From an optimization exercise on the open Yosys and OpenROAD flow, aimed at small area, a short achievable clock period and few clock cycles; shortcuts taken in it are not production practice. The RTL was checked by simulation tests, not by an equivalence proof against the original design. Not every run is shown, and edits may drop behaviour that the tests do not exercise. Power and IR drop assume default switching activity.

File: design/flow/design.v
module alu(
    input wire [31:0] a,
    input wire [31:0] b,
    input wire [3:0] alu_op,
    output reg [31:0] result,
    output wire zero
);
    parameter ALU_ADD  = 4'b0000;
    parameter ALU_SUB  = 4'b0001;
    parameter ALU_AND  = 4'b0010;
    parameter ALU_OR   = 4'b0011;
    parameter ALU_XOR  = 4'b0100;
    parameter ALU_SLL  = 4'b0101;  
    parameter ALU_SRL  = 4'b0110;  
    parameter ALU_SRA  = 4'b0111;  
    parameter ALU_SLT  = 4'b1000;  
    parameter ALU_SLTU = 4'b1001;  
    parameter ALU_LUI  = 4'b1010;  
    always @(*) begin
        case(alu_op)
            ALU_ADD:  result = a + b;
            ALU_SUB:  result = a - b;
            ALU_AND:  result = a & b;
            ALU_OR:   result = a | b;
            ALU_XOR:  result = a ^ b;
            ALU_SLL:  result = a << b[4:0];
            ALU_SRL:  result = a >> b[4:0];
            ALU_SRA:  result = $signed(a) >>> b[4:0];
            ALU_SLT:  result = ($signed(a) < $signed(b)) ? 32'b1 : 32'b0;
            ALU_SLTU: result = (a < b) ? 32'b1 : 32'b0;
            ALU_LUI:  result = b;
            default:  result = a;  
        endcase
    end
    assign zero = (result == 32'b0);
endmodule 
module control_unit(
    input wire [31:0] instruction,
    output reg reg_write,
    output reg mem_to_reg,
    output reg mem_read,
    output reg mem_write,
    output reg [3:0] alu_op,
    output reg alu_src,
    output reg branch,
    output reg jal,
    output reg jalr,
    output reg auipc
);
    wire [6:0] opcode;
    wire [2:0] funct3;
    wire [6:0] funct7;
    assign opcode = instruction[6:0];
    assign funct3 = instruction[14:12];
    assign funct7 = instruction[31:25];
    parameter OP_R_TYPE     = 7'b0110011;  
    parameter OP_I_TYPE     = 7'b0010011;  
    parameter OP_LOAD       = 7'b0000011;  
    parameter OP_STORE      = 7'b0100011;  
    parameter OP_BRANCH     = 7'b1100011;  
    parameter OP_JAL        = 7'b1101111;  
    parameter OP_JALR       = 7'b1100111;  
    parameter OP_LUI        = 7'b0110111;  
    parameter OP_AUIPC      = 7'b0010111;  
    parameter ALU_ADD  = 4'b0000;
    parameter ALU_SUB  = 4'b0001;
    parameter ALU_AND  = 4'b0010;
    parameter ALU_OR   = 4'b0011;
    parameter ALU_XOR  = 4'b0100;
    parameter ALU_SLL  = 4'b0101;
    parameter ALU_SRL  = 4'b0110;
    parameter ALU_SRA  = 4'b0111;
    parameter ALU_SLT  = 4'b1000;
    parameter ALU_SLTU = 4'b1001;
    parameter ALU_LUI  = 4'b1010;
    always @(*) begin
        reg_write = 1'b0;
        mem_to_reg = 1'b0;
        mem_read = 1'b0;
        mem_write = 1'b0;
        alu_op = ALU_ADD;
        alu_src = 1'b0;
        branch = 1'b0;
        jal = 1'b0;
        jalr = 1'b0;
        auipc = 1'b0;
        case(opcode)
            OP_R_TYPE: begin
                reg_write = 1'b1;
                alu_src = 1'b0;  
                mem_to_reg = 1'b0;  
                case(funct3)
                    3'b000: begin  
                        if (funct7 == 7'b0000000)
                            alu_op = ALU_ADD;
                        else if (funct7 == 7'b0100000)
                            alu_op = ALU_SUB;
                    end
                    3'b001: alu_op = ALU_SLL;  
                    3'b010: alu_op = ALU_SLT;  
                    3'b011: alu_op = ALU_SLTU;  
                    3'b100: alu_op = ALU_XOR;  
                    3'b101: begin  
                        if (funct7 == 7'b0000000)
                            alu_op = ALU_SRL;
                        else if (funct7 == 7'b0100000)
                            alu_op = ALU_SRA;
                    end
                    3'b110: alu_op = ALU_OR;  
                    3'b111: alu_op = ALU_AND;  
                endcase
            end
            OP_I_TYPE: begin
                reg_write = 1'b1;
                alu_src = 1'b1;  
                mem_to_reg = 1'b0;  
                case(funct3)
                    3'b000: alu_op = ALU_ADD;  
                    3'b001: alu_op = ALU_SLL;  
                    3'b010: alu_op = ALU_SLT;  
                    3'b011: alu_op = ALU_SLTU;  
                    3'b100: alu_op = ALU_XOR;  
                    3'b101: begin
                        if (funct7 == 7'b0000000)
                            alu_op = ALU_SRL;  
                        else if (funct7 == 7'b0100000)
                            alu_op = ALU_SRA;  
                    end
                    3'b110: alu_op = ALU_OR;  
                    3'b111: alu_op = ALU_AND;  
                endcase
            end
            OP_LOAD: begin
                reg_write = 1'b1;
                alu_src = 1'b1;  
                mem_to_reg = 1'b1;  
                mem_read = 1'b1;  
                alu_op = ALU_ADD;  
            end
            OP_STORE: begin
                reg_write = 1'b0;  
                alu_src = 1'b1;  
                mem_write = 1'b1;  
                alu_op = ALU_ADD;  
            end
            OP_BRANCH: begin
                reg_write = 1'b0;  
                alu_src = 1'b0;  
                branch = 1'b1;  
                case(funct3)
                    3'b000: alu_op = ALU_SUB;  
                    3'b001: alu_op = ALU_SUB;  
                    3'b100: alu_op = ALU_SLT;  
                    3'b101: alu_op = ALU_SLT;  
                    3'b110: alu_op = ALU_SLTU;  
                    3'b111: alu_op = ALU_SLTU;  
                    default: alu_op = ALU_SUB;
                endcase
            end
            OP_LUI: begin
                reg_write = 1'b1;
                alu_src = 1'b1;  
                alu_op = ALU_LUI;  
            end
            OP_AUIPC: begin
                reg_write = 1'b1;
                alu_src = 1'b1;  
                alu_op = ALU_ADD;  
                auipc = 1;
            end
            OP_JAL: begin
                reg_write = 1'b1;  
                alu_op = ALU_ADD;  
                jal = 1'b1;
            end
            OP_JALR: begin
                reg_write = 1'b1;  
                alu_src = 1'b1;  
                alu_op = ALU_ADD;  
                jalr = 1'b1;
            end
            default: begin
                reg_write = 1'b0;
                mem_to_reg = 1'b0;
                mem_read = 1'b0;
                mem_write = 1'b0;
                alu_op = ALU_ADD;
                alu_src = 1'b0;
                branch = 1'b0;
                jal = 1'b0;
                jalr = 1'b0;
            end
        endcase
    end
endmodule 
module immediate_gen(
    input wire [31:0] instruction,
    output reg [31:0] imm_ext
);
    wire [6:0] opcode;
    assign opcode = instruction[6:0];
    parameter OP_I_TYPE     = 7'b0010011;  
    parameter OP_LOAD       = 7'b0000011;  
    parameter OP_STORE      = 7'b0100011;  
    parameter OP_BRANCH     = 7'b1100011;  
    parameter OP_JAL        = 7'b1101111;  
    parameter OP_JALR       = 7'b1100111;  
    parameter OP_LUI        = 7'b0110111;  
    parameter OP_AUIPC      = 7'b0010111;  
    always @(*) begin
        case(opcode)
            OP_I_TYPE, OP_LOAD, OP_JALR: begin
                imm_ext = {{20{instruction[31]}}, instruction[31:20]};
            end
            OP_STORE: begin
                imm_ext = {{20{instruction[31]}}, instruction[31:25], instruction[11:7]};
            end
            OP_BRANCH: begin
                imm_ext = {{19{instruction[31]}}, instruction[31], instruction[7], instruction[30:25], instruction[11:8], 1'b0};
            end
            OP_LUI, OP_AUIPC: begin
                imm_ext = {instruction[31:12], 12'b0};
            end
            OP_JAL: begin
                imm_ext = {{11{instruction[31]}}, instruction[31], instruction[19:12], instruction[20], instruction[30:21], 1'b0};
            end
            default: begin
                imm_ext = 32'b0;
            end
        endcase
    end
endmodule 
module hazard_detection(
    input wire ID_EX_MemRead,
    input wire MEM_WB_RegWrite,
    input wire [4:0] ID_EX_Rd,
    input wire [4:0] IF_ID_Rs1,
    input wire [4:0] IF_ID_Rs2,
    input wire [4:0] MEM_WB_Rd,
    output reg stall
);
    always @(*) begin
        if (ID_EX_MemRead && 
            ((ID_EX_Rd == IF_ID_Rs1) || (ID_EX_Rd == IF_ID_Rs2)) && 
            (ID_EX_Rd != 0)) begin
            stall = 1'b1;  
        end
        else begin
            stall = 1'b0;  
        end
    end
endmodule 
module forwarding_unit(
    input wire EX_MEM_RegWrite,
    input wire MEM_WB_RegWrite,
    input wire [4:0] EX_MEM_Rd,
    input wire [4:0] MEM_WB_Rd,
    input wire [4:0] ID_EX_Rs1,
    input wire [4:0] ID_EX_Rs2,
    output reg [1:0] ForwardA,
    output reg [1:0] ForwardB
);
    always @(*) begin
        if (EX_MEM_RegWrite && (EX_MEM_Rd != 5'b0) && (EX_MEM_Rd == ID_EX_Rs1)) begin
            ForwardA = 2'b10;
        end
        else if (MEM_WB_RegWrite && (MEM_WB_Rd != 5'b0) && 
                 !(EX_MEM_RegWrite && (EX_MEM_Rd != 5'b0) && (EX_MEM_Rd == ID_EX_Rs1)) &&
                 (MEM_WB_Rd == ID_EX_Rs1)) begin
            ForwardA = 2'b01;
        end
        else begin
            ForwardA = 2'b00;
        end
        if (EX_MEM_RegWrite && (EX_MEM_Rd != 5'b0) && (EX_MEM_Rd == ID_EX_Rs2)) begin
            ForwardB = 2'b10;
        end
        else if (MEM_WB_RegWrite && (MEM_WB_Rd != 5'b0) && 
                 !(EX_MEM_RegWrite && (EX_MEM_Rd != 5'b0) && (EX_MEM_Rd == ID_EX_Rs2)) &&
                 (MEM_WB_Rd == ID_EX_Rs2)) begin
            ForwardB = 2'b01;
        end
        else begin
            ForwardB = 2'b00;
        end
    end
endmodule 
module register_file(
    input wire clk,
    input wire rst,
    input wire reg_write,
    input wire [4:0] read_reg1,
    input wire [4:0] read_reg2,
    input wire [4:0] write_reg,
    input wire [31:0] write_data,
    output wire [31:0] read_data1,
    output wire [31:0] read_data2
);
    reg [31:0] registers [0:31];
    integer i;
    always @(negedge clk or posedge rst) begin
        if (rst) begin
            for (i = 0; i < 32; i = i + 1) begin
                registers[i] <= 32'b0;
            end
        end else if (reg_write && write_reg != 5'b0) begin
            registers[write_reg] <= write_data;
        end
    end
    assign read_data1 = (read_reg1 == 5'b0) ? 32'b0 : registers[read_reg1];
    assign read_data2 = (read_reg2 == 5'b0) ? 32'b0 : registers[read_reg2];
endmodule 
module cpu(
    input wire clk,
    input wire rst,
    output wire [31:0] instr_addr,
    input wire [31:0] instruction,
    output wire [31:0] data_addr,
    output wire [31:0] data_out,
    input wire [31:0] data_in,
    output wire mem_write,
    output wire mem_read
);
    reg [31:0] IF_ID_PC;
    reg [31:0] IF_ID_Instruction;
    reg [31:0] ID_EX_PC;
    reg [4:0] ID_EX_Rs1;
    reg [4:0] ID_EX_Rs2;
    reg [4:0] ID_EX_Rd;
    reg [31:0] ID_EX_RegR1;
    reg [31:0] ID_EX_RegR2;
    reg [31:0] ID_EX_Imm;
    reg ID_EX_RegWrite;
    reg [1:0] ID_EX_ALUSrc;
    reg [3:0] ID_EX_ALUOp;
    reg [2:0] ID_EX_Funct3;
    reg ID_EX_MemRead;
    reg ID_EX_MemWrite;
    reg ID_EX_MemtoReg;
    reg ID_EX_Branch;
    reg ID_EX_Jal;
    reg ID_EX_Jalr;
    reg ID_EX_Auipc;
    reg [31:0] EX_MEM_BranchTarget;
    reg EX_MEM_Zero;
    reg [31:0] EX_MEM_ALUResult;
    reg [31:0] EX_MEM_RegR2;
    reg [4:0] EX_MEM_Rd;
    reg [2:0] EX_MEM_Funct3;
    reg EX_MEM_RegWrite;
    reg EX_MEM_MemRead;
    reg EX_MEM_MemWrite;
    reg EX_MEM_MemtoReg;
    reg EX_MEM_Branch;
    reg EX_MEM_Jal;
    reg EX_MEM_Jalr;
    reg [31:0] MEM_WB_ReadData;
    reg [31:0] MEM_WB_ALUResult;
    reg [4:0] MEM_WB_Rd;
    reg MEM_WB_RegWrite;
    reg MEM_WB_MemtoReg;
    reg [31:0] PC;
    wire [31:0] PC_next;
    wire branch_taken;
    wire [4:0] rs1, rs2, rd;
    wire [31:0] reg_data1, reg_data2;
    wire [31:0] imm_ext;
    wire [3:0] alu_op;
    wire reg_write, mem_to_reg, alu_src, branch, mem_read_ctrl, mem_write_ctrl;
    reg [31:0] alu_in2_fwding_mux;
    reg [31:0] alu_in1_fwding_mux;
    wire [31:0] alu_in1, alu_in2;
    wire [31:0] alu_result;
    wire zero_flag;
    wire [31:0] branch_target;
    wire [31:0] jump_target;
    wire jal;
    wire jalr;
    wire auipc;
    wire stall;
    reg flush;
    wire [1:0] forward_a, forward_b;
    reg pipeline_stall;
    assign instr_addr = PC;
    always @(posedge clk or posedge rst) begin
        if (rst) begin
            PC <= 32'b0;
        end else if (branch_taken || !pipeline_stall) begin
            PC <= PC_next;
        end
    end
    assign PC_next = branch_taken ? EX_MEM_BranchTarget : PC + 4;
    assign branch_taken = ((EX_MEM_Branch) & 
                            (((EX_MEM_Funct3 == 3'b000) & (EX_MEM_Zero == 1)) |
                            ((EX_MEM_Funct3 == 3'b001) & (EX_MEM_Zero == 0))  |
                            ((EX_MEM_Funct3 == 3'b100) & (EX_MEM_Zero == 0))  |
                            ((EX_MEM_Funct3 == 3'b101) & (EX_MEM_Zero == 1))  |
                            ((EX_MEM_Funct3 == 3'b110) & (EX_MEM_Zero == 0))  |
                            ((EX_MEM_Funct3 == 3'b111) & (EX_MEM_Zero == 1))))|
                            (EX_MEM_Jal) |
                            (EX_MEM_Jalr);
    always @(posedge clk or posedge rst) begin
        if (rst) begin
            IF_ID_PC <= 32'b0;
            IF_ID_Instruction <= 32'b0;
        end else if (flush || !pipeline_stall) begin
            if (flush) begin
                IF_ID_Instruction <= 32'b0;  
                IF_ID_PC <= 32'b0;
            end else begin
                IF_ID_PC <= PC;
                IF_ID_Instruction <= instruction;
            end
        end
    end
    control_unit control(
        .instruction(IF_ID_Instruction),
        .reg_write(reg_write),
        .mem_to_reg(mem_to_reg),
        .mem_read(mem_read_ctrl),
        .mem_write(mem_write_ctrl),
        .alu_op(alu_op),
        .alu_src(alu_src),
        .branch(branch),
        .jal(jal),
        .jalr(jalr),
        .auipc(auipc)
    );
    register_file registers(
        .clk(clk),
        .rst(rst),
        .reg_write(MEM_WB_RegWrite),
        .read_reg1(IF_ID_Instruction[19:15]),  
        .read_reg2(IF_ID_Instruction[24:20]),  
        .write_reg(MEM_WB_Rd),
        .write_data(MEM_WB_MemtoReg ? MEM_WB_ReadData : MEM_WB_ALUResult),
        .read_data1(reg_data1),
        .read_data2(reg_data2)
    );
    immediate_gen imm_gen(
        .instruction(IF_ID_Instruction),
        .imm_ext(imm_ext)
    );
    hazard_detection hazard_unit(
        .ID_EX_MemRead(ID_EX_MemRead),
        .MEM_WB_RegWrite(MEM_WB_RegWrite),
        .ID_EX_Rd(ID_EX_Rd),
        .IF_ID_Rs1(IF_ID_Instruction[19:15]),
        .IF_ID_Rs2(IF_ID_Instruction[24:20]),
        .MEM_WB_Rd(MEM_WB_Rd),
        .stall(stall)
    );
    always @(posedge clk or posedge rst) begin
        if (rst) begin
            ID_EX_PC <= 32'b0;
            ID_EX_Rs1 <= 5'b0;
            ID_EX_Rs2 <= 5'b0;
            ID_EX_Rd <= 5'b0;
            ID_EX_RegR1 <= 32'b0;
            ID_EX_RegR2 <= 32'b0;
            ID_EX_Imm <= 32'b0;
            ID_EX_RegWrite <= 1'b0;
            ID_EX_ALUSrc <= 1'b0;
            ID_EX_ALUOp <= 4'b0;
            ID_EX_MemRead <= 1'b0;
            ID_EX_MemWrite <= 1'b0;
            ID_EX_MemtoReg <= 1'b0;
            ID_EX_Branch <= 1'b0;
            ID_EX_Jal <= 1'b0;
            ID_EX_Jalr <= 1'b0;
            ID_EX_Funct3 <= 3'b0;
            ID_EX_Auipc <= 1'b0;
        end else if (flush || stall) begin
            ID_EX_PC <= 32'b0;
            ID_EX_Rs1 <= 5'b0;
            ID_EX_Rs2 <= 5'b0;
            ID_EX_Rd <= 5'b0;
            ID_EX_RegR1 <= 32'b0;
            ID_EX_RegR2 <= 32'b0;
            ID_EX_Imm <= 32'b0;
            ID_EX_RegWrite <= 1'b0;
            ID_EX_ALUSrc <= 1'b0;
            ID_EX_ALUOp <= 4'b0;
            ID_EX_MemRead <= 1'b0;
            ID_EX_MemWrite <= 1'b0;
            ID_EX_MemtoReg <= 1'b0;
            ID_EX_Branch <= 1'b0;
            ID_EX_Jal <= 1'b0;
            ID_EX_Jalr <= 1'b0;
            ID_EX_Funct3 <= 3'b0;
            ID_EX_Auipc <= 1'b0;
        end else if (!pipeline_stall) begin
            ID_EX_PC <= IF_ID_PC;
            ID_EX_Rs1 <= IF_ID_Instruction[19:15];
            ID_EX_Rs2 <= IF_ID_Instruction[24:20];
            ID_EX_Rd <= IF_ID_Instruction[11:7];
            ID_EX_RegR1 <= reg_data1;
            ID_EX_RegR2 <= reg_data2;
            ID_EX_Imm <= imm_ext;
            ID_EX_RegWrite <= reg_write;
            ID_EX_ALUSrc <= alu_src;
            ID_EX_ALUOp <= alu_op;
            ID_EX_MemRead <= mem_read_ctrl;
            ID_EX_MemWrite <= mem_write_ctrl;
            ID_EX_MemtoReg <= mem_to_reg;
            ID_EX_Branch <= branch;
            ID_EX_Jal <= jal;
            ID_EX_Jalr <= jalr;
            ID_EX_Auipc <= auipc;
            ID_EX_Funct3 <= IF_ID_Instruction[14:12];
        end
    end
    forwarding_unit forwarding(
        .EX_MEM_RegWrite(EX_MEM_RegWrite),
        .MEM_WB_RegWrite(MEM_WB_RegWrite),
        .EX_MEM_Rd(EX_MEM_Rd),
        .MEM_WB_Rd(MEM_WB_Rd),
        .ID_EX_Rs1(ID_EX_Rs1),
        .ID_EX_Rs2(ID_EX_Rs2),
        .ForwardA(forward_a),
        .ForwardB(forward_b)
    );
    always @(*) begin
        case(forward_a)
            2'b00: alu_in1_fwding_mux = ID_EX_RegR1;
            2'b01: alu_in1_fwding_mux = MEM_WB_MemtoReg ? MEM_WB_ReadData : MEM_WB_ALUResult;
            2'b10: alu_in1_fwding_mux = EX_MEM_ALUResult;
            default: alu_in1_fwding_mux = ID_EX_RegR1;
        endcase
    end
    always @(*) begin
        case(forward_b)
            2'b00: alu_in2_fwding_mux = ID_EX_RegR2;
            2'b01: alu_in2_fwding_mux = MEM_WB_MemtoReg ? MEM_WB_ReadData : MEM_WB_ALUResult;
            2'b10: alu_in2_fwding_mux = EX_MEM_ALUResult;
            default: alu_in2_fwding_mux = ID_EX_RegR2;
        endcase
    end
    assign alu_in1 = (ID_EX_Jal | ID_EX_Jalr | ID_EX_Auipc) ? ID_EX_PC: alu_in1_fwding_mux;
    assign alu_in2 = (ID_EX_Jal | ID_EX_Jalr) ? 32'd4 : (ID_EX_ALUSrc ? ID_EX_Imm : alu_in2_fwding_mux);
    alu alu_unit(
        .a(alu_in1),
        .b(alu_in2),
        .alu_op(ID_EX_ALUOp),
        .result(alu_result),
        .zero(zero_flag)
    );
    assign branch_target = ID_EX_Jalr ? ((alu_in1_fwding_mux + ID_EX_Imm) & ~32'h1) : (ID_EX_PC + ID_EX_Imm) ;
    always @(posedge clk or posedge rst) begin
        if (rst) begin
            EX_MEM_BranchTarget <= 32'b0;
            EX_MEM_Zero <= 1'b0;
            EX_MEM_ALUResult <= 32'b0;
            EX_MEM_RegR2 <= 32'b0;
            EX_MEM_Rd <= 5'b0;
            EX_MEM_RegWrite <= 1'b0;
            EX_MEM_MemRead <= 1'b0;
            EX_MEM_MemWrite <= 1'b0;
            EX_MEM_MemtoReg <= 1'b0;
            EX_MEM_Branch <= 1'b0;
            EX_MEM_Jal <= 1'b0;
            EX_MEM_Jalr <= 1'b0;
            EX_MEM_Funct3 <= 3'b0;
        end else if (flush) begin
            EX_MEM_BranchTarget <= 32'b0;
            EX_MEM_Zero <= 1'b0;
            EX_MEM_ALUResult <= 32'b0;
            EX_MEM_RegR2 <= 32'b0;
            EX_MEM_Rd <= 5'b0;
            EX_MEM_RegWrite <= 1'b0;
            EX_MEM_MemRead <= 1'b0;
            EX_MEM_MemWrite <= 1'b0;
            EX_MEM_MemtoReg <= 1'b0;
            EX_MEM_Branch <= 1'b0;
            EX_MEM_Jal <= 1'b0;
            EX_MEM_Jalr <= 1'b0;
            EX_MEM_Funct3 <= 3'b0;
        end else begin
            EX_MEM_BranchTarget <= branch_target;
            EX_MEM_Zero <= zero_flag;
            EX_MEM_ALUResult <= alu_result;
            EX_MEM_RegR2 <= alu_in2_fwding_mux;
            EX_MEM_Rd <= ID_EX_Rd;
            EX_MEM_RegWrite <= ID_EX_RegWrite;
            EX_MEM_MemRead <= ID_EX_MemRead;
            EX_MEM_MemWrite <= ID_EX_MemWrite;
            EX_MEM_MemtoReg <= ID_EX_MemtoReg;
            EX_MEM_Branch <= ID_EX_Branch;
            EX_MEM_Jal <= ID_EX_Jal;
            EX_MEM_Jalr <= ID_EX_Jalr;
            EX_MEM_Funct3 <= ID_EX_Funct3;
        end
    end
    assign data_addr = EX_MEM_ALUResult;
    assign data_out = EX_MEM_RegR2;
    assign mem_write = EX_MEM_MemWrite;
    assign mem_read = EX_MEM_MemRead;
    always @(posedge clk or posedge rst) begin
        if (rst) begin
            MEM_WB_ReadData <= 32'b0;
            MEM_WB_ALUResult <= 32'b0;
            MEM_WB_Rd <= 5'b0;
            MEM_WB_RegWrite <= 1'b0;
            MEM_WB_MemtoReg <= 1'b0;
        end else begin
            MEM_WB_ReadData <= data_in;
            MEM_WB_ALUResult <= EX_MEM_ALUResult;
            MEM_WB_Rd <= EX_MEM_Rd;
            MEM_WB_RegWrite <= EX_MEM_RegWrite;
            MEM_WB_MemtoReg <= EX_MEM_MemtoReg;
        end
    end
    always @(*) begin
        pipeline_stall = stall;
        flush = branch_taken;
    end
endmodule 
File: design/flow/constraint.sdc
create_clock -name core_clock -period 12.0 [get_ports {clk}]
set_input_delay 2.4000 -clock core_clock [delete_from_list [all_inputs] [get_ports {clk}]]
set_output_delay 2.4000 -clock core_clock [all_outputs]
set_load 0.01 [all_outputs]
File: design/flow/config.mk
export PLATFORM = sky130hd
export DESIGN_NAME = cpu
export DESIGN_NICKNAME = cpu
export VERILOG_FILES = /design/flow/design.v
export SDC_FILE = /design/flow/constraint.sdc
export NUM_CORES = 4
export LEC_CHECK = 0
export CAP_MARGIN = 20
export CORE_MARGIN = 2
export CORE_UTILIZATION = 40
export SLEW_MARGIN = 20
File: design/flow/run.sh
#!/bin/bash
# synth_recipe.tcl (not shown) runs the flow's synth.tcl, then flattens the netlist and writes it again
# the make line also repeats each setting of config.mk as NAME=value (left out here)
make -C /OpenROAD-flow-scripts/flow DESIGN_CONFIG=/design/flow/config.mk WORK_HOME=/design/flow/orfs CLKGATE_MAP_FILE= SYNTH_SCRIPT=/design/flow/synth_recipe.tcl finish
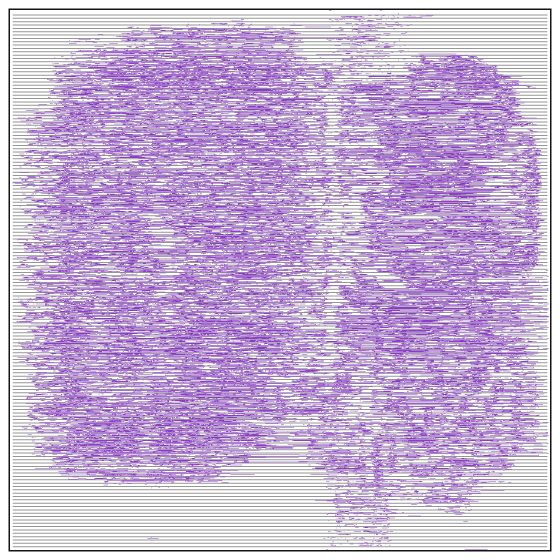
Run 1: M1 wires
Supply wires on this layer in grey.
main direction	horizontal
nets with wire on the layer	8059
share of all routed wire	36%
longest straight run	122 um
GRT met1 Usage: 0.473
DR vias: 75700
WL final: 386 mm

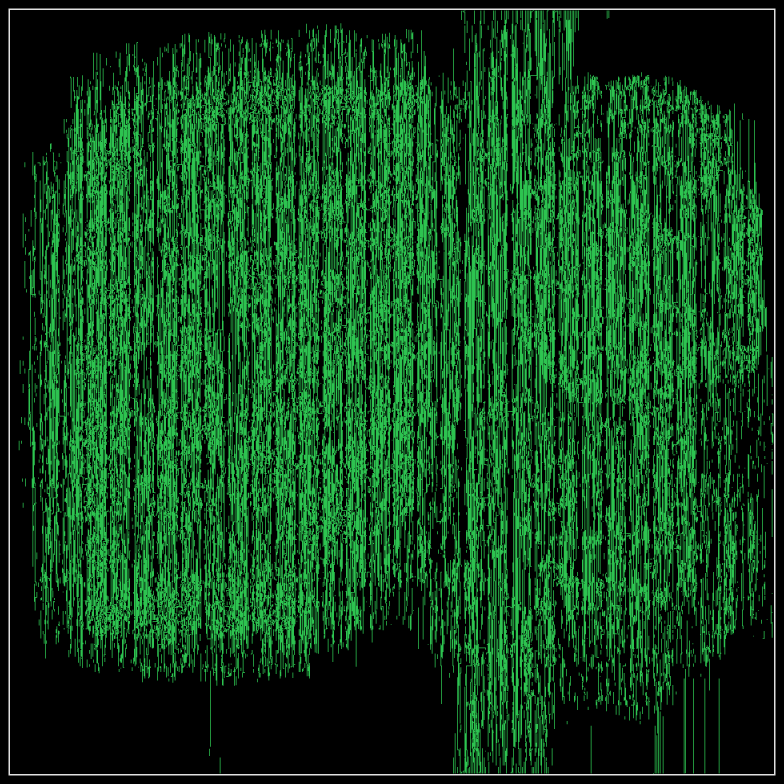
Run 1: signal wires on met2
longest straight run	237 um
wire length on this layer	160 mm
met2 GRT Util: 0.563

==> results.toml, run 1 <==
[sta]
clock.fmax_ghz = 0.107
worst_pin_slew_ns = 1.33
grt_setup_unrepaired = "false"
max_slew_margin = 0.108
period_share = 0.781
hold_viol = 0
finClkSkew_ns = 0.133
setup-tns-final_ns = 0
final_max_slew_viol_count = 0

[clocking]
cts_resized = 0
clk_latency_ns = 0.83
cts_buffer_depth = 3
ctsHoldBuffers = 0
clock-sinks = 1428
cts_setup_buffers = 0
cts_tree = "built"

[setup_path]
crit_cells = 5
timing.rr.end = "registers.registers[28][1]$_DFFE_NP0P_"
max_stage_delay_ns = 0.93
cp_slowest_cell = "nor2b_4"
rr_worst_depth = 5
worstPathArrival_ns = 3.90
end_kind = "flop"
path_buf_inv = 1
crit_start = "MEM_WB_Rd[0]$_DFF_PP0_"
path_cells = "nand2b_1, nor3b_1, nor2b_4, buf_4, a21oi_1"

[synth]
synthTopCellsByArea = "dfrtn_1 33%, dfrtp_1 14%, a21oi_1 6.4%, nor2_1 4.9%, o21ai_0 3.9%"
synth_async_sr_flop_share = 1.00
synth_edf_count = 0
synth_adder_area_share = 0.0280
ys_types = 94
synth_xor_area_frac = 0.0140
synth_top_cell_by_area = "dfrtn_1"
synthSimpleGateAreaFrac = 0.156
seq_area_frac_synth = 0.471
synth_compound_area_frac = 0.269
synth.top_cells.by_count = "999 x nor2_1, 992 x dfrtn_1, 972 x a21oi_1"
syn_area_per_cell_sq_um = 8.94

[floorplanning]
fp.dieArea_sq_um = 193000
core_sq_um = 188000
die_h_um = 439
die_width_um = 439
std_cell_rows = 159

[routing]
drtIter0Drc = 13100
ant_nets = 0
first_pass_iters = 10

[layout]
multiInputGateArea_sq_um = 37900
drive_above_1_share = 0.0892
flops_and_latches = 1428
fin_area_sq_um = 86800
sh_seq_area = 0.412
layout.nonclk_buf_frac = 0.0472
num-nonclk-buffers = 430
multi_input_cells = 6172
nNonClkInverters = 129
num-clock-buffers = 221
multi_input_area_share = 0.436
regArea_sq_um = 35700
regMostFlops = "registers.registers"
clock_area_frac = 0.0627
nFillCells = 18000
area_growth_pct = 14.5
diodes = 12

[global_route]
grt_pass1_vias = 70900
antenna_found_initial = 25
grt_util_all_layers = 0.390
overflow = 0
grt_max_degree = 135

[job]
maxCapViolCount = 0

[worst_hold_path]
hold_class = "reg2reg"
hp-start = "EX_MEM_RegWrite$_DFF_PP0_"
hold_depth = 0

[power_and_ir_drop]
p_leak_nw = 37.8
vdd_drop_max_mv = 0.106

[placement]
place_area_sq_um = 80900
port_buffers = 163
dp_hpwl_mm = 241

[status]
status = "complete, no violations"
Testbench counts for the RTL of run 1, summed over its fixed seeds: cycles 59,981.
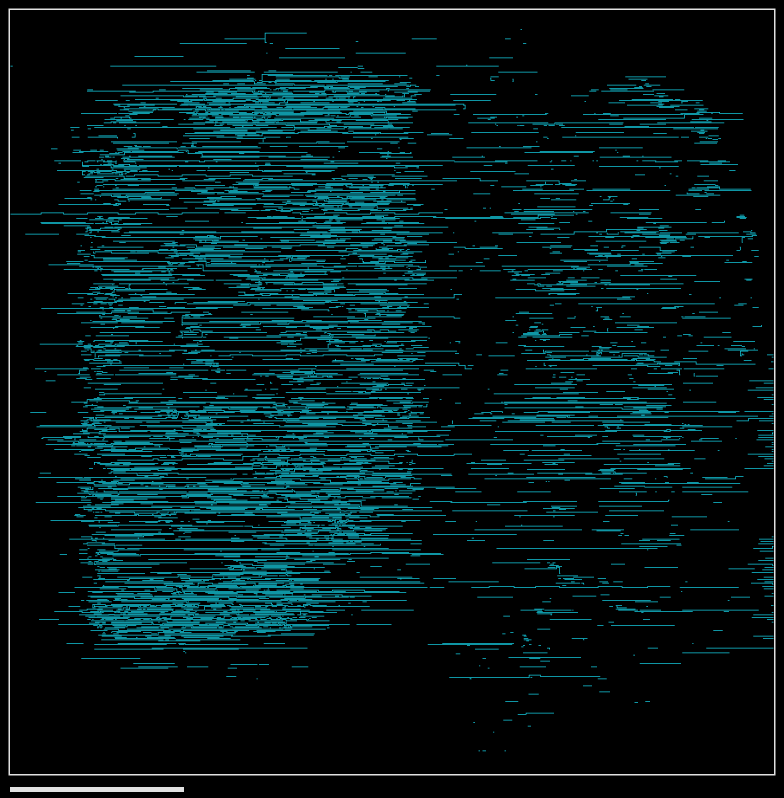
Run 1: signal wires on met3
Bar = 100 um.
longest straight run	203 um
main direction	horizontal
met3 usage: 0.153

run 1: layer usage:
layer | up-vias | wire length, um | GRT usage
met2 | 6325 | 160000 | 0.563
li1 | 30800 | - | -
met5 | - | 430 | 0.0129
met3 | 2109 | 53100 | 0.153
met4 | 34 | 34800 | 0.274
met1 | 36400 | 138000 | 0.473
run 1: cell families after synthesis:
family / after synthesis
xor gates and xnor gates: 121
and+or+nand+nor: 2664
DFF: 1428
muxes: 120
AOI/OAI and AO/OA: 3100
buffers and inverters: 873
adders and majority gates: 167
run 1: layout by cell type, fill, tap and decap left out, types with 67 or more instances in the layout:
master,instances
a21oi_1,972
a221oi_1,278
a22o_1,259
a22oi_1,339
and2_1,77
and3_1,109
buf_4,235
clkbuf_16,163
clkdlybuf4s50_1,163
dfrtn_1,992
dfrtp_1,433
ha_1,163
inv_1,123
mux2i_1,67
nand2_1,772
nand2b_1,69
nand3_1,179
nand4_1,138
nor2_1,924
nor2_4,75
nor3_1,165
o211ai_1,92
o21ai_0,591
xnor2_1,67
run 1: power by group:
part           internal, mW  switching (mW)  total (mW)
Sequential             5.19           0.406        5.59
Clock                  2.96            2.17        5.12
Combinational         0.709            1.50        2.21
Run 1, clock wiring as the flow saved it:
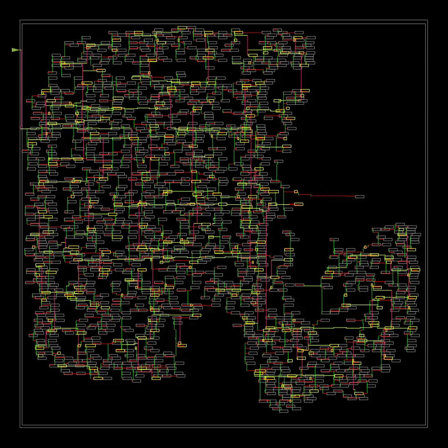

## Run 2: files that changed since run 1, shown whole
removed: design/flow/run.sh
==> design/flow/design.v <==
module alu(
    input  wire [31:0] a,
    input  wire [31:0] b,
    input  wire        sub,       
    input  wire        sh_left,
    input  wire        sh_arith,
    output wire [31:0] sum,
    output wire        lt,        
    output wire        ltu,       
    output wire        eq,
    output wire [31:0] shift
);
    wire [32:0] s = {1'b0, a} + {1'b0, b ^ {32{sub}}} + {32'b0, sub};
    assign sum = s[31:0];
    assign ltu = ~s[32];
    assign lt  = (a[31] ^ b[31]) ? a[31] : s[31];
    assign eq  = (a == b);
    function [31:0] rev(input [31:0] x);
        integer k;
        for (k = 0; k < 32; k = k + 1) rev[k] = x[31-k];
    endfunction
    wire [31:0] sh_in = sh_left ? rev(a) : a;
    wire [32:0] sh_ext = {sh_arith & sh_in[31], sh_in};
    wire [32:0] sh_r = $signed(sh_ext) >>> b[4:0];
    assign shift = sh_left ? rev(sh_r[31:0]) : sh_r[31:0];
endmodule
module register_file(
    input  wire        clk,
    input  wire        rst,
    input  wire        we,
    input  wire [4:0]  wa,
    input  wire [31:0] wd,
    input  wire [4:0]  ra1,
    input  wire [4:0]  ra2,
    output reg  [31:0] rd1,
    output reg  [31:0] rd2
);
    reg [31:0] regs [1:31];
    reg [31:1] valid;
    integer i;
    always @(posedge clk or posedge rst) begin
        if (rst)
            valid <= 31'b0;
        else if (we && wa != 5'd0)
            valid[wa] <= 1'b1;
    end
    always @(posedge clk) begin
        if (we && wa != 5'd0)
            regs[wa] <= wd;
    end
    always @(*) begin
        rd1 = 32'b0;
        rd2 = 32'b0;
        for (i = 1; i < 32; i = i + 1) begin
            rd1 = rd1 | ({32{valid[i] && ra1 == i}} & regs[i]);
            rd2 = rd2 | ({32{valid[i] && ra2 == i}} & regs[i]);
        end
    end
endmodule
module cpu(
    input wire clk,
    input wire rst,
    output wire [31:0] instr_addr,
    input wire [31:0] instruction,
    output wire [31:0] data_addr,
    output wire [31:0] data_out,
    input wire [31:0] data_in,
    output wire mem_write,
    output wire mem_read
);
    reg  [31:2] pc;
    reg         ifid_valid;
    reg  [31:0] ifid_instr;
    reg  [31:2] ifid_pc;
    reg         idex_valid;
    reg         idex_we;         
    reg         idex_load;
    reg         idex_store;
    reg         idex_br;
    reg         idex_jalr;
    reg         idex_pred;       
    reg  [2:0]  idex_f3;
    reg  [4:0]  idex_rd;
    reg         idex_fwd_a;
    reg         idex_fwd_b;
    reg         idex_fwd_s;
    reg         idex_sub;
    reg         idex_sh_left;
    reg         idex_sh_arith;
    reg         idex_s_sum, idex_s_slt, idex_s_sltu, idex_s_xor, idex_s_or,
                idex_s_and, idex_s_sh, idex_s_pass;
    reg  [31:0] idex_a;          
    reg  [31:0] idex_b;          
    reg  [31:0] idex_i;          
    reg         exmem_we;
    reg         exmem_load;
    reg         exmem_store;
    reg  [4:0]  exmem_rd;
    reg  [31:0] exmem_res;
    reg  [31:0] exmem_sdata;
    assign data_addr = exmem_res;
    assign data_out  = exmem_sdata;
    assign mem_read  = exmem_load;
    assign mem_write = exmem_store;
    wire [31:0] wb_data = exmem_load ? data_in : exmem_res;
    wire [31:0] ins = ifid_instr;
    wire [4:0]  op  = ins[6:2];
    wire [2:0]  f3  = ins[14:12];
    wire [4:0]  rs1 = ins[19:15];
    wire [4:0]  rs2 = ins[24:20];
    wire [4:0]  rd  = ins[11:7];
    wire is_br    =  op[4] & ~op[0];
    wire is_jal   =  op[4] &  op[1];
    wire is_jalr  =  op[4] &  op[0] & ~op[1];
    wire is_u     = ~op[4] &  op[0];             
    wire is_lui   =  is_u  &  op[3];
    wire is_load  = ~op[4] & ~op[2] & ~op[3];
    wire is_store = ~op[4] & ~op[2] &  op[3];
    wire is_opi   = ~op[4] &  op[2] & ~op[3] & ~op[0];
    wire is_op    = ~op[4] &  op[2] &  op[3] & ~op[0];
    wire uses_rs1 = ~(is_u | is_jal);
    wire uses_rs2 = is_op | is_br | is_store;
    wire writes   = ~(is_br | is_store) & (rd != 5'd0);
    wire [31:0] imm_i = {{20{ins[31]}}, ins[31:20]};
    wire [31:0] imm_s = {{20{ins[31]}}, ins[31:25], ins[11:7]};
    wire [31:0] imm_b = {{19{ins[31]}}, ins[31], ins[7], ins[30:25], ins[11:8], 1'b0};
    wire [31:0] imm_u = {ins[31:12], 12'b0};
    wire [31:0] imm_j = {{11{ins[31]}}, ins[31], ins[19:12], ins[20], ins[30:21], 1'b0};
    wire [31:0] imm_pc = is_br ? imm_b : (is_jal ? imm_j : imm_u);
    wire [31:0] pc_rel = {ifid_pc, 2'b00} + imm_pc;      
    wire [31:2] pc_4   = ifid_pc + 30'd1;                  
    wire [31:0] rf1, rf2;
    register_file registers(
        .clk(clk), .rst(rst),
        .we(exmem_we), .wa(exmem_rd), .wd(wb_data),
        .ra1(rs1), .ra2(rs2), .rd1(rf1), .rd2(rf2)
    );
    wire [31:0] rs1_val = (exmem_we && exmem_rd == rs1) ? wb_data : rf1;
    wire [31:0] rs2_val = (exmem_we && exmem_rd == rs2) ? wb_data : rf2;
    wire hit1 = idex_valid & idex_we & (idex_rd == rs1);
    wire hit2 = idex_valid & idex_we & (idex_rd == rs2);
    wire stall = ifid_valid & idex_load &
                 ((uses_rs1 & hit1) | ((is_op | is_br) & hit2));
    wire ex_redirect;
    wire [31:2] ex_target;
    wire id_go   = ifid_valid & ~stall & ~ex_redirect;
    wire id_pred = is_jal | (is_br & ins[31]);
    wire id_redirect = id_go & id_pred;
    assign instr_addr = {pc, 2'b00};
    always @(posedge clk or posedge rst) begin
        if (rst)
            pc <= 30'b0;
        else if (ex_redirect)
            pc <= ex_target;
        else if (id_redirect)
            pc <= pc_rel[31:2];
        else if (!stall)
            pc <= pc + 30'd1;
    end
    always @(posedge clk or posedge rst) begin
        if (rst)
            ifid_valid <= 1'b0;
        else if (ex_redirect || id_redirect)
            ifid_valid <= 1'b0;
        else if (!stall)
            ifid_valid <= 1'b1;
    end
    always @(posedge clk) begin
        if (!stall) begin
            ifid_instr <= instruction;
            ifid_pc    <= pc;
        end
    end
    always @(posedge clk or posedge rst) begin
        if (rst) begin
            idex_valid <= 1'b0;
            idex_we    <= 1'b0;
            idex_load  <= 1'b0;
            idex_store <= 1'b0;
            idex_br    <= 1'b0;
            idex_jalr  <= 1'b0;
        end else begin
            idex_valid <= id_go;
            idex_we    <= id_go & writes;
            idex_load  <= id_go & is_load;
            idex_store <= id_go & is_store;
            idex_br    <= id_go & is_br;
            idex_jalr  <= id_go & is_jalr;
        end
    end
    wire arith_f3 = is_op | is_opi;
    always @(posedge clk) begin
        idex_pred     <= ins[31];
        idex_f3       <= f3;
        idex_rd       <= rd;
        idex_fwd_a    <= hit1;
        idex_fwd_b    <= hit2 & (is_op | is_br);
        idex_fwd_s    <= hit2 & is_store;
        idex_sub      <= is_br | (arith_f3 & (f3 == 3'b010 || f3 == 3'b011)) |
                         (is_op & f3 == 3'b000 & ins[30]);
        idex_sh_left  <= ~f3[2];
        idex_sh_arith <= ins[30];
        idex_s_sum    <= is_load | is_store | (arith_f3 & f3 == 3'b000);
        idex_s_slt    <= arith_f3 & f3 == 3'b010;
        idex_s_sltu   <= arith_f3 & f3 == 3'b011;
        idex_s_xor    <= arith_f3 & f3 == 3'b100;
        idex_s_or     <= arith_f3 & f3 == 3'b110;
        idex_s_and    <= arith_f3 & f3 == 3'b111;
        idex_s_sh     <= arith_f3 & f3[1:0] == 2'b01;
        idex_s_pass   <= is_u | is_jal | is_jalr;
        idex_a        <= rs1_val;
        idex_b        <= (is_op | is_br) ? rs2_val : (is_store ? imm_s : imm_i);
        idex_i        <= is_store ? rs2_val :
                         is_lui ? imm_u :
                         (is_jal | is_jalr) ? {pc_4, 2'b00} :
                         (is_br & ins[31]) ? {pc_4, 2'b00} : pc_rel;
    end
    wire [31:0] op_a = idex_fwd_a ? exmem_res : idex_a;
    wire [31:0] op_b = idex_fwd_b ? exmem_res : idex_b;
    wire [31:0] sdata = idex_fwd_s ? wb_data : idex_i;
    wire [31:0] sum, shift;
    wire lt, ltu, eq;
    alu alu_unit(
        .a(op_a), .b(op_b), .sub(idex_sub),
        .sh_left(idex_sh_left), .sh_arith(idex_sh_arith),
        .sum(sum), .lt(lt), .ltu(ltu), .eq(eq), .shift(shift)
    );
    wire cond  = idex_f3[2] ? (idex_f3[1] ? ltu : lt) : eq;
    wire taken = cond ^ idex_f3[0];
    assign ex_redirect = idex_jalr | (idex_br & (taken ^ idex_pred));
    assign ex_target   = idex_jalr ? sum[31:2] : idex_i[31:2];
    wire [31:0] result =
        ({32{idex_s_sum}}  & sum) |
        ({32{idex_s_slt}}  & {31'b0, lt}) |
        ({32{idex_s_sltu}} & {31'b0, ltu}) |
        ({32{idex_s_xor}}  & (op_a ^ op_b)) |
        ({32{idex_s_or}}   & (op_a | op_b)) |
        ({32{idex_s_and}}  & (op_a & op_b)) |
        ({32{idex_s_sh}}   & shift) |
        ({32{idex_s_pass}} & idex_i);
    always @(posedge clk or posedge rst) begin
        if (rst) begin
            exmem_we    <= 1'b0;
            exmem_load  <= 1'b0;
            exmem_store <= 1'b0;
        end else begin
            exmem_we    <= idex_we;
            exmem_load  <= idex_load;
            exmem_store <= idex_store;
        end
    end
    always @(posedge clk) begin
        exmem_rd    <= idex_rd;
        exmem_res   <= result;
        exmem_sdata <= sdata;
    end
endmodule
==> design/flow/flow/run.sh <==
#!/bin/bash
set -euo pipefail
MARGIN=$(cat flow/margin.txt)
bash standard.sh SETUP_SLACK_MARGIN=$MARGIN finish > standard_flow.log 2>&1
==> design/flow/flow/margin.txt <==
7.5
==> design/flow/standard.sh <==
#!/bin/bash
# synth_recipe.tcl (not shown) runs the flow's synth.tcl, then flattens the netlist and writes it again
# the make line also repeats each setting of config.mk as NAME=value (left out here)
make -C /OpenROAD-flow-scripts/flow DESIGN_CONFIG=/design/flow/config.mk WORK_HOME=/design/flow/orfs CLKGATE_MAP_FILE= SYNTH_SCRIPT=/design/flow/synth_recipe.tcl "${@:-finish}"
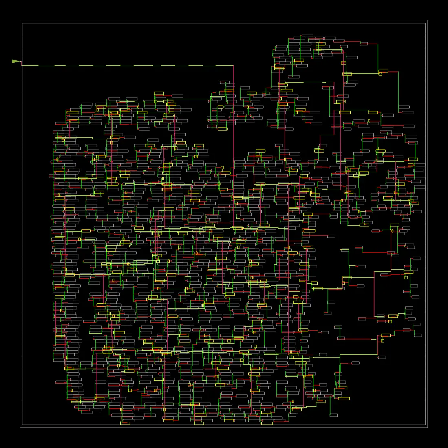
Run 2: clock wiring as the flow saved it
Clock Sinks: 1311
TritonCTS Buffers: 139
skew final: 0.0519 ns
clkbuf count: 176

==> results.toml, run 2 <==
[status]
status = "complete, no violations"

[layout]
regMostFlops = "registers.regs"
final_cell_mix = "1052 x edfxtp_1, 339 x a22oi_1, 291 x a221oi_1, 291 x a22o_1, 252 x nand2_1"
final_common_cell = "edfxtp_1"
largest_register_ffs = 992
drive_above_1_share = 0.151
fin_nets = 5537
area_growth_pct = 16.8

[setup_path]
path_cells = "and2_0, and3_2, buf_4, a22o_1, a221oi_1, nand4_1, nor3_1, a21oi_1, nand2_1, o21ai_0"
cp_slowest_cell = "nor3_1"
rr_worst_depth = 10
crit_fanout = 20
crit_cells = 10
worstPathArrival_ns = 5.31
crit_start = "ifid_instr[21]$_DFFE_PN_"
max_stage_delay_ns = 0.91
crit_path_end = "idex_i[3]$_DFF_P_"
path_buf_inv = 1
start_kind = "flop"
end_kind = "flop"
path_delay_family = "simple AND/OR/NAND/NOR gates"
rr_startpoint = "ifid_instr[21]$_DFFE_PN_"
required_ns = 12.67
crit_type = "reg2reg"
timing.rr.end = "idex_i[3]$_DFF_P_"
reg2reg_slack_ns = 7.36

[placement]
dp_hpwl_mm = 183
port_buffers = 159
gp_congestion = 1.02

[global_route]
grt_pass1_vias = 51000
busiest_layer = "met2"
met2_usage = 0.541
grt_pass1_wl_mm = 418
grt_util_all_layers = 0.372
grt_max_degree = 72
gr-usage-met3 = 0.156
antenna_found_initial = 21
overflow = 0

[routing]
first_pass_iters = 10
drtIter0Drc = 12400
ant_nets = 0
wl_met2_mm = 130
wl_met3_mm = 52.0
viasPerCell = 7.38
top_layer = "met5"
drc = 0
wl_per_cell_um = 41.8
wl_met1_mm = 102

[power_and_ir_drop]
power_density_nw_per_um2 = 199
powerComb_mw = 3.89
sequentialPowerShare = 0.430
power_switching_mw = 5.18
pg_seq_mw = 6.36
vdd_drop_max_mv = 0.139
p_clk_mw = 4.55
p_clk_frac = 0.307
p_leak_nw = 25.8
maxPowerGroup = "registers"
p_comb_frac = 0.263
internal_power_mw = 9.61
swShare = 0.350

[floorplanning]
std_cell_rows = 146
start_util = 0.402
core_sq_um = 158000
fp.dieArea_sq_um = 162000
ioPinCount = 164
die_width_um = 403
die_h_um = 403

[synth]
syn-cell-area_sq_um = 63700
syn_inst = 5194
synth_top_cell_by_area = "edfxtp_1"
ys_ff_latch = 1311
post-synth-top-count-cell = "edfxtp_1"
yosysWarnings = 3
synth.top_cells.by_count = "1052 x edfxtp_1, 339 x a22oi_1, 333 x clkbuf_1"
synth_flop_cell = "edfxtp_1"
ys_types = 95
synthTopCellsByArea = "edfxtp_1 50%, dfxtp_1 5.9%, a221oi_1 4.0%, a22o_1 4.0%, a22oi_1 4.0%"
seq_area_frac_synth = 0.583
syn_area_per_cell_sq_um = 12.3
synth_edf_count = 1052
synth_async_sr_flop_share = 0.0542
yosysTopAreaCellShare = 0.496

[job]
maxCapViolCount = 0

[clocking]
clkTransAtPathRegs_ns = 0.06
clock-root-buffer = "clkbuf_16"
htree_levels = 4
ctsHoldBuffers = 0
clk_latency_ns = 0.83
cts_tree = "built"
cts_buffer_depth = 3

[sta]
setup-tns-final_ns = 0
worst_pin_slew_ns = 1.37
period_minus_slack_ns = 4.64
timing.hold.ws_ns = 0.353
clock.fmax_ghz = 0.216
setup_violations = 0
hold_viol = 0
final_max_slew_viol_count = 0
period_share = 0.387
max_slew_margin = 0.0771
grt_setup_unrepaired = "true"

[worst_hold_path]
hold_class = "reg2reg"
hp-start = "idex_store$_DFF_PP0_"
hold_depth = 0
min_to = "exmem_store$_DFF_PP0_"
Testbench counts for the RTL of run 2, summed over its fixed seeds: cycles 52,264.
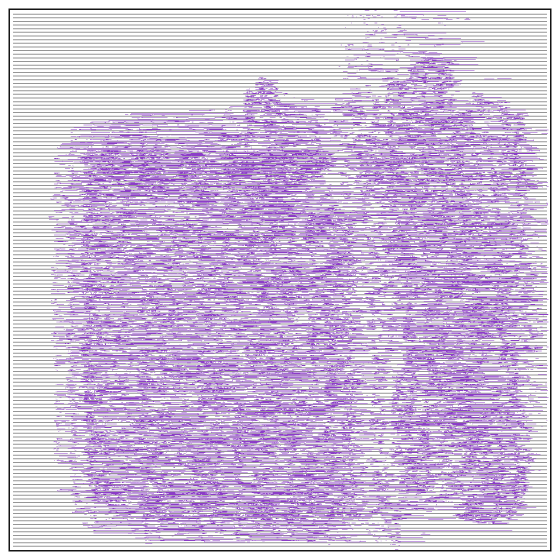
Run 2: M1 wires
Supply wires on this layer in grey.
wire length on this layer	102 mm
nets with wire on the layer	5230
WL final: 314 mm
GRT met1 Usage: 0.443
DR vias: 55500

run 2: cell families after synthesis:
family,synth area share
AOI/OAI and AO/OA,0.201
muxes,0.0450
adders and majority gates,0.0279
DFF,0.583
and+or+nand+nor,0.0874
xor gates and xnor gates,0.0230
other,0.0000589
buffers and inverters,0.0321
run 2: per-stage QoR:
step | std cells | util | cell area, sq um | worst slack (ns) | power, mW
after floorplan | 5195 | - | 63700 | 7.57 | 8.07
after global placement | 7147 | 0.427 | 67600 | 5.58 | 9.93
after detailed placement | 7147 | 0.427 | 67600 | 5.58 | 9.95
after CTS | 7436 | 0.461 | 73000 | 7.49 | 14.5
after global routing | 7514 | 0.470 | 74300 | 7.47 | 15.1
final | 7526 | 0.470 | 74300 | 7.36 | 14.8
run 2: final cells by class:
type	instances	area [sq um]
fill	14000	83900
sequential	1311	37200
multi-input combinational	3355	25500
timing repair buffer	408	3780
clock buffer	176	3770
tap	2072	2590
clock inverter	77	987
inverter	114	454
antenna	12	30.0
timing repair inverter	1	11.3
run 2: timing repair:
item,4_1_cts,5_1_grt
gates cloned,2,6
pin swaps,13,33
buffers inserted,34,72
resized for setup,58,99
endpoints found under the setup margin,72,53
## Run 3: files that changed since run 2, shown whole
==> design/flow/design.v <==
module alu(
    input  wire [31:0] a,
    input  wire [31:0] b,
    input  wire        sub,       
    input  wire        sh_left,
    input  wire        sh_arith,
    output wire [31:0] sum,
    output wire        lt,        
    output wire        ltu,       
    output wire        eq,
    output wire [31:0] shift
);
    wire co_unused, no_borrow;
    wire [31:0] diff_unused;
    ks_add #(32) adder(.x(a), .y(b ^ {32{sub}}), .cin(sub), .sum(sum), .cout(co_unused));
    ks_add #(32) compare(.x(a), .y(~b), .cin(1'b1), .sum(diff_unused), .cout(no_borrow));
    assign ltu = ~no_borrow;
    assign lt  = (a[31] ^ b[31]) ? a[31] : ltu;
    assign eq  = (a == b);
    function [31:0] rev(input [31:0] x);
        integer k;
        for (k = 0; k < 32; k = k + 1) rev[k] = x[31-k];
    endfunction
    wire [31:0] sh_in = sh_left ? rev(a) : a;
    wire [32:0] sh_ext = {sh_arith & sh_in[31], sh_in};
    wire [32:0] sh_r = $signed(sh_ext) >>> b[4:0];
    assign shift = sh_left ? rev(sh_r[31:0]) : sh_r[31:0];
endmodule
module ks_add #(parameter W = 32) (
    input  wire [W-1:0] x,
    input  wire [W-1:0] y,
    input  wire         cin,
    output wire [W-1:0] sum,
    output wire         cout
);
    reg [W-1:0] g, p;
    integer i, d;
    always @(*) begin
        g = x & y;
        p = x ^ y;
        g[0] = g[0] | (p[0] & cin);
        for (d = 1; d < W; d = d * 2)
            for (i = W - 1; i >= d; i = i - 1) begin
                g[i] = g[i] | (p[i] & g[i-d]);
                p[i] = p[i] & p[i-d];
            end
    end
    assign sum  = x ^ y ^ {g[W-2:0], cin};
    assign cout = g[W-1];
endmodule
module incdec #(parameter W = 30) (
    input  wire [W-1:0] x,
    output wire [W-1:0] inc,
    output wire [W-1:0] dec
);
    reg [W-1:0] ones, zeros;      
    integer i, d;
    always @(*) begin
        ones  = {x[W-2:0], 1'b1};
        zeros = {~x[W-2:0], 1'b1};
        for (d = 1; d < W; d = d * 2)
            for (i = W - 1; i >= d; i = i - 1) begin
                ones[i]  = ones[i] & ones[i-d];
                zeros[i] = zeros[i] & zeros[i-d];
            end
    end
    assign inc = x ^ ones;
    assign dec = x ^ zeros;
endmodule
module register_file(
    input  wire        clk,
    input  wire        rst,
    input  wire        we,
    input  wire [4:0]  wa,
    input  wire [31:0] wd,
    input  wire [4:0]  ra1,
    input  wire [4:0]  ra2,
    output reg  [31:0] rd1,
    output reg  [31:0] rd2
);
    reg [31:0] regs [1:31];
    reg [31:1] valid;
    integer i;
    always @(posedge clk or posedge rst) begin
        if (rst)
            valid <= 31'b0;
        else if (we && wa != 5'd0)
            valid[wa] <= 1'b1;
    end
    always @(posedge clk) begin
        if (we && wa != 5'd0)
            regs[wa] <= wd;
    end
    always @(*) begin
        rd1 = 32'b0;
        rd2 = 32'b0;
        for (i = 1; i < 32; i = i + 1) begin
            rd1 = rd1 | ({32{valid[i] && ra1 == i}} & regs[i]);
            rd2 = rd2 | ({32{valid[i] && ra2 == i}} & regs[i]);
        end
    end
endmodule
module cpu(
    input wire clk,
    input wire rst,
    output wire [31:0] instr_addr,
    input wire [31:0] instruction,
    output wire [31:0] data_addr,
    output wire [31:0] data_out,
    input wire [31:0] data_in,
    output wire mem_write,
    output wire mem_read
);
    reg  [31:2] pc;
    reg  [15:0] bht;             
    reg         ifid_valid;
    reg         ifid_pred;       
    reg  [31:0] ifid_instr;
    reg  [31:2] ifid_pc;
    reg         idex_valid;
    reg         idex_we;         
    reg         idex_load;
    reg         idex_store;
    reg         idex_ctl;        
    reg         idex_ctl1;       
    reg         idex_jalr;
    reg         idex_jal;
    reg         idex_fwdbr;      
    reg  [3:0]  idex_bidx;       
    reg         idex_c_eq, idex_c_lt, idex_c_ltu, idex_c_one;
    reg         idex_flip;       
    reg         idex_inv;        
    reg  [4:0]  idex_rd;
    reg         idex_fwd_s;      
    reg         idex_sub;
    reg         idex_sh_left;
    reg         idex_sh_arith;
    reg         idex_s_sum, idex_s_slt, idex_s_sltu, idex_s_xor, idex_s_or,
                idex_s_and, idex_s_sh, idex_s_pass;
    reg  [31:0] idex_a;          
    reg  [31:0] idex_b;          
    reg  [31:0] idex_i;          
    reg         exmem_we;
    reg         exmem_load;
    reg         exmem_store;
    reg  [4:0]  exmem_rd;
    reg  [31:0] exmem_res;
    reg  [31:0] exmem_sdata;
    assign data_addr = exmem_res;
    assign data_out  = exmem_sdata;
    assign mem_read  = exmem_load;
    assign mem_write = exmem_store;
    wire [31:0] wb_data = exmem_load ? data_in : exmem_res;
    wire [31:0] ins = ifid_instr;
    wire [4:0]  op  = ins[6:2];
    wire [2:0]  f3  = ins[14:12];
    wire [4:0]  rs1 = ins[19:15];
    wire [4:0]  rs2 = ins[24:20];
    wire [4:0]  rd  = ins[11:7];
    wire is_br    =  op[4] & ~op[0];
    wire is_jal   =  op[4] &  op[1];
    wire is_jalr  =  op[4] &  op[0] & ~op[1];
    wire is_u     = ~op[4] &  op[0];             
    wire is_lui   =  is_u  &  op[3];
    wire is_load  = ~op[4] & ~op[2] & ~op[3];
    wire is_store = ~op[4] & ~op[2] &  op[3];
    wire is_opi   = ~op[4] &  op[2] & ~op[3] & ~op[0];
    wire is_op    = ~op[4] &  op[2] &  op[3] & ~op[0];
    wire uses_rs1 = ~(is_u | is_jal);
    wire writes   = ~(is_br | is_store) & (rd != 5'd0);
    wire [31:0] imm_i = {{20{ins[31]}}, ins[31:20]};
    wire [31:0] imm_s = {{20{ins[31]}}, ins[31:25], ins[11:7]};
    wire [31:0] imm_b = {{19{ins[31]}}, ins[31], ins[7], ins[30:25], ins[11:8], 1'b0};
    wire [31:0] imm_u = {ins[31:12], 12'b0};
    wire [31:0] imm_j = {{11{ins[31]}}, ins[31], ins[19:12], ins[20], ins[30:21], 1'b0};
    wire [31:0] imm_pc = is_br ? imm_b : (is_jal ? imm_j : imm_u);
    wire [31:2] pc_rel_w, pc_4, pc_4_unused;
    wire        pc_rel_co;
    ks_add #(30) pc_rel_add(.x(ifid_pc), .y(imm_pc[31:2]), .cin(1'b0),
                            .sum(pc_rel_w), .cout(pc_rel_co));
    wire [31:0] pc_rel = {pc_rel_w, 2'b00};
    incdec #(30) pc_4_inc(.x(ifid_pc), .inc(pc_4), .dec(pc_4_unused));   
    wire [31:0] rf1, rf2;
    register_file registers(
        .clk(clk), .rst(rst),
        .we(exmem_we), .wa(exmem_rd), .wd(wb_data),
        .ra1(rs1), .ra2(rs2), .rd1(rf1), .rd2(rf2)
    );
    wire [31:0] rs1_val = (exmem_we && exmem_rd == rs1) ? wb_data : rf1;
    wire [31:0] rs2_val = (exmem_we && exmem_rd == rs2) ? wb_data : rf2;
    wire hit1 = idex_valid & idex_we & (idex_rd == rs1);
    wire hit2 = idex_valid & idex_we & (idex_rd == rs2);
    wire stall = ifid_valid & idex_load &
                 ((uses_rs1 & hit1) | ((is_op | is_br) & hit2));
    wire [31:0] result;           
    wire ex_redirect;
    wire ex_skip;
    wire [31:2] ex_target;
    wire id_go   = ifid_valid & ~stall & ~ex_redirect & ~ex_skip;
    wire [31:0] fi = instruction;
    wire f_s    = fi[31];                            
    wire f_jal  = fi[6] & fi[3];
    wire f_br   = fi[6] & ~fi[2];
    wire f_small_j = ({fi[30], fi[20], fi[19:12]} == {10{f_s}});
    wire f_small_b = ({fi[30], fi[7]} == {2{f_s}});
    wire f_pred = (f_jal & f_small_j) |
                  (f_br & f_small_b & (f_s | bht[pc[5:2]]));
    wire [7:0]  f_off_j = fi[29:22];
    wire [7:0]  f_off_b = {fi[29:25], fi[11:9]};
    wire [8:0]  lo_j, lo_b;
    ks_add #(8) lo_j_add(.x(pc[9:2]), .y(f_off_j), .cin(1'b0), .sum(lo_j[7:0]), .cout(lo_j[8]));
    ks_add #(8) lo_b_add(.x(pc[9:2]), .y(f_off_b), .cin(1'b0), .sum(lo_b[7:0]), .cout(lo_b[8]));
    wire [8:0]  f_lo = f_jal ? lo_j : lo_b;
    wire [31:10] hi_inc, hi_dec;
    incdec #(22) hi_incdec(.x(pc[31:10]), .inc(hi_inc), .dec(hi_dec));
    wire [9:2] lo_inc, lo_dec_unused;
    incdec #(8) lo_incdec(.x(pc[9:2]), .inc(lo_inc), .dec(lo_dec_unused));
    wire [31:2] pc_next_seq = {(&pc[9:2]) ? hi_inc : pc[31:10], lo_inc};
    wire [31:10] f_hi = (f_s == f_lo[8]) ? pc[31:10] : (f_lo[8] ? hi_inc : hi_dec);
    wire [31:2] f_target = {f_hi, f_lo[7:0]};
    assign instr_addr = {pc, 2'b00};
    always @(posedge clk or posedge rst) begin
        if (rst)
            pc <= 30'b0;
        else if (ex_redirect)
            pc <= ex_target;
        else if (!stall)
            pc <= f_pred ? f_target : pc_next_seq;
    end
    always @(posedge clk or posedge rst) begin
        if (rst)
            ifid_valid <= 1'b0;
        else if (ex_redirect)
            ifid_valid <= 1'b0;
        else if (!stall)
            ifid_valid <= 1'b1;
    end
    always @(posedge clk) begin
        if (!stall) begin
            ifid_pred  <= f_pred;
            ifid_instr <= instruction;
            ifid_pc    <= pc;
        end
    end
    wire over1 = is_br & ~ifid_pred & (imm_b[11:0] == 12'd8) & ~f_pred;
    always @(posedge clk or posedge rst) begin
        if (rst) begin
            idex_valid <= 1'b0;
            idex_we    <= 1'b0;
            idex_load  <= 1'b0;
            idex_store <= 1'b0;
            idex_ctl   <= 1'b0;
            idex_ctl1  <= 1'b0;
            idex_jalr  <= 1'b0;
            idex_fwdbr <= 1'b0;
        end else begin
            idex_valid <= id_go;
            idex_we    <= id_go & writes;
            idex_load  <= id_go & is_load;
            idex_store <= id_go & is_store;
            idex_ctl   <= id_go & (is_br | is_jal) & ~over1;
            idex_ctl1  <= id_go & over1;
            idex_jalr  <= id_go & is_jalr;
            idex_fwdbr <= id_go & is_br & ~ins[31];
        end
    end
    wire arith_f3 = is_op | is_opi;
    always @(posedge clk) begin
        idex_jal      <= is_jal;
        idex_bidx     <= ifid_pc[5:2];
        idex_c_eq     <= ~f3[2];
        idex_c_lt     <= ~is_jal & f3[2] & ~f3[1];
        idex_c_ltu    <= ~is_jal & f3[2] &  f3[1];
        idex_c_one    <= is_jal;
        idex_inv      <= ~is_jal & f3[0];
        idex_flip     <= (~is_jal & f3[0]) ^ ifid_pred;
        idex_rd       <= rd;
        idex_fwd_s    <= hit2 & is_store & idex_load;
        idex_sub      <= is_op & f3 == 3'b000 & ins[30];
        idex_sh_left  <= ~f3[2];
        idex_sh_arith <= ins[30];
        idex_s_sum    <= is_load | is_store | (arith_f3 & f3 == 3'b000);
        idex_s_slt    <= arith_f3 & f3 == 3'b010;
        idex_s_sltu   <= arith_f3 & f3 == 3'b011;
        idex_s_xor    <= arith_f3 & f3 == 3'b100;
        idex_s_or     <= arith_f3 & f3 == 3'b110;
        idex_s_and    <= arith_f3 & f3 == 3'b111;
        idex_s_sh     <= arith_f3 & f3[1:0] == 2'b01;
        idex_s_pass   <= is_u | is_jal | is_jalr;
        idex_a        <= hit1 ? result : rs1_val;
        idex_b        <= (is_op | is_br) ? (hit2 ? result : rs2_val) :
                         is_jal ? pc_rel :
                         is_store ? imm_s : imm_i;
        idex_i        <= is_store ? (hit2 ? result : rs2_val) :
                         is_lui ? imm_u :
                         (is_jal | is_jalr) ? {pc_4, 2'b00} :
                         (is_br & ifid_pred) ? {pc_4, 2'b00} : pc_rel;
    end
    wire [31:0] sdata = idex_fwd_s ? data_in : idex_i;
    wire [31:0] sum, shift;
    wire lt, ltu, eq;
    alu alu_unit(
        .a(idex_a), .b(idex_b), .sub(idex_sub),
        .sh_left(idex_sh_left), .sh_arith(idex_sh_arith),
        .sum(sum), .lt(lt), .ltu(ltu), .eq(eq), .shift(shift)
    );
    assign result =
        ({32{idex_s_sum}}  & sum) |
        ({32{idex_s_slt}}  & {31'b0, lt}) |
        ({32{idex_s_sltu}} & {31'b0, ltu}) |
        ({32{idex_s_xor}}  & (idex_a ^ idex_b)) |
        ({32{idex_s_or}}   & (idex_a | idex_b)) |
        ({32{idex_s_and}}  & (idex_a & idex_b)) |
        ({32{idex_s_sh}}   & shift) |
        ({32{idex_s_pass}} & idex_i);
    wire cond = (idex_c_eq & eq) | (idex_c_lt & lt) | (idex_c_ltu & ltu) | idex_c_one;
    wire wrong = cond ^ idex_flip;                   
    assign ex_skip     = idex_ctl1 & wrong;
    assign ex_redirect = idex_jalr | (idex_ctl & wrong);
    assign ex_target   = idex_jalr ? sum[31:2] :
                         idex_jal ? idex_b[31:2] : idex_i[31:2];
    always @(posedge clk or posedge rst) begin
        if (rst)
            bht <= 16'b0;
        else if (idex_fwdbr)
            bht[idex_bidx] <= cond ^ idex_inv;
    end
    always @(posedge clk or posedge rst) begin
        if (rst) begin
            exmem_we    <= 1'b0;
            exmem_load  <= 1'b0;
            exmem_store <= 1'b0;
        end else begin
            exmem_we    <= idex_we;
            exmem_load  <= idex_load;
            exmem_store <= idex_store;
        end
    end
    always @(posedge clk) begin
        exmem_rd    <= idex_rd;
        exmem_res   <= result;
        exmem_sdata <= sdata;
    end
endmodule
==> design/flow/flow/margin.txt <==
8.0
==> design/flow/config.mk <==
export PLATFORM = sky130hd
export DESIGN_NAME = cpu
export DESIGN_NICKNAME = cpu
export VERILOG_FILES = /design/flow/design.v
export SDC_FILE = /design/flow/constraint.sdc
export NUM_CORES = 4
export LEC_CHECK = 0
export CAP_MARGIN = 20
export CORE_MARGIN = 2
export CORE_UTILIZATION = 40
export CTS_CLUSTER_DIAMETER = 100
export CTS_CLUSTER_SIZE = 30
export SLEW_MARGIN = 20
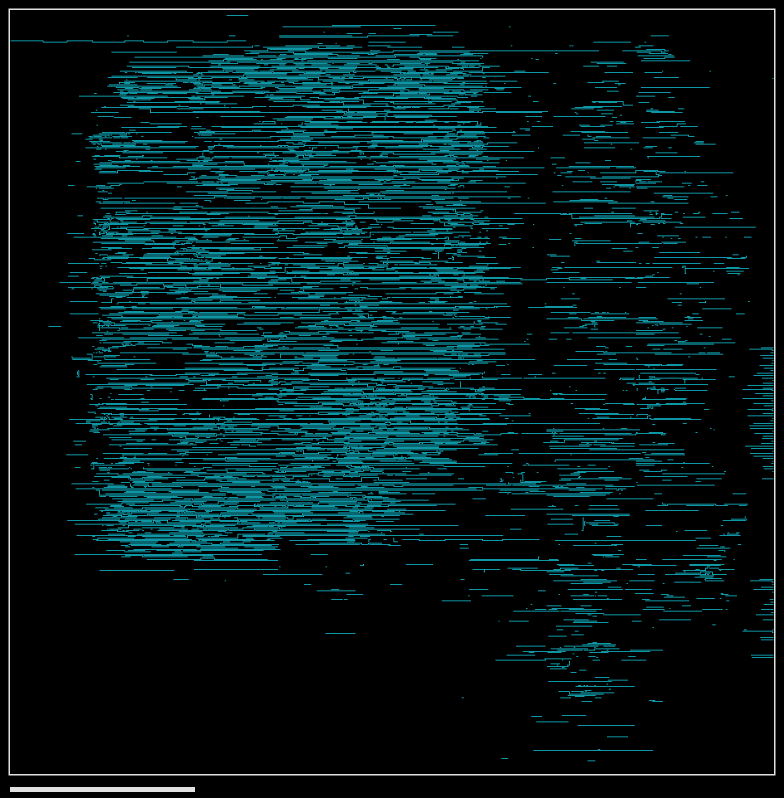
Run 3: signal wires on met3
Bar = 100 um.
main direction	horizontal
longest straight run	219 um
WL final: 335 mm
met3 usage: 0.139

==> results.toml, run 3 <==
[power_and_ir_drop]
power_density_nw_per_um2 = 184
vdd_drop_max_mv = 0.151
p_leak_nw = 26.5
power_mw = 14.0

[global_route]
overflow = 0
met2_usage = 0.554
grt_max_degree = 70
antenna_found_initial = 18
use_met1 = 0.452

[routing]
top_layer = "met5"
wl_met1_mm = 111
viasPerCell = 7.45
wl_met2_mm = 140

[worst_hold_path]
hold_class = "reg2reg"
hp-start = "idex_store$_DFF_PP0_"
min_to = "exmem_store$_DFF_PP0_"

[synth]
synth_top_family_by_area = "compound AO/OA/AOI/OAI gates"
synth_adder_area_share = 0.0360
synth_flop_cell = "edfxtp_1"
synth_async_sr_flop_share = 0.0668
synth_edf_count = 1053
synth_xor_area_frac = 0.0224
yosysWarnings = 9
synth_top_cell_by_area = "edfxtp_1"
ys_ff_latch = 1333
syn_inst = 5577
synthSimpleGateAreaFrac = 0.0942
syn_area_per_cell_sq_um = 12.0
synth.top_cells.by_count = "1053 x edfxtp_1, 462 x a22oi_1, 354 x clkbuf_1"

[placement]
place_area_sq_um = 71200
port_buffers = 159
dp_slack_ns = 5.97

[setup_path]
rr_startpoint = "exmem_rd[2]$_DFF_P_"
timing.rr.end = "idex_a[26]$_DFF_P_"
crit_type = "in2reg"
crit_start = "instruction[9]"
path_delay_family = "simple AND/OR/NAND/NOR gates"
crit_fanout = 4
crit_cells = 15
path_buf_inv = 3
rr_worst_depth = 8
worstPathArrival_ns = 5.05
end_kind = "flop"
max_stage_delay_ns = 0.54
reg2reg_slack_ns = 7.90

[clocking]
cts_tree = "built"
clk_latency_ns = 0.80
clock-sinks = 1333
clock-root-buffer = "clkbuf_16"
cts_buffer_depth = 3

[layout]
regMostFlops = "registers.regs"
final_common_cell = "edfxtp_1"
final_cell_mix = "1053 x edfxtp_1, 461 x a22oi_1, 264 x nand2_1"
fin_nets = 5911
fin_cells = 7891
nFillCells = 15100
area_growth_pct = 13.3
final_core_util = 0.455
drive_above_1_share = 0.162
fin_area_sq_um = 75700

[floorplanning]
core_sq_um = 166000
ioPinCount = 164
die_h_um = 413

[status]
status = "complete, no violations"

[sta]
setup-tns-final_ns = 0
max_slew_margin = 0.192
setup_slack_ns = 7.60
period_share = 0.367
final_max_slew_viol_count = 0
setup_violations = 0
Testbench counts for the RTL of run 3, summed over its fixed seeds: cycles 46,517.
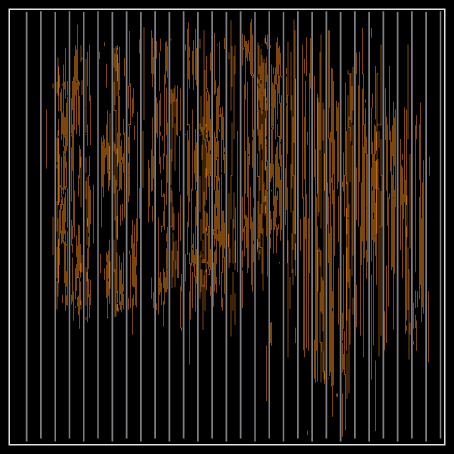
Run 3: M4 wires
Supply wires on this layer in grey.
main direction	vertical
wire length on this layer	32.8 mm
share of all routed wire	9.8%
longest straight run	256 um
nets with wire on the layer	353
DR vias: 58800

run 3: cell types whose count changed in the layout (fill, tap and decap cells not counted), sizes merged, moves of 33 or more:
cell,before,now
buf,244,296
a221oi,293,253
ha,139,186
a22oi,339,462
clkinv,45,9
o21ai,170,225
dlygate4sd2,0,102
xor2,50,86
mux2i,120,70
clkdlybuf4s50,159,41
a22o,291,252
xnor2,117,84
clkbuf,180,72
run 3: area by class of cell:
| cell class | count | area share |
|---|---|---|
| repair buffers | 455 | 0.0538 |
| inverters | 141 | 0.00730 |
| flip-flops and latches | 1333 | 0.499 |
| clock buffers | 66 | 0.0184 |
| diodes | 7 | 0.000231 |
| clock inverters | 15 | 0.00370 |
| well taps | 2204 | 0.0364 |
| multi-input cells | 3670 | 0.381 |
run 3: where the power goes:
part / internal [mW] / total, mW / switching (mW) / leakage [nW]
logic: 1.70 / 4.92 / 3.22 / 13.3
clock network: 0.893 / 2.46 / 1.57 / 0.799
registers: 5.86 / 6.58 / 0.713 / 12.4
total: 8.45 / 14.0 / 5.50 / 26.5
run 3: what timing repair did:
action,4_1_cts,5_1_grt
pin swaps,52,64
gates resized for setup,395,132
hold buffers,0,0
setup endpoints to repair,259,145
gates cloned,4,6
buffers inserted,84,45
==> inputs of run 4 (changes only) <==
--- a/design/flow/design.v
+++ b/design/flow/design.v
@@ -117,2 +117,3 @@
     reg         ifid_pred;       
+    reg         ifid_br, ifid_jal;   
     reg  [31:0] ifid_instr;
@@ -175,3 +176,3 @@
     wire [31:0] imm_j = {{11{ins[31]}}, ins[31], ins[19:12], ins[20], ins[30:21], 1'b0};
-    wire [31:0] imm_pc = is_br ? imm_b : (is_jal ? imm_j : imm_u);
+    wire [31:0] imm_pc = ifid_br ? imm_b : (ifid_jal ? imm_j : imm_u);
     wire [31:2] pc_rel_w, pc_4, pc_4_unused;
@@ -199,2 +200,8 @@
     wire id_go   = ifid_valid & ~stall & ~ex_redirect & ~ex_skip;
+    wire [7:0] id_off = is_jal ? ins[29:22] : {ins[29:25], ins[11:9]};
+    wire [7:0] id_lo_unused;
+    wire       id_c;
+    ks_add #(8) id_lo_add(.x(ifid_pc[9:2]), .y(id_off), .cin(1'b0),
+                          .sum(id_lo_unused), .cout(id_c));
+    wire id_redirect = id_go & ifid_pred & (id_c ^ ins[31]);
     wire [31:0] fi = instruction;
@@ -207,8 +214,9 @@
                   (f_br & f_small_b & (f_s | bht[pc[5:2]]));
-    wire [7:0]  f_off_j = fi[29:22];
-    wire [7:0]  f_off_b = {fi[29:25], fi[11:9]};
-    wire [8:0]  lo_j, lo_b;
-    ks_add #(8) lo_j_add(.x(pc[9:2]), .y(f_off_j), .cin(1'b0), .sum(lo_j[7:0]), .cout(lo_j[8]));
-    ks_add #(8) lo_b_add(.x(pc[9:2]), .y(f_off_b), .cin(1'b0), .sum(lo_b[7:0]), .cout(lo_b[8]));
-    wire [8:0]  f_lo = f_jal ? lo_j : lo_b;
+    wire [7:0]  lo_j, lo_b;
+    wire        c_j_unused, c_b_unused;
+    ks_add #(8) lo_j_add(.x(pc[9:2]), .y(fi[29:22]), .cin(1'b0),
+                         .sum(lo_j), .cout(c_j_unused));
+    ks_add #(8) lo_b_add(.x(pc[9:2]), .y({fi[29:25], fi[11:9]}), .cin(1'b0),
+                         .sum(lo_b), .cout(c_b_unused));
+    wire [31:2] f_target = {pc[31:10], f_jal ? lo_j : lo_b};
     wire [31:10] hi_inc, hi_dec;
@@ -218,4 +226,2 @@
     wire [31:2] pc_next_seq = {(&pc[9:2]) ? hi_inc : pc[31:10], lo_inc};
-    wire [31:10] f_hi = (f_s == f_lo[8]) ? pc[31:10] : (f_lo[8] ? hi_inc : hi_dec);
-    wire [31:2] f_target = {f_hi, f_lo[7:0]};
     assign instr_addr = {pc, 2'b00};
@@ -226,2 +232,4 @@
             pc <= ex_target;
+        else if (id_redirect)
+            pc <= {id_c ? hi_inc : hi_dec, pc[9:2]};
         else if (!stall)
@@ -232,3 +240,3 @@
             ifid_valid <= 1'b0;
-        else if (ex_redirect)
+        else if (ex_redirect || id_redirect)
             ifid_valid <= 1'b0;
@@ -240,2 +248,4 @@
             ifid_pred  <= f_pred;
+            ifid_br    <= f_br;
+            ifid_jal   <= f_jal;
             ifid_instr <= instruction;
--- a/design/flow/config.mk
+++ b/design/flow/config.mk
@@ -9,5 +9,5 @@
 export CORE_MARGIN = 2
-export CORE_UTILIZATION = 40
-export CTS_CLUSTER_DIAMETER = 100
-export CTS_CLUSTER_SIZE = 30
+export CORE_UTILIZATION = 50
+export CTS_CLUSTER_DIAMETER = 80
+export CTS_CLUSTER_SIZE = 24
 export SLEW_MARGIN = 20
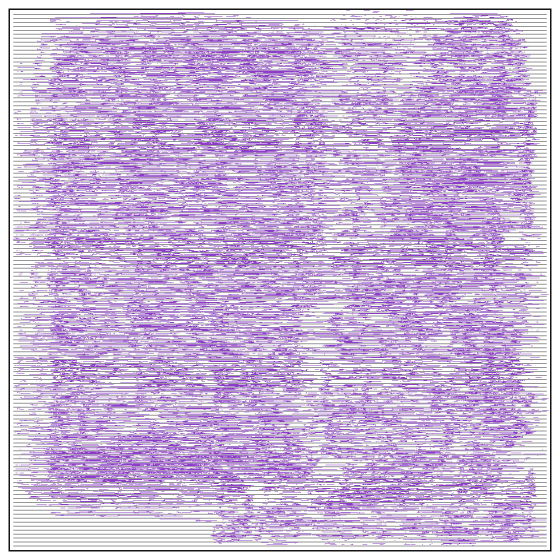
Run 4: M1 wires
Supply wires on this layer in grey.
longest straight run	106 um
main direction	horizontal
wire length on this layer	109 mm
share of all routed wire	33%
DR vias: 59100
WL final: 331 mm
GRT met1 Usage: 0.566

==> results.toml, run 4 <==
[setup_path]
crit_type = "reg2reg"
path_buf_inv = 2
required_ns = 12.69
max_stage_delay_ns = 1.06
path_cells = "inv_1, nor2_1, and3_2, buf_4, a221oi_1, nand4_1, nor3_1, o21ai_0, o21a_1"
timing.rr.end = "idex_a[30]$_DFF_P_"
path_delay_family = "simple AND/OR/NAND/NOR gates"
crit_fanout = 21
reg2reg_slack_ns = 7.89
worstPathArrival_ns = 4.80
rr_startpoint = "ifid_instr[19]$_DFFE_PN_"
end_kind = "flop"
rr_worst_depth = 9

[layout]
fin_area_sq_um = 76100
drive_above_1_share = 0.165
area_growth_pct = 13.4
fin_nets = 5971
regMostFlops = "registers.regs"
fin_cells = 7546
final_core_util = 0.571
final_common_cell = "edfxtp_1"
final_cell_mix = "1055 x edfxtp_1, 482 x a22oi_1, 320 x nand2_1"
nFillCells = 11100

[clocking]
cts_tree = "built"
clk_latency_ns = 0.77
cts_buffer_depth = 3
clock-sinks = 1335
clock-root-buffer = "clkbuf_16"
cts_resized = 328
cts_setup_buffers = 86
ctsHoldBuffers = 0

[routing]
wl_met1_mm = 109
ant_nets = 0
drtIter0Drc = 13400
drc = 0
viasPerCell = 7.83
wl_met2_mm = 136
top_layer = "met5"
wl_met3_mm = 52.1

[floorplanning]
start_util = 0.503
fp.dieArea_sq_um = 137000
die_width_um = 370
ioPinCount = 164
die_h_um = 370
core_sq_um = 133000

[sta]
clock.fmax_ghz = 0.243
period_share = 0.342
period_minus_slack_ns = 4.11
setup_slack_ns = 7.89
setup-tns-final_ns = 0
worst_pin_slew_ns = 1.19
setup_violations = 0
max_slew_margin = 0.201
final_max_slew_viol_count = 0

[power_and_ir_drop]
power_density_nw_per_um2 = 194
power_mw = 14.7
p_leak_nw = 27.1
vdd_drop_max_mv = 0.160

[global_route]
gr-usage-met3 = 0.180
grt_util_all_layers = 0.466
antenna_found_initial = 22
grt_pass1_wl_mm = 442
overflow = 0
grt_pass1_vias = 54200
grt_max_degree = 73

[synth]
synth_edf_count = 1055
synth_top_family_by_area = "compound AO/OA/AOI/OAI gates"
synth_adder_area_share = 0.0370
synth.area.mux_share = 0.0449
synthSimpleGateAreaFrac = 0.0937
syn_inst = 5611
synth_top_cell_by_area = "edfxtp_1"
synth_async_sr_flop_share = 0.0667
yosysTopAreaCellShare = 0.472
synth.top_cells.by_count = "1055 x edfxtp_1, 482 x a22oi_1, 372 x clkbuf_1"
yosysWarnings = 9
synth_xor_area_frac = 0.0215
syn_area_per_cell_sq_um = 12.0
synth_flop_cell = "edfxtp_1"
ys_ff_latch = 1335

[placement]
dp_slack_ns = 6.32
port_buffers = 159
dp_hpwl_mm = 196
place_area_sq_um = 70800

[worst_hold_path]
hp-start = "idex_store$_DFF_PP0_"
hold_class = "reg2reg"
min_to = "exmem_store$_DFF_PP0_"

[status]
status = "complete, no violations"
Testbench counts for the RTL of run 4, summed over its fixed seeds: cycles 46,579.
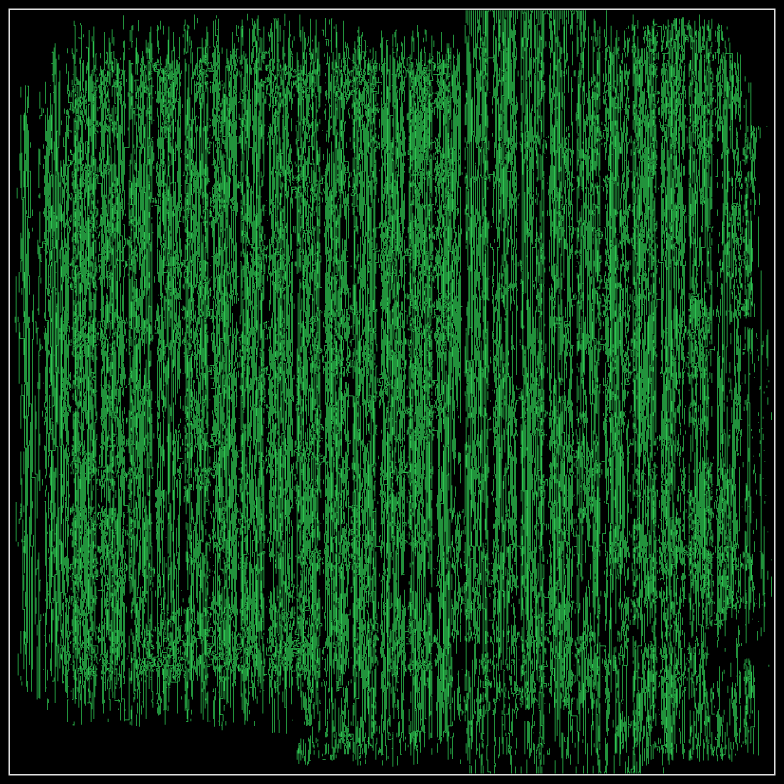
Run 4: signal wires on met2
share of all routed wire	41%
longest straight run	149 um
met2 GRT Util: 0.667

==> run 4: power breakdown <==
group / switching (mW) / internal (mW)
clock: 1.77 / 1.44
sequential: 0.637 / 5.89
combinational: 3.29 / 1.71
total: 5.70 / 9.05
==> run 4: layout make-up <==
| cell class | count | area, sq um | area share |
|---|---|---|---|
| timing repair inverter | 2 | 10.0 | 0.000132 |
| clock inverter | 38 | 563 | 0.00740 |
| tap | 1768 | 2210 | 0.0291 |
| sequential | 1335 | 37900 | 0.498 |
| clock buffer | 103 | 2170 | 0.0285 |
| multi-input combinational | 3679 | 28500 | 0.374 |
| timing repair buffer | 447 | 4050 | 0.0533 |
| inverter | 164 | 677 | 0.00889 |
| antenna | 10 | 25.0 | 0.000329 |
==> run 4: worst max path at each step <==
stage | from | end | cells past startpoint
after global routing | idex_b[2]$_DFF_P_ | idex_i[20]$_DFF_P_ | 16
after detailed placement | instruction[31] | pc[22]$_DFFE_PP0P_ | 11
final | ifid_instr[19]$_DFFE_PN_ | idex_a[30]$_DFF_P_ | 9
after floorplan | instruction[18] | pc[27]$_DFFE_PP0P_ | 11
after global placement | instruction[31] | pc[22]$_DFFE_PP0P_ | 11
after CTS | instruction[26] | pc[9]$_DFFE_PP0P_ | 11
Run 4, M4 wires:
Supply wires on this layer in grey.
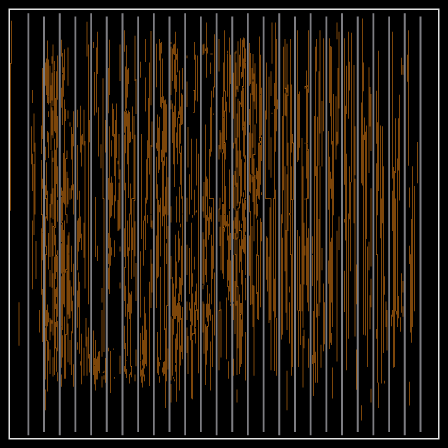

==> inputs of run 5 (changes only) <==
--- a/design/flow/design.v
+++ b/design/flow/design.v
@@ -75,4 +75,6 @@
     input  wire [31:0] wd,
-    input  wire [4:0]  ra1,
-    input  wire [4:0]  ra2,
+    input  wire [3:0]  ra1_hi,
+    input  wire [7:0]  ra1_lo,
+    input  wire [3:0]  ra2_hi,
+    input  wire [7:0]  ra2_lo,
     output reg  [31:0] rd1,
@@ -97,4 +99,4 @@
         for (i = 1; i < 32; i = i + 1) begin
-            rd1 = rd1 | ({32{valid[i] && ra1 == i}} & regs[i]);
-            rd2 = rd2 | ({32{valid[i] && ra2 == i}} & regs[i]);
+            rd1 = rd1 | ({32{valid[i] & ra1_hi[i/8] & ra1_lo[i%8]}} & regs[i]);
+            rd2 = rd2 | ({32{valid[i] & ra2_hi[i/8] & ra2_lo[i%8]}} & regs[i]);
         end
@@ -118,2 +120,4 @@
     reg         ifid_br, ifid_jal;   
+    reg  [3:0]  ifid_r1_hi, ifid_r2_hi;  
+    reg  [7:0]  ifid_r1_lo, ifid_r2_lo;
     reg  [31:0] ifid_instr;
@@ -187,3 +191,4 @@
         .we(exmem_we), .wa(exmem_rd), .wd(wb_data),
-        .ra1(rs1), .ra2(rs2), .rd1(rf1), .rd2(rf2)
+        .ra1_hi(ifid_r1_hi), .ra1_lo(ifid_r1_lo),
+        .ra2_hi(ifid_r2_hi), .ra2_lo(ifid_r2_lo), .rd1(rf1), .rd2(rf2)
     );
@@ -249,2 +254,6 @@
             ifid_br    <= f_br;
+            ifid_r1_hi <= 4'b1 << fi[19:18];
+            ifid_r1_lo <= 8'b1 << fi[17:15];
+            ifid_r2_hi <= 4'b1 << fi[24:23];
+            ifid_r2_lo <= 8'b1 << fi[22:20];
             ifid_jal   <= f_jal;
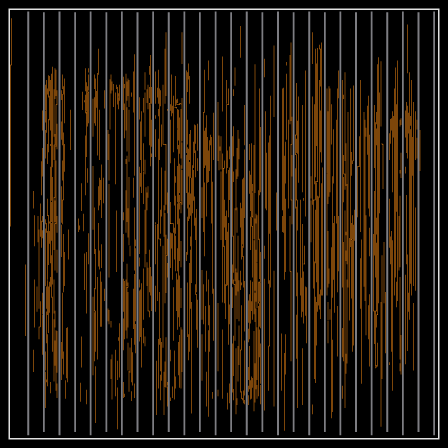
Run 5: M4 wires
Supply wires on this layer in grey.
wire length on this layer	30.3 mm
longest straight run	218 um
main direction	vertical
DR vias: 59300
WL final: 328 mm

==> results.toml, run 5 <==
[status]
status = "complete, no violations"

[floorplanning]
core_sq_um = 135000
die_h_um = 372
taps = 1781
start_util = 0.502
fp.dieArea_sq_um = 138000
die_width_um = 372
ioPinCount = 164

[layout]
largest_class = "sequential cells"
area_growth_pct = 13.7
diodes = 13
regArea_sq_um = 38600
final_cell_mix = "1079 x edfxtp_1, 415 x a22oi_1, 266 x nand2_1, 266 x a221oi_1, 255 x a22o_1"
num-clock-buffers = 93
fin_nets = 5996
fin_area_sq_um = 77000
sh_seq_area = 0.501
flops_and_latches = 1359
drive_above_1_share = 0.172
num-nonclk-buffers = 460
final_core_util = 0.571
final_common_cell = "edfxtp_1"
clock_area_frac = 0.0361
nFillCells = 11100
multi_input_area_share = 0.371
regMostFlops = "registers.regs"
nNonClkInverters = 161
layout.nonclk_buf_frac = 0.0541
multi_input_cells = 3670

[sta]
setup_violations = 0
setup_slack_ns = 7.86
worst_pin_slew_ns = 1.37
period_share = 0.345
clock.fmax_ghz = 0.241
final_max_slew_viol_count = 0
period_minus_slack_ns = 4.14
max_slew_margin = 0.0872
finClkSkew_ns = 0.0632
setup-tns-final_ns = 0

[setup_path]
required_ns = 12.67
crit_fanout = 5
rr_worst_depth = 16
crit_start = "idex_a[9]$_DFF_P_"
reg2reg_slack_ns = 7.86
crit_path_end = "pc[17]$_DFFE_PP0P_"
max_stage_delay_ns = 0.60
end_kind = "flop"
rr_startpoint = "idex_a[9]$_DFF_P_"
worstPathArrival_ns = 4.81

[synth]
ys_ff_latch = 1359
synth.top_cells.by_count = "1079 x edfxtp_1, 415 x a22oi_1, 368 x clkbuf_1"
synth_top_cell_by_area = "edfxtp_1"
yosysTopAreaCellShare = 0.478
synth_edf_count = 1079
syn_area_per_cell_sq_um = 12.1
synth_flop_cell = "edfxtp_1"

[global_route]
grt_max_degree = 66
overflow = 0
met2_usage = 0.662
grt_pass1_vias = 53800
use_met1 = 0.566
grt_pass1_wl_mm = 436
antenna_found_initial = 9

[power_and_ir_drop]
vdd_drop_max_mv = 0.127
power_mw = 14.2

[clocking]
cts_buffer_depth = 3
cts_tree = "built"
clk_latency_ns = 0.76
clock-root-buffer = "clkbuf_16"
cts_setup_buffers = 90
ctsHoldBuffers = 0
cts_resized = 343
clock-sinks = 1359

[worst_hold_path]
hp-start = "idex_store$_DFF_PP0_"
hold_class = "reg2reg"

[routing]
wl_met3_mm = 51.3
ant_nets = 0
top_layer = "met5"
drc = 0
wl_met1_mm = 110
wl_met2_mm = 136
drtIter0Drc = 12600

[placement]
dp_hpwl_mm = 190
dp_slack_ns = 6.10
Testbench counts for the RTL of run 5, summed over its fixed seeds: cycles 46,579.
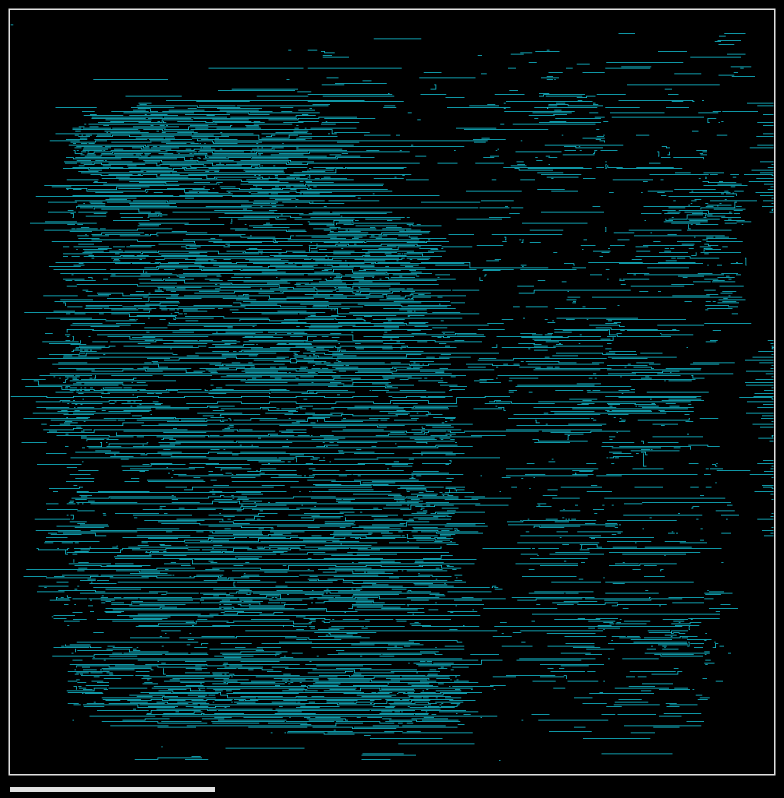
Run 5: signal wires on met3
Bar = 100 um.
main direction	horizontal
wire length on this layer	51.3 mm
met3 usage: 0.165

[run 5: cell types whose count changed after synthesis, sizes merged, moves of 28 or more]
cell / delta
a221oi: +29
nor2: +40
a22o: +34
nand2: -55
a21oi: +28
a22oi: -67
[run 5: logic make-up (layout without fill, tap and decap cells)]
group,count (synthesis),count (layout),share of synthesized area
other,1,15,0.0000554
DFF,1359,1359,0.568
buffers and inverters,598,760,0.0340
xor gates and xnor gates,164,164,0.0212
adders and majority gates,196,196,0.0366
and+or+nand+nor,1224,1229,0.0901
AOI/OAI and AO/OA,1836,1837,0.203
muxes,242,242,0.0477
[run 5: power breakdown]
| group | internal, mW | switching [mW] | total, mW |
|---|---|---|---|
| Combinational | 1.55 | 2.94 | 4.49 |
| Sequential | 5.91 | 0.528 | 6.44 |
| Clock | 1.43 | 1.81 | 3.24 |
| Total | 8.89 | 5.28 | 14.2 |
[run 5: critical path, delay by kind of cell, from the launching register on]
kind	cells	cell delay, ns
compound gates	6	1.61
fa+ha+maj	1	0.20
mux	1	0.12
buf+inv	6	0.79
flops	1	0.40
simple gates	2	0.92
==> inputs of run 6 (changes only) <==
==> design/flow/flow/margin.txt (replaced) <==
8.2
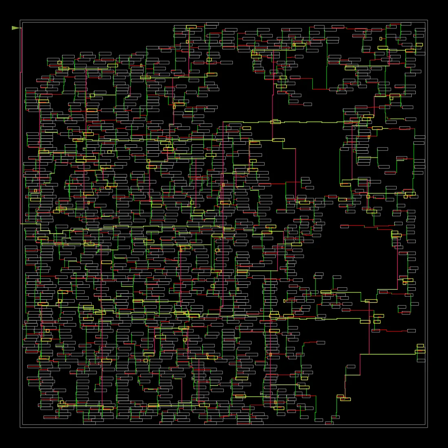
Run 6: clock wiring as the flow saved it
clkbuf count: 94
Skew-Pair Late Insertion Delay: 0.77 ns
Clk power: 3.19 mW
skew final: 0.0642 ns
TritonCTS Buffers: 81

==> results.toml, run 6 <==
[synth]
synth.top_cells.by_count = "1079 x edfxtp_1, 415 x a22oi_1, 368 x clkbuf_1"
synthTopCellsByArea = "edfxtp_1 48%, dfxtp_1 5.6%, a22oi_1 4.6%, ha_1 3.5%, a221oi_1 3.5%"
ys_types = 90
synthSimpleGateAreaFrac = 0.0901
synth_compound_area_frac = 0.203
synth_edf_count = 1079
synth_top_family_by_area = "compound AO/OA/AOI/OAI gates"
post-synth-top-count-cell = "edfxtp_1"
synth_flop_cell = "edfxtp_1"
synth_async_sr_flop_share = 0.0655
syn_inst = 5620
seq_area_frac_synth = 0.568
ys_ff_latch = 1359
yosysTopAreaCellShare = 0.478
synth_top_cell_by_area = "edfxtp_1"
syn_area_per_cell_sq_um = 12.1
yosysWarnings = 9
syn-cell-area_sq_um = 67700
synth_xor_area_frac = 0.0212
synth.area.mux_share = 0.0477
synth_adder_area_share = 0.0366

[setup_path]
crit_start = "idex_a[31]$_DFF_P_"
path_cells = "inv_1, ha_1, nor4_4, and4_4, nand4b_1, o31ai_4, buf_4, a31oi_4, mux2i_4, buf_6, buf_6, buf_12, buf_12, buf_16, o31ai_2, a21o_1"
reg2reg_slack_ns = 7.97
path_buf_inv = 7
crit_type = "reg2reg"
rr_startpoint = "idex_a[31]$_DFF_P_"
worstPathArrival_ns = 4.71
required_ns = 12.69
end_kind = "flop"
crit_fanout = 8
rr_worst_depth = 16
start_kind = "flop"
cp_slowest_cell = "o31ai_2"
crit_cells = 16
timing.rr.end = "pc[12]$_DFFE_PP0P_"
crit_path_end = "pc[12]$_DFFE_PP0P_"
path_delay_family = "compound AO/OA/AOI/OAI gates"
max_stage_delay_ns = 0.59

[layout]
final_core_util = 0.574
final_common_cell = "edfxtp_1"
final_cell_mix = "1079 x edfxtp_1, 415 x a22oi_1, 266 x nand2_1"
drive_above_1_share = 0.194
fin_nets = 6013
fin_cells = 7595
area_growth_pct = 14.3
regMostFlops = "registers.regs"
largest_register_ffs = 992
fin_area_sq_um = 77400

[global_route]
busiest_layer = "met2"
met2_usage = 0.659
grt_pass1_wl_mm = 440
overflow = 0
antenna_found_initial = 19
use_met1 = 0.567
grt_util_all_layers = 0.461
grt_pass1_vias = 54200
grt_max_degree = 69

[worst_hold_path]
hold_depth = 0
hold_class = "reg2reg"
min_to = "exmem_store$_DFF_PP0_"
hp-start = "idex_store$_DFF_PP0_"

[sta]
max_slew_margin = 0.143
clock.fmax_ghz = 0.248
setup_violations = 0
setup-tns-final_ns = 0
hold_viol = 0
final_max_slew_viol_count = 0
period_share = 0.336
worst_pin_slew_ns = 1.28
grt_setup_unrepaired = "true"
period_minus_slack_ns = 4.03
timing.hold.ws_ns = 0.363
setup_slack_ns = 7.97

[floorplanning]
ioPinCount = 164
std_cell_rows = 135
start_util = 0.502
fp.dieArea_sq_um = 138000
core_sq_um = 135000
die_width_um = 372
die_h_um = 372

[job]
maxCapViolCount = 0

[power_and_ir_drop]
power_mw = 14.2
p_leak_nw = 27.6
vdd_drop_max_mv = 0.130
power_density_nw_per_um2 = 184

[clocking]
clkTransAtPathRegs_ns = 0.10
cts_resized = 564
clock-sinks = 1359
cts_setup_buffers = 127
clock-root-buffer = "clkbuf_16"
cts_tree = "built"
cts_buffer_depth = 3
htree_levels = 3
ctsHoldBuffers = 0

[placement]
dp_hpwl_mm = 188
port_buffers = 159
place_area_sq_um = 71400
dp_cells = 7261
gp_congestion = 1.05
dp_slack_ns = 6.06

[routing]
ant_nets = 0
wl_per_cell_um = 43.2
first_pass_iters = 11
drtIter0Drc = 13200
viasPerCell = 7.84
drc = 0

[status]
status = "complete, no violations"
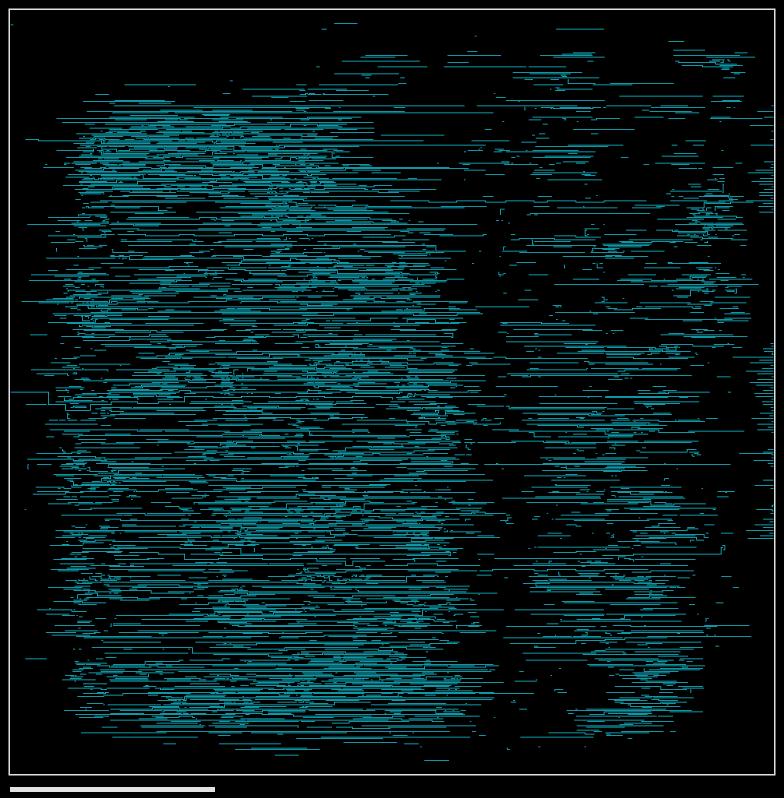
Run 6: signal wires on met3
Bar = 100 um.
main direction	horizontal
nets with wire on the layer	1199
wire length on this layer	52.1 mm
DR vias: 59600
met3 usage: 0.174
WL final: 328 mm

-- run 6: changes by cell type in the layout (fill, tap and decap cells not counted), sizes merged, moves of 5 or more --
| cell | change |
|---|---|
| clkinvlp | +5 |
| dlygate4sd2 | -52 |
| inv | +5 |
| buf | +54 |
| diode | -5 |
| clkinv | -11 |
| clkdlybuf4s15 | +18 |
-- run 6: where the power goes --
part / switching (mW) / total [mW] / leakage, nW / internal (mW)
logic: 2.98 / 4.57 / 13.6 / 1.59
registers: 0.560 / 6.48 / 12.7 / 5.92
clock network: 1.79 / 3.19 / 1.29 / 1.40
total: 5.33 / 14.2 / 27.6 / 8.91
-- run 6: cell type report --
cell class	instances	area [sq um]
diodes	8	20.0
fillers	11100	57600
repair buffers	478	4170
clock inverters	44	561
flip-flops and latches	1359	38700
clock buffers	94	2150
multi-input cells	3670	29000
well taps	1781	2230
repair inverters	2	13.8
inverters	159	633
-- run 6: layer usage --
metal  part of all wire  up-vias  routed length [um]
li1                   -    22800                   -
met1               0.33    28900              108000
met2               0.41     6117              135000
met3               0.16     1808               52100
met4               0.10       26               32800
met5             0.0011        -                 369
==> inputs of run 7 (changes only) <==
==> design/flow/flow/margin.txt (replaced) <==
8.35
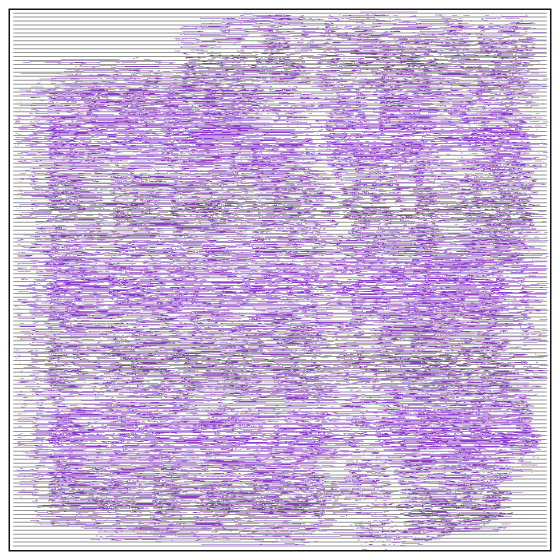
Run 7: M1 wires
Supply wires on this layer in grey.
share of all routed wire	33%
wire length on this layer	110 mm
nets with wire on the layer	5706
longest straight run	90.2 um
main direction	horizontal
DR vias: 59500
GRT met1 Usage: 0.562
WL final: 332 mm

==> results.toml, run 7 <==
[setup_path]
worstPathArrival_ns = 4.61
path_buf_inv = 6
max_stage_delay_ns = 0.49
crit_path_end = "pc[9]$_DFFE_PP0P_"
crit_start = "idex_b[11]$_DFF_P_"
crit_cells = 17
required_ns = 12.66
reg2reg_slack_ns = 8.04
cp_slowest_cell = "or4_4"
rr_startpoint = "idex_b[11]$_DFF_P_"
path_cells = "inv_4, ha_4, or4_4, or3_4, a211oi_4, o41ai_4, buf_6, a31oi_4, buf_12, mux2i_4, buf_12, buf_12, buf_8, nor3_4, a21oi_4, o31ai_2, a22o_1"
rr_worst_depth = 17
crit_fanout = 4
start_kind = "flop"
crit_type = "reg2reg"
timing.rr.end = "pc[9]$_DFFE_PP0P_"
path_delay_family = "compound AO/OA/AOI/OAI gates"
crit_path_frequent_cell = "buf_12"
end_kind = "flop"

[synth]
syn_area_per_cell_sq_um = 12.1
ys_types = 90
synth.top_cells.by_count = "1079 x edfxtp_1, 415 x a22oi_1, 368 x clkbuf_1"
synth_top_family_by_area = "compound AO/OA/AOI/OAI gates"
synth_top_cell_by_area = "edfxtp_1"
yosysWarnings = 9
synthTopCellsByArea = "edfxtp_1 48%, dfxtp_1 5.6%, a22oi_1 4.6%, ha_1 3.5%, a221oi_1 3.5%"
seq_area_frac_synth = 0.568
synth_adder_area_share = 0.0366
synth_flop_cell = "edfxtp_1"
post-synth-top-count-cell = "edfxtp_1"
synth_edf_count = 1079
ys_ff_latch = 1359
synth_compound_area_frac = 0.203
yosysTopAreaCellShare = 0.478
synthSimpleGateAreaFrac = 0.0901
syn_inst = 5620
synth_xor_area_frac = 0.0212
syn-cell-area_sq_um = 67700
synth.area.mux_share = 0.0477
synth_async_sr_flop_share = 0.0655

[floorplanning]
fp.dieArea_sq_um = 138000
core_sq_um = 135000
die_h_um = 372
std_cell_rows = 135
ioPinCount = 164
die_width_um = 372
start_util = 0.502

[power_and_ir_drop]
power_mw = 14.6
power_switching_mw = 5.46
internal_power_mw = 9.13
p_leak_nw = 28.4
power_density_nw_per_um2 = 184
sequentialPowerShare = 0.445
swShare = 0.374
p_comb_frac = 0.341
vdd_drop_max_mv = 0.149
p_clk_frac = 0.214

[global_route]
grt_pass1_vias = 54900
gr-usage-met3 = 0.167
overflow = 0
grt_util_all_layers = 0.463
busiest_layer = "met2"
antenna_found_initial = 15
grt_max_degree = 72
grt_pass1_wl_mm = 442

[routing]
wl_met1_mm = 110
drtIter0Drc = 12800
first_pass_iters = 10
ant_nets = 0
wl_met2_mm = 138
viasPerCell = 7.75
drc = 0
wl_met3_mm = 51.0
top_layer = "met5"
wl_per_cell_um = 43.2

[layout]
nFillCells = 10800
final_common_cell = "edfxtp_1"
area_growth_pct = 16.9
fin_area_sq_um = 79200
drive_above_1_share = 0.230
largest_register_ffs = 992
final_cell_mix = "1079 x edfxtp_1, 414 x a22oi_1, 330 x buf_4"
fin_cells = 7674
final_core_util = 0.587
fin_nets = 6099
regMostFlops = "registers.regs"

[placement]
dp_cells = 7280
port_buffers = 159
dp_hpwl_mm = 188
dp_slack_ns = 6.03
gp_congestion = 1.04
place_area_sq_um = 71600

[sta]
final_max_slew_viol_count = 0
clock.fmax_ghz = 0.253
period_minus_slack_ns = 3.96
period_share = 0.330
worst_pin_slew_ns = 1.26
finClkSkew_ns = 0.0623
setup_slack_ns = 8.04
setup-tns-final_ns = 0
timing.hold.ws_ns = 0.363
grt_setup_unrepaired = "true"
setup_violations = 0
hold_viol = 0
max_slew_margin = 0.156

[worst_hold_path]
hold_depth = 0
min_to = "exmem_store$_DFF_PP0_"
hp-start = "idex_store$_DFF_PP0_"
hold_class = "reg2reg"

[job]
maxCapViolCount = 0

[status]
status = "complete, no violations"

[clocking]
clock-root-buffer = "clkbuf_16"
htree_levels = 3
cts_buffer_depth = 3
clock-sinks = 1359
cts_buffers = 77
clkTransAtPathRegs_ns = 0.10
cts_tree = "built"
clk_latency_ns = 0.78
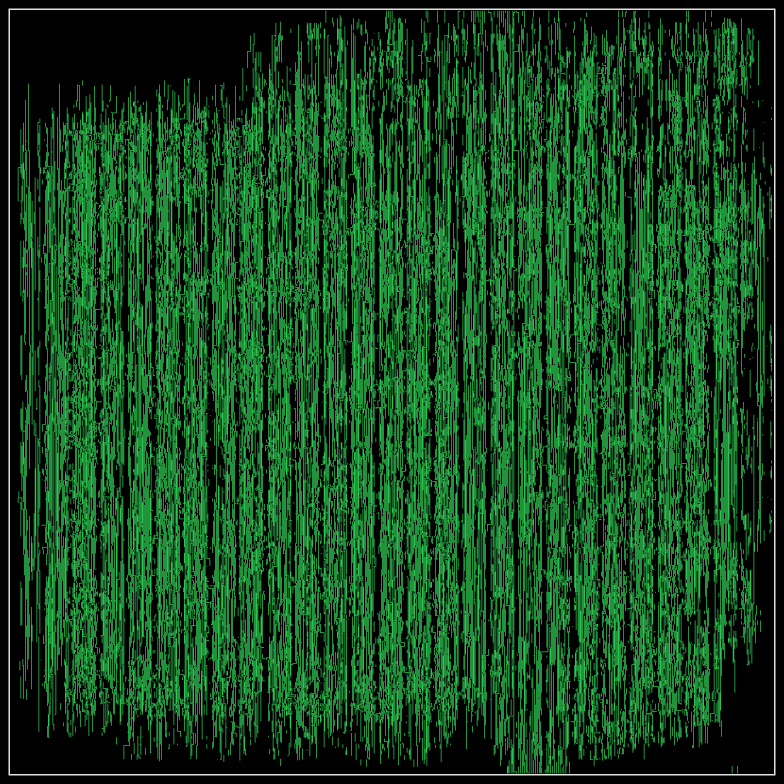
Run 7: signal wires on met2
longest straight run	173 um
nets with wire on the layer	5220
wire length on this layer	138 mm
met2 GRT Util: 0.671

run 7: cell count changes in the layout (fill, tap and decap cells not counted), sizes merged, moves of 2 or more:
cell           delta
buf             +159
bufbuf            +5
bufinv            +2
clkbuf           -15
clkdlybuf4s15    -17
clkdlybuf4s50     -2
clkinv            -3
clkinvlp          -5
diode             -3
dlygate4sd2      -41
inv               -2
run 7: power groups by stage:
stage	combinational [mW]	clock (mW)	sequential, mW
after floorplan	2.26	0	6.32
after global placement	3.81	0	6.62
after detailed placement	3.84	0	6.61
after CTS	4.39	3.09	6.44
after global routing	5.13	3.25	6.50
final	4.97	3.13	6.49
run 7: cell type report:
type / instances / area [sq um] / area share
clock buffer: 92 / 2060 / 0.0260
clock inverter: 38 / 546 / 0.00689
inverter: 159 / 624 / 0.00789
multi-input combinational: 3669 / 29800 / 0.376
antenna: 5 / 12.5 / 0.000158
tap: 1781 / 2230 / 0.0281
sequential: 1359 / 38700 / 0.488
timing repair buffer: 571 / 5280 / 0.0667
run 7: timing repair:
action,CTS,global route
resized for setup,938,244
buffers inserted,152,87
endpoints found under the setup margin,357,198
cloned,15,5
pin swaps,98,100
hold buffers,0,0
==> inputs of run 8 (changes only) <==
==> design/flow/flow/margin.txt (replaced) <==
8.2
--- a/design/flow/config.mk
+++ b/design/flow/config.mk
@@ -10,4 +10,4 @@
 export CORE_UTILIZATION = 50
-export CTS_CLUSTER_DIAMETER = 80
-export CTS_CLUSTER_SIZE = 24
+export CTS_CLUSTER_DIAMETER = 90
+export CTS_CLUSTER_SIZE = 27
 export SLEW_MARGIN = 20
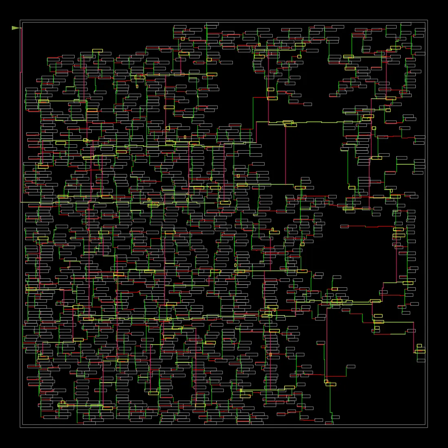
Run 8: clock wiring as the flow saved it
seq_cells: 1359
Skew-Pair Late Insertion Delay: 0.78 ns
TritonCTS Buffers: 67
clkbuf count: 80

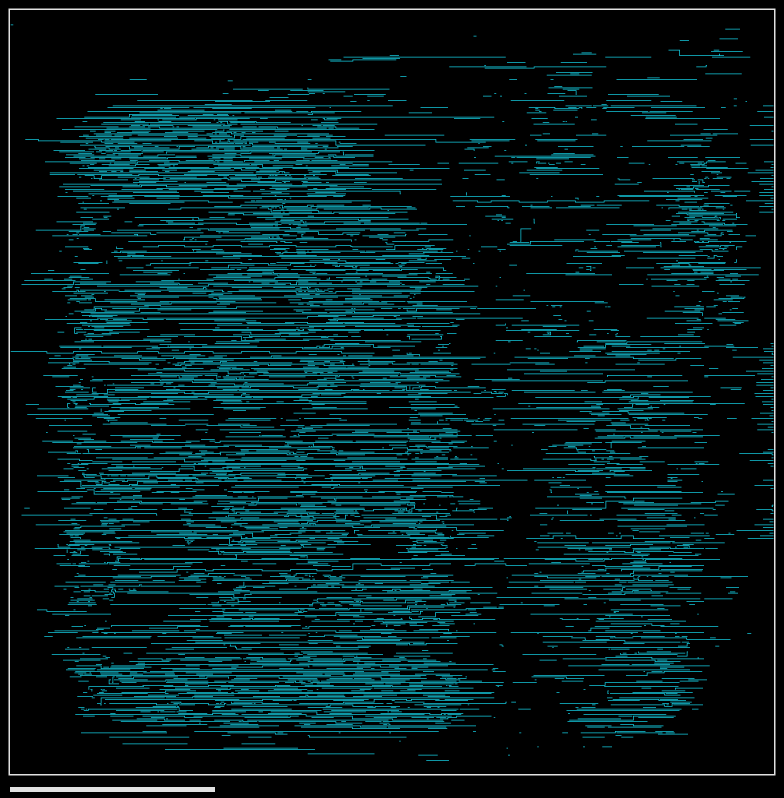
Run 8: signal wires on met3
Bar = 100 um.
longest straight run	190 um
share of all routed wire	16%
wire length on this layer	53.1 mm
met3 usage: 0.169
WL final: 329 mm
DR vias: 59000

==> results.toml, run 8 <==
[synth]
yosysTopAreaCellShare = 0.478
syn-cell-area_sq_um = 67700
synth_top_cell_by_area = "edfxtp_1"
synth_async_sr_flop_share = 0.0655
synthSimpleGateAreaFrac = 0.0901
synth_compound_area_frac = 0.203
ys_types = 90
synth.area.mux_share = 0.0477
synth.top_cells.by_count = "1079 x edfxtp_1, 415 x a22oi_1, 368 x clkbuf_1"
syn_inst = 5620
syn_area_per_cell_sq_um = 12.1
post-synth-top-count-cell = "edfxtp_1"
yosysWarnings = 9
seq_area_frac_synth = 0.568
synth_top_family_by_area = "compound AO/OA/AOI/OAI gates"

[sta]
period_share = 0.334
max_slew_margin = 0.111
final_max_slew_viol_count = 0
hold_viol = 0
worst_pin_slew_ns = 1.33
timing.hold.ws_ns = 0.362
setup_violations = 0
setup-tns-final_ns = 0

[global_route]
overflow = 0
antenna_found_initial = 16
grt_pass1_wl_mm = 442

[placement]
dp_hpwl_mm = 188
place_area_sq_um = 71400
dp_cells = 7261

[layout]
fin_area_sq_um = 76700
final_cell_mix = "1079 x edfxtp_1, 415 x a22oi_1, 272 x buf_4"
final_common_cell = "edfxtp_1"
multi_input_cells = 3671
sh_seq_area = 0.504
diodes = 3
num-nonclk-buffers = 483
fin_cells = 7559
multiInputGateArea_sq_um = 28900
multi_input_area_share = 0.376
drive_above_1_share = 0.185
final_core_util = 0.568
largest_class = "sequential cells"
nFillCells = 11100
area_growth_pct = 13.2

[power_and_ir_drop]
sequentialPowerShare = 0.466
maxPowerGroup = "registers"
internal_power_mw = 8.64
vdd_drop_max_mv = 0.170
power_switching_mw = 5.19
powerComb_mw = 4.63
power_mw = 13.8
p_clk_mw = 2.75
p_comb_frac = 0.335

[routing]
ant_nets = 0
drc = 0
drtIter0Drc = 13300

[worst_hold_path]
hold_class = "reg2reg"

[floorplanning]
die_width_um = 372
die_h_um = 372
taps = 1781

[clocking]
clkTransAtPathRegs_ns = 0.11
clock-root-buffer = "clkbuf_16"
clock-sinks = 1359
cts_tree = "built"
cts_resized = 548

[setup_path]
crit_path_frequent_cell = "buf_6"
crit_type = "reg2reg"
path_cells = "inv_2, ha_4, or4_4, or3_4, a211oi_4, o41ai_4, buf_4, a31oi_4, buf_12, mux2i_4, buf_12, o211ai_1, buf_6, buf_6, buf_6, nand2b_4, a2bb2oi_2, o21a_1"
cp_slowest_cell = "or4_4"

[status]
status = "complete, no violations"
==> run 8: cell counts after synthesis <==
Identical to the previous run, type by type.
==> run 8: final timing paths <==
check	depth (start not counted)	end	from	slack (ns)
setup reg to reg	18	pc[13]$_DFFE_PP0P_	idex_a[10]$_DFF_P_	7.99
max in group asynchronous	3	pc[2]$_DFFE_PP0P_	rst	8.45
hold reg to reg	0	exmem_store$_DFF_PP0_	idex_store$_DFF_PP0_	0.36
min in group asynchronous	2	registers.valid[13]$_DFFE_PP0P_	rst	2.17
hold / removal	0	exmem_store$_DFF_PP0_	idex_store$_DFF_PP0_	0.36
setup / recovery	18	pc[13]$_DFFE_PP0P_	idex_a[10]$_DFF_P_	7.99
==> run 8: metal layers <==
layer | up-vias | GRT usage | part of all wire
li1 | 22700 | - | -
met1 | 28500 | 0.569 | 0.33
met2 | 6014 | 0.663 | 0.41
met3 | 1778 | 0.169 | 0.16
met4 | 24 | 0.346 | 0.10
met5 | - | 0.00874 | 0.0012

==> gallery <==
Clock wiring as the flow saved it.
panel A
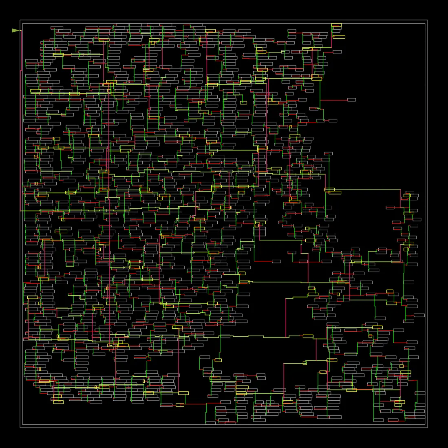
panel B
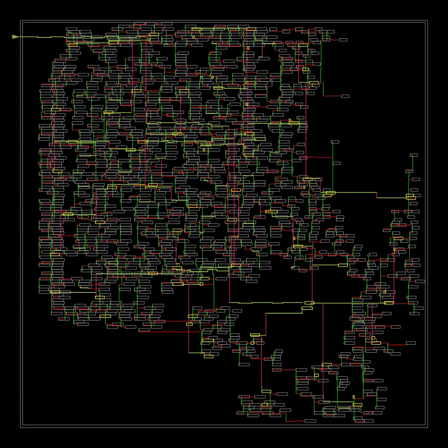
panel C
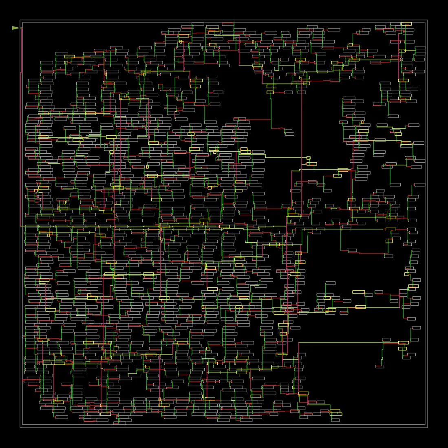
Of these, fewest clock buffers: panel B
Run 3 is panel B.
Run 4 is panel A.
Run 5 is panel C.


==> notes/layouts.md <==
Pictures saved along the way, in no particular order.

M4 wires.
Supply wires on this layer in grey.
Plate I
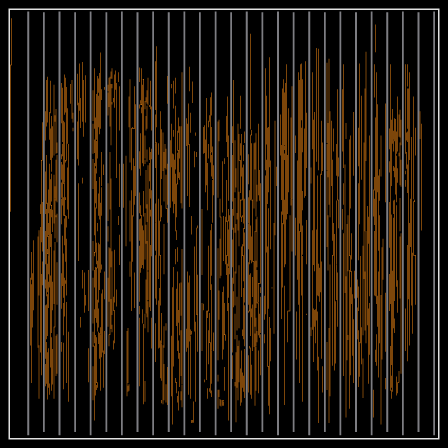
Plate II
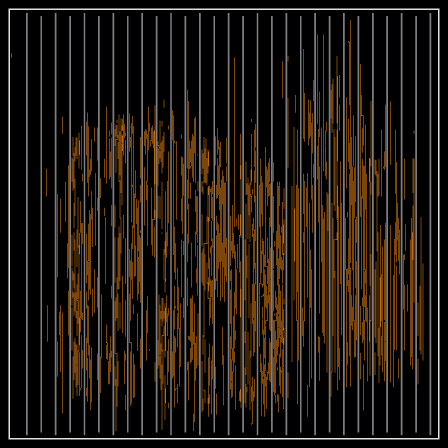
Plate III
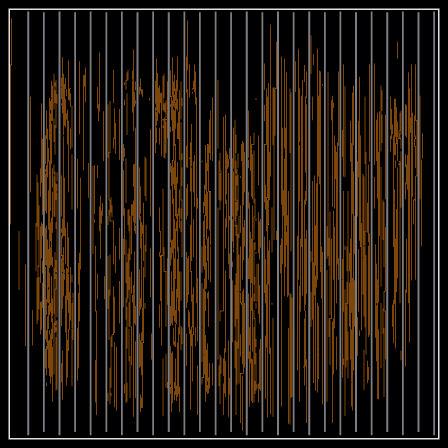
Plate IV
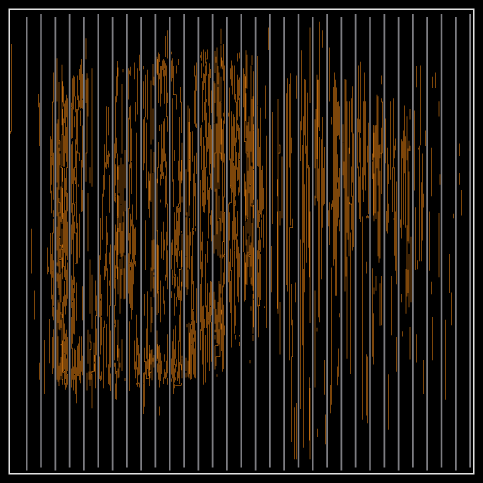
Plate I: run 7
Plate IV: run 1
Plate III: run 6
Plate II: run 2

## afterwards: timing with drivers on the ports
Ports are ideal in the flow. The routed layouts listed here were re-timed in OpenROAD. Step 1 sets driving cells, clkbuf_16 on the clock port and buf_2 on the other inputs (assumed; they add their load-dependent delay and slew). Step 2 adds t to the input delays and takes it off the output delays; t is the mean of the earliest and latest rising clock arrival at the registers after step 1. Input paths then give back, and output paths get back, about the clock's delay inside the block. a / b / c = no drivers / after step 1 / after step 2; a / b = the first two.
run	shift t [ns]	slack for setup (ns)	cell pins on the clock port's net
run 2	0.887	7.362 / 7.362 / 7.214	1
run 3	0.856	7.601 / 7.655 / 6.799	1
run 4	0.813	7.890 / 7.890 / 7.201	1
run 5	0.805	7.859 / 7.859 / 7.207	1
run 6	0.817	7.974 / 7.974 / 7.288	1
run 7	0.830	8.045 / 8.045 / 7.328	1
run 8	0.819	7.990 / 7.990 / 7.278	1
After both steps every run listed still meets setup and hold. For run 3, which loses most, drivers alone change the setup slack by +0.054 ns; drivers and shift together by -0.802 ns.
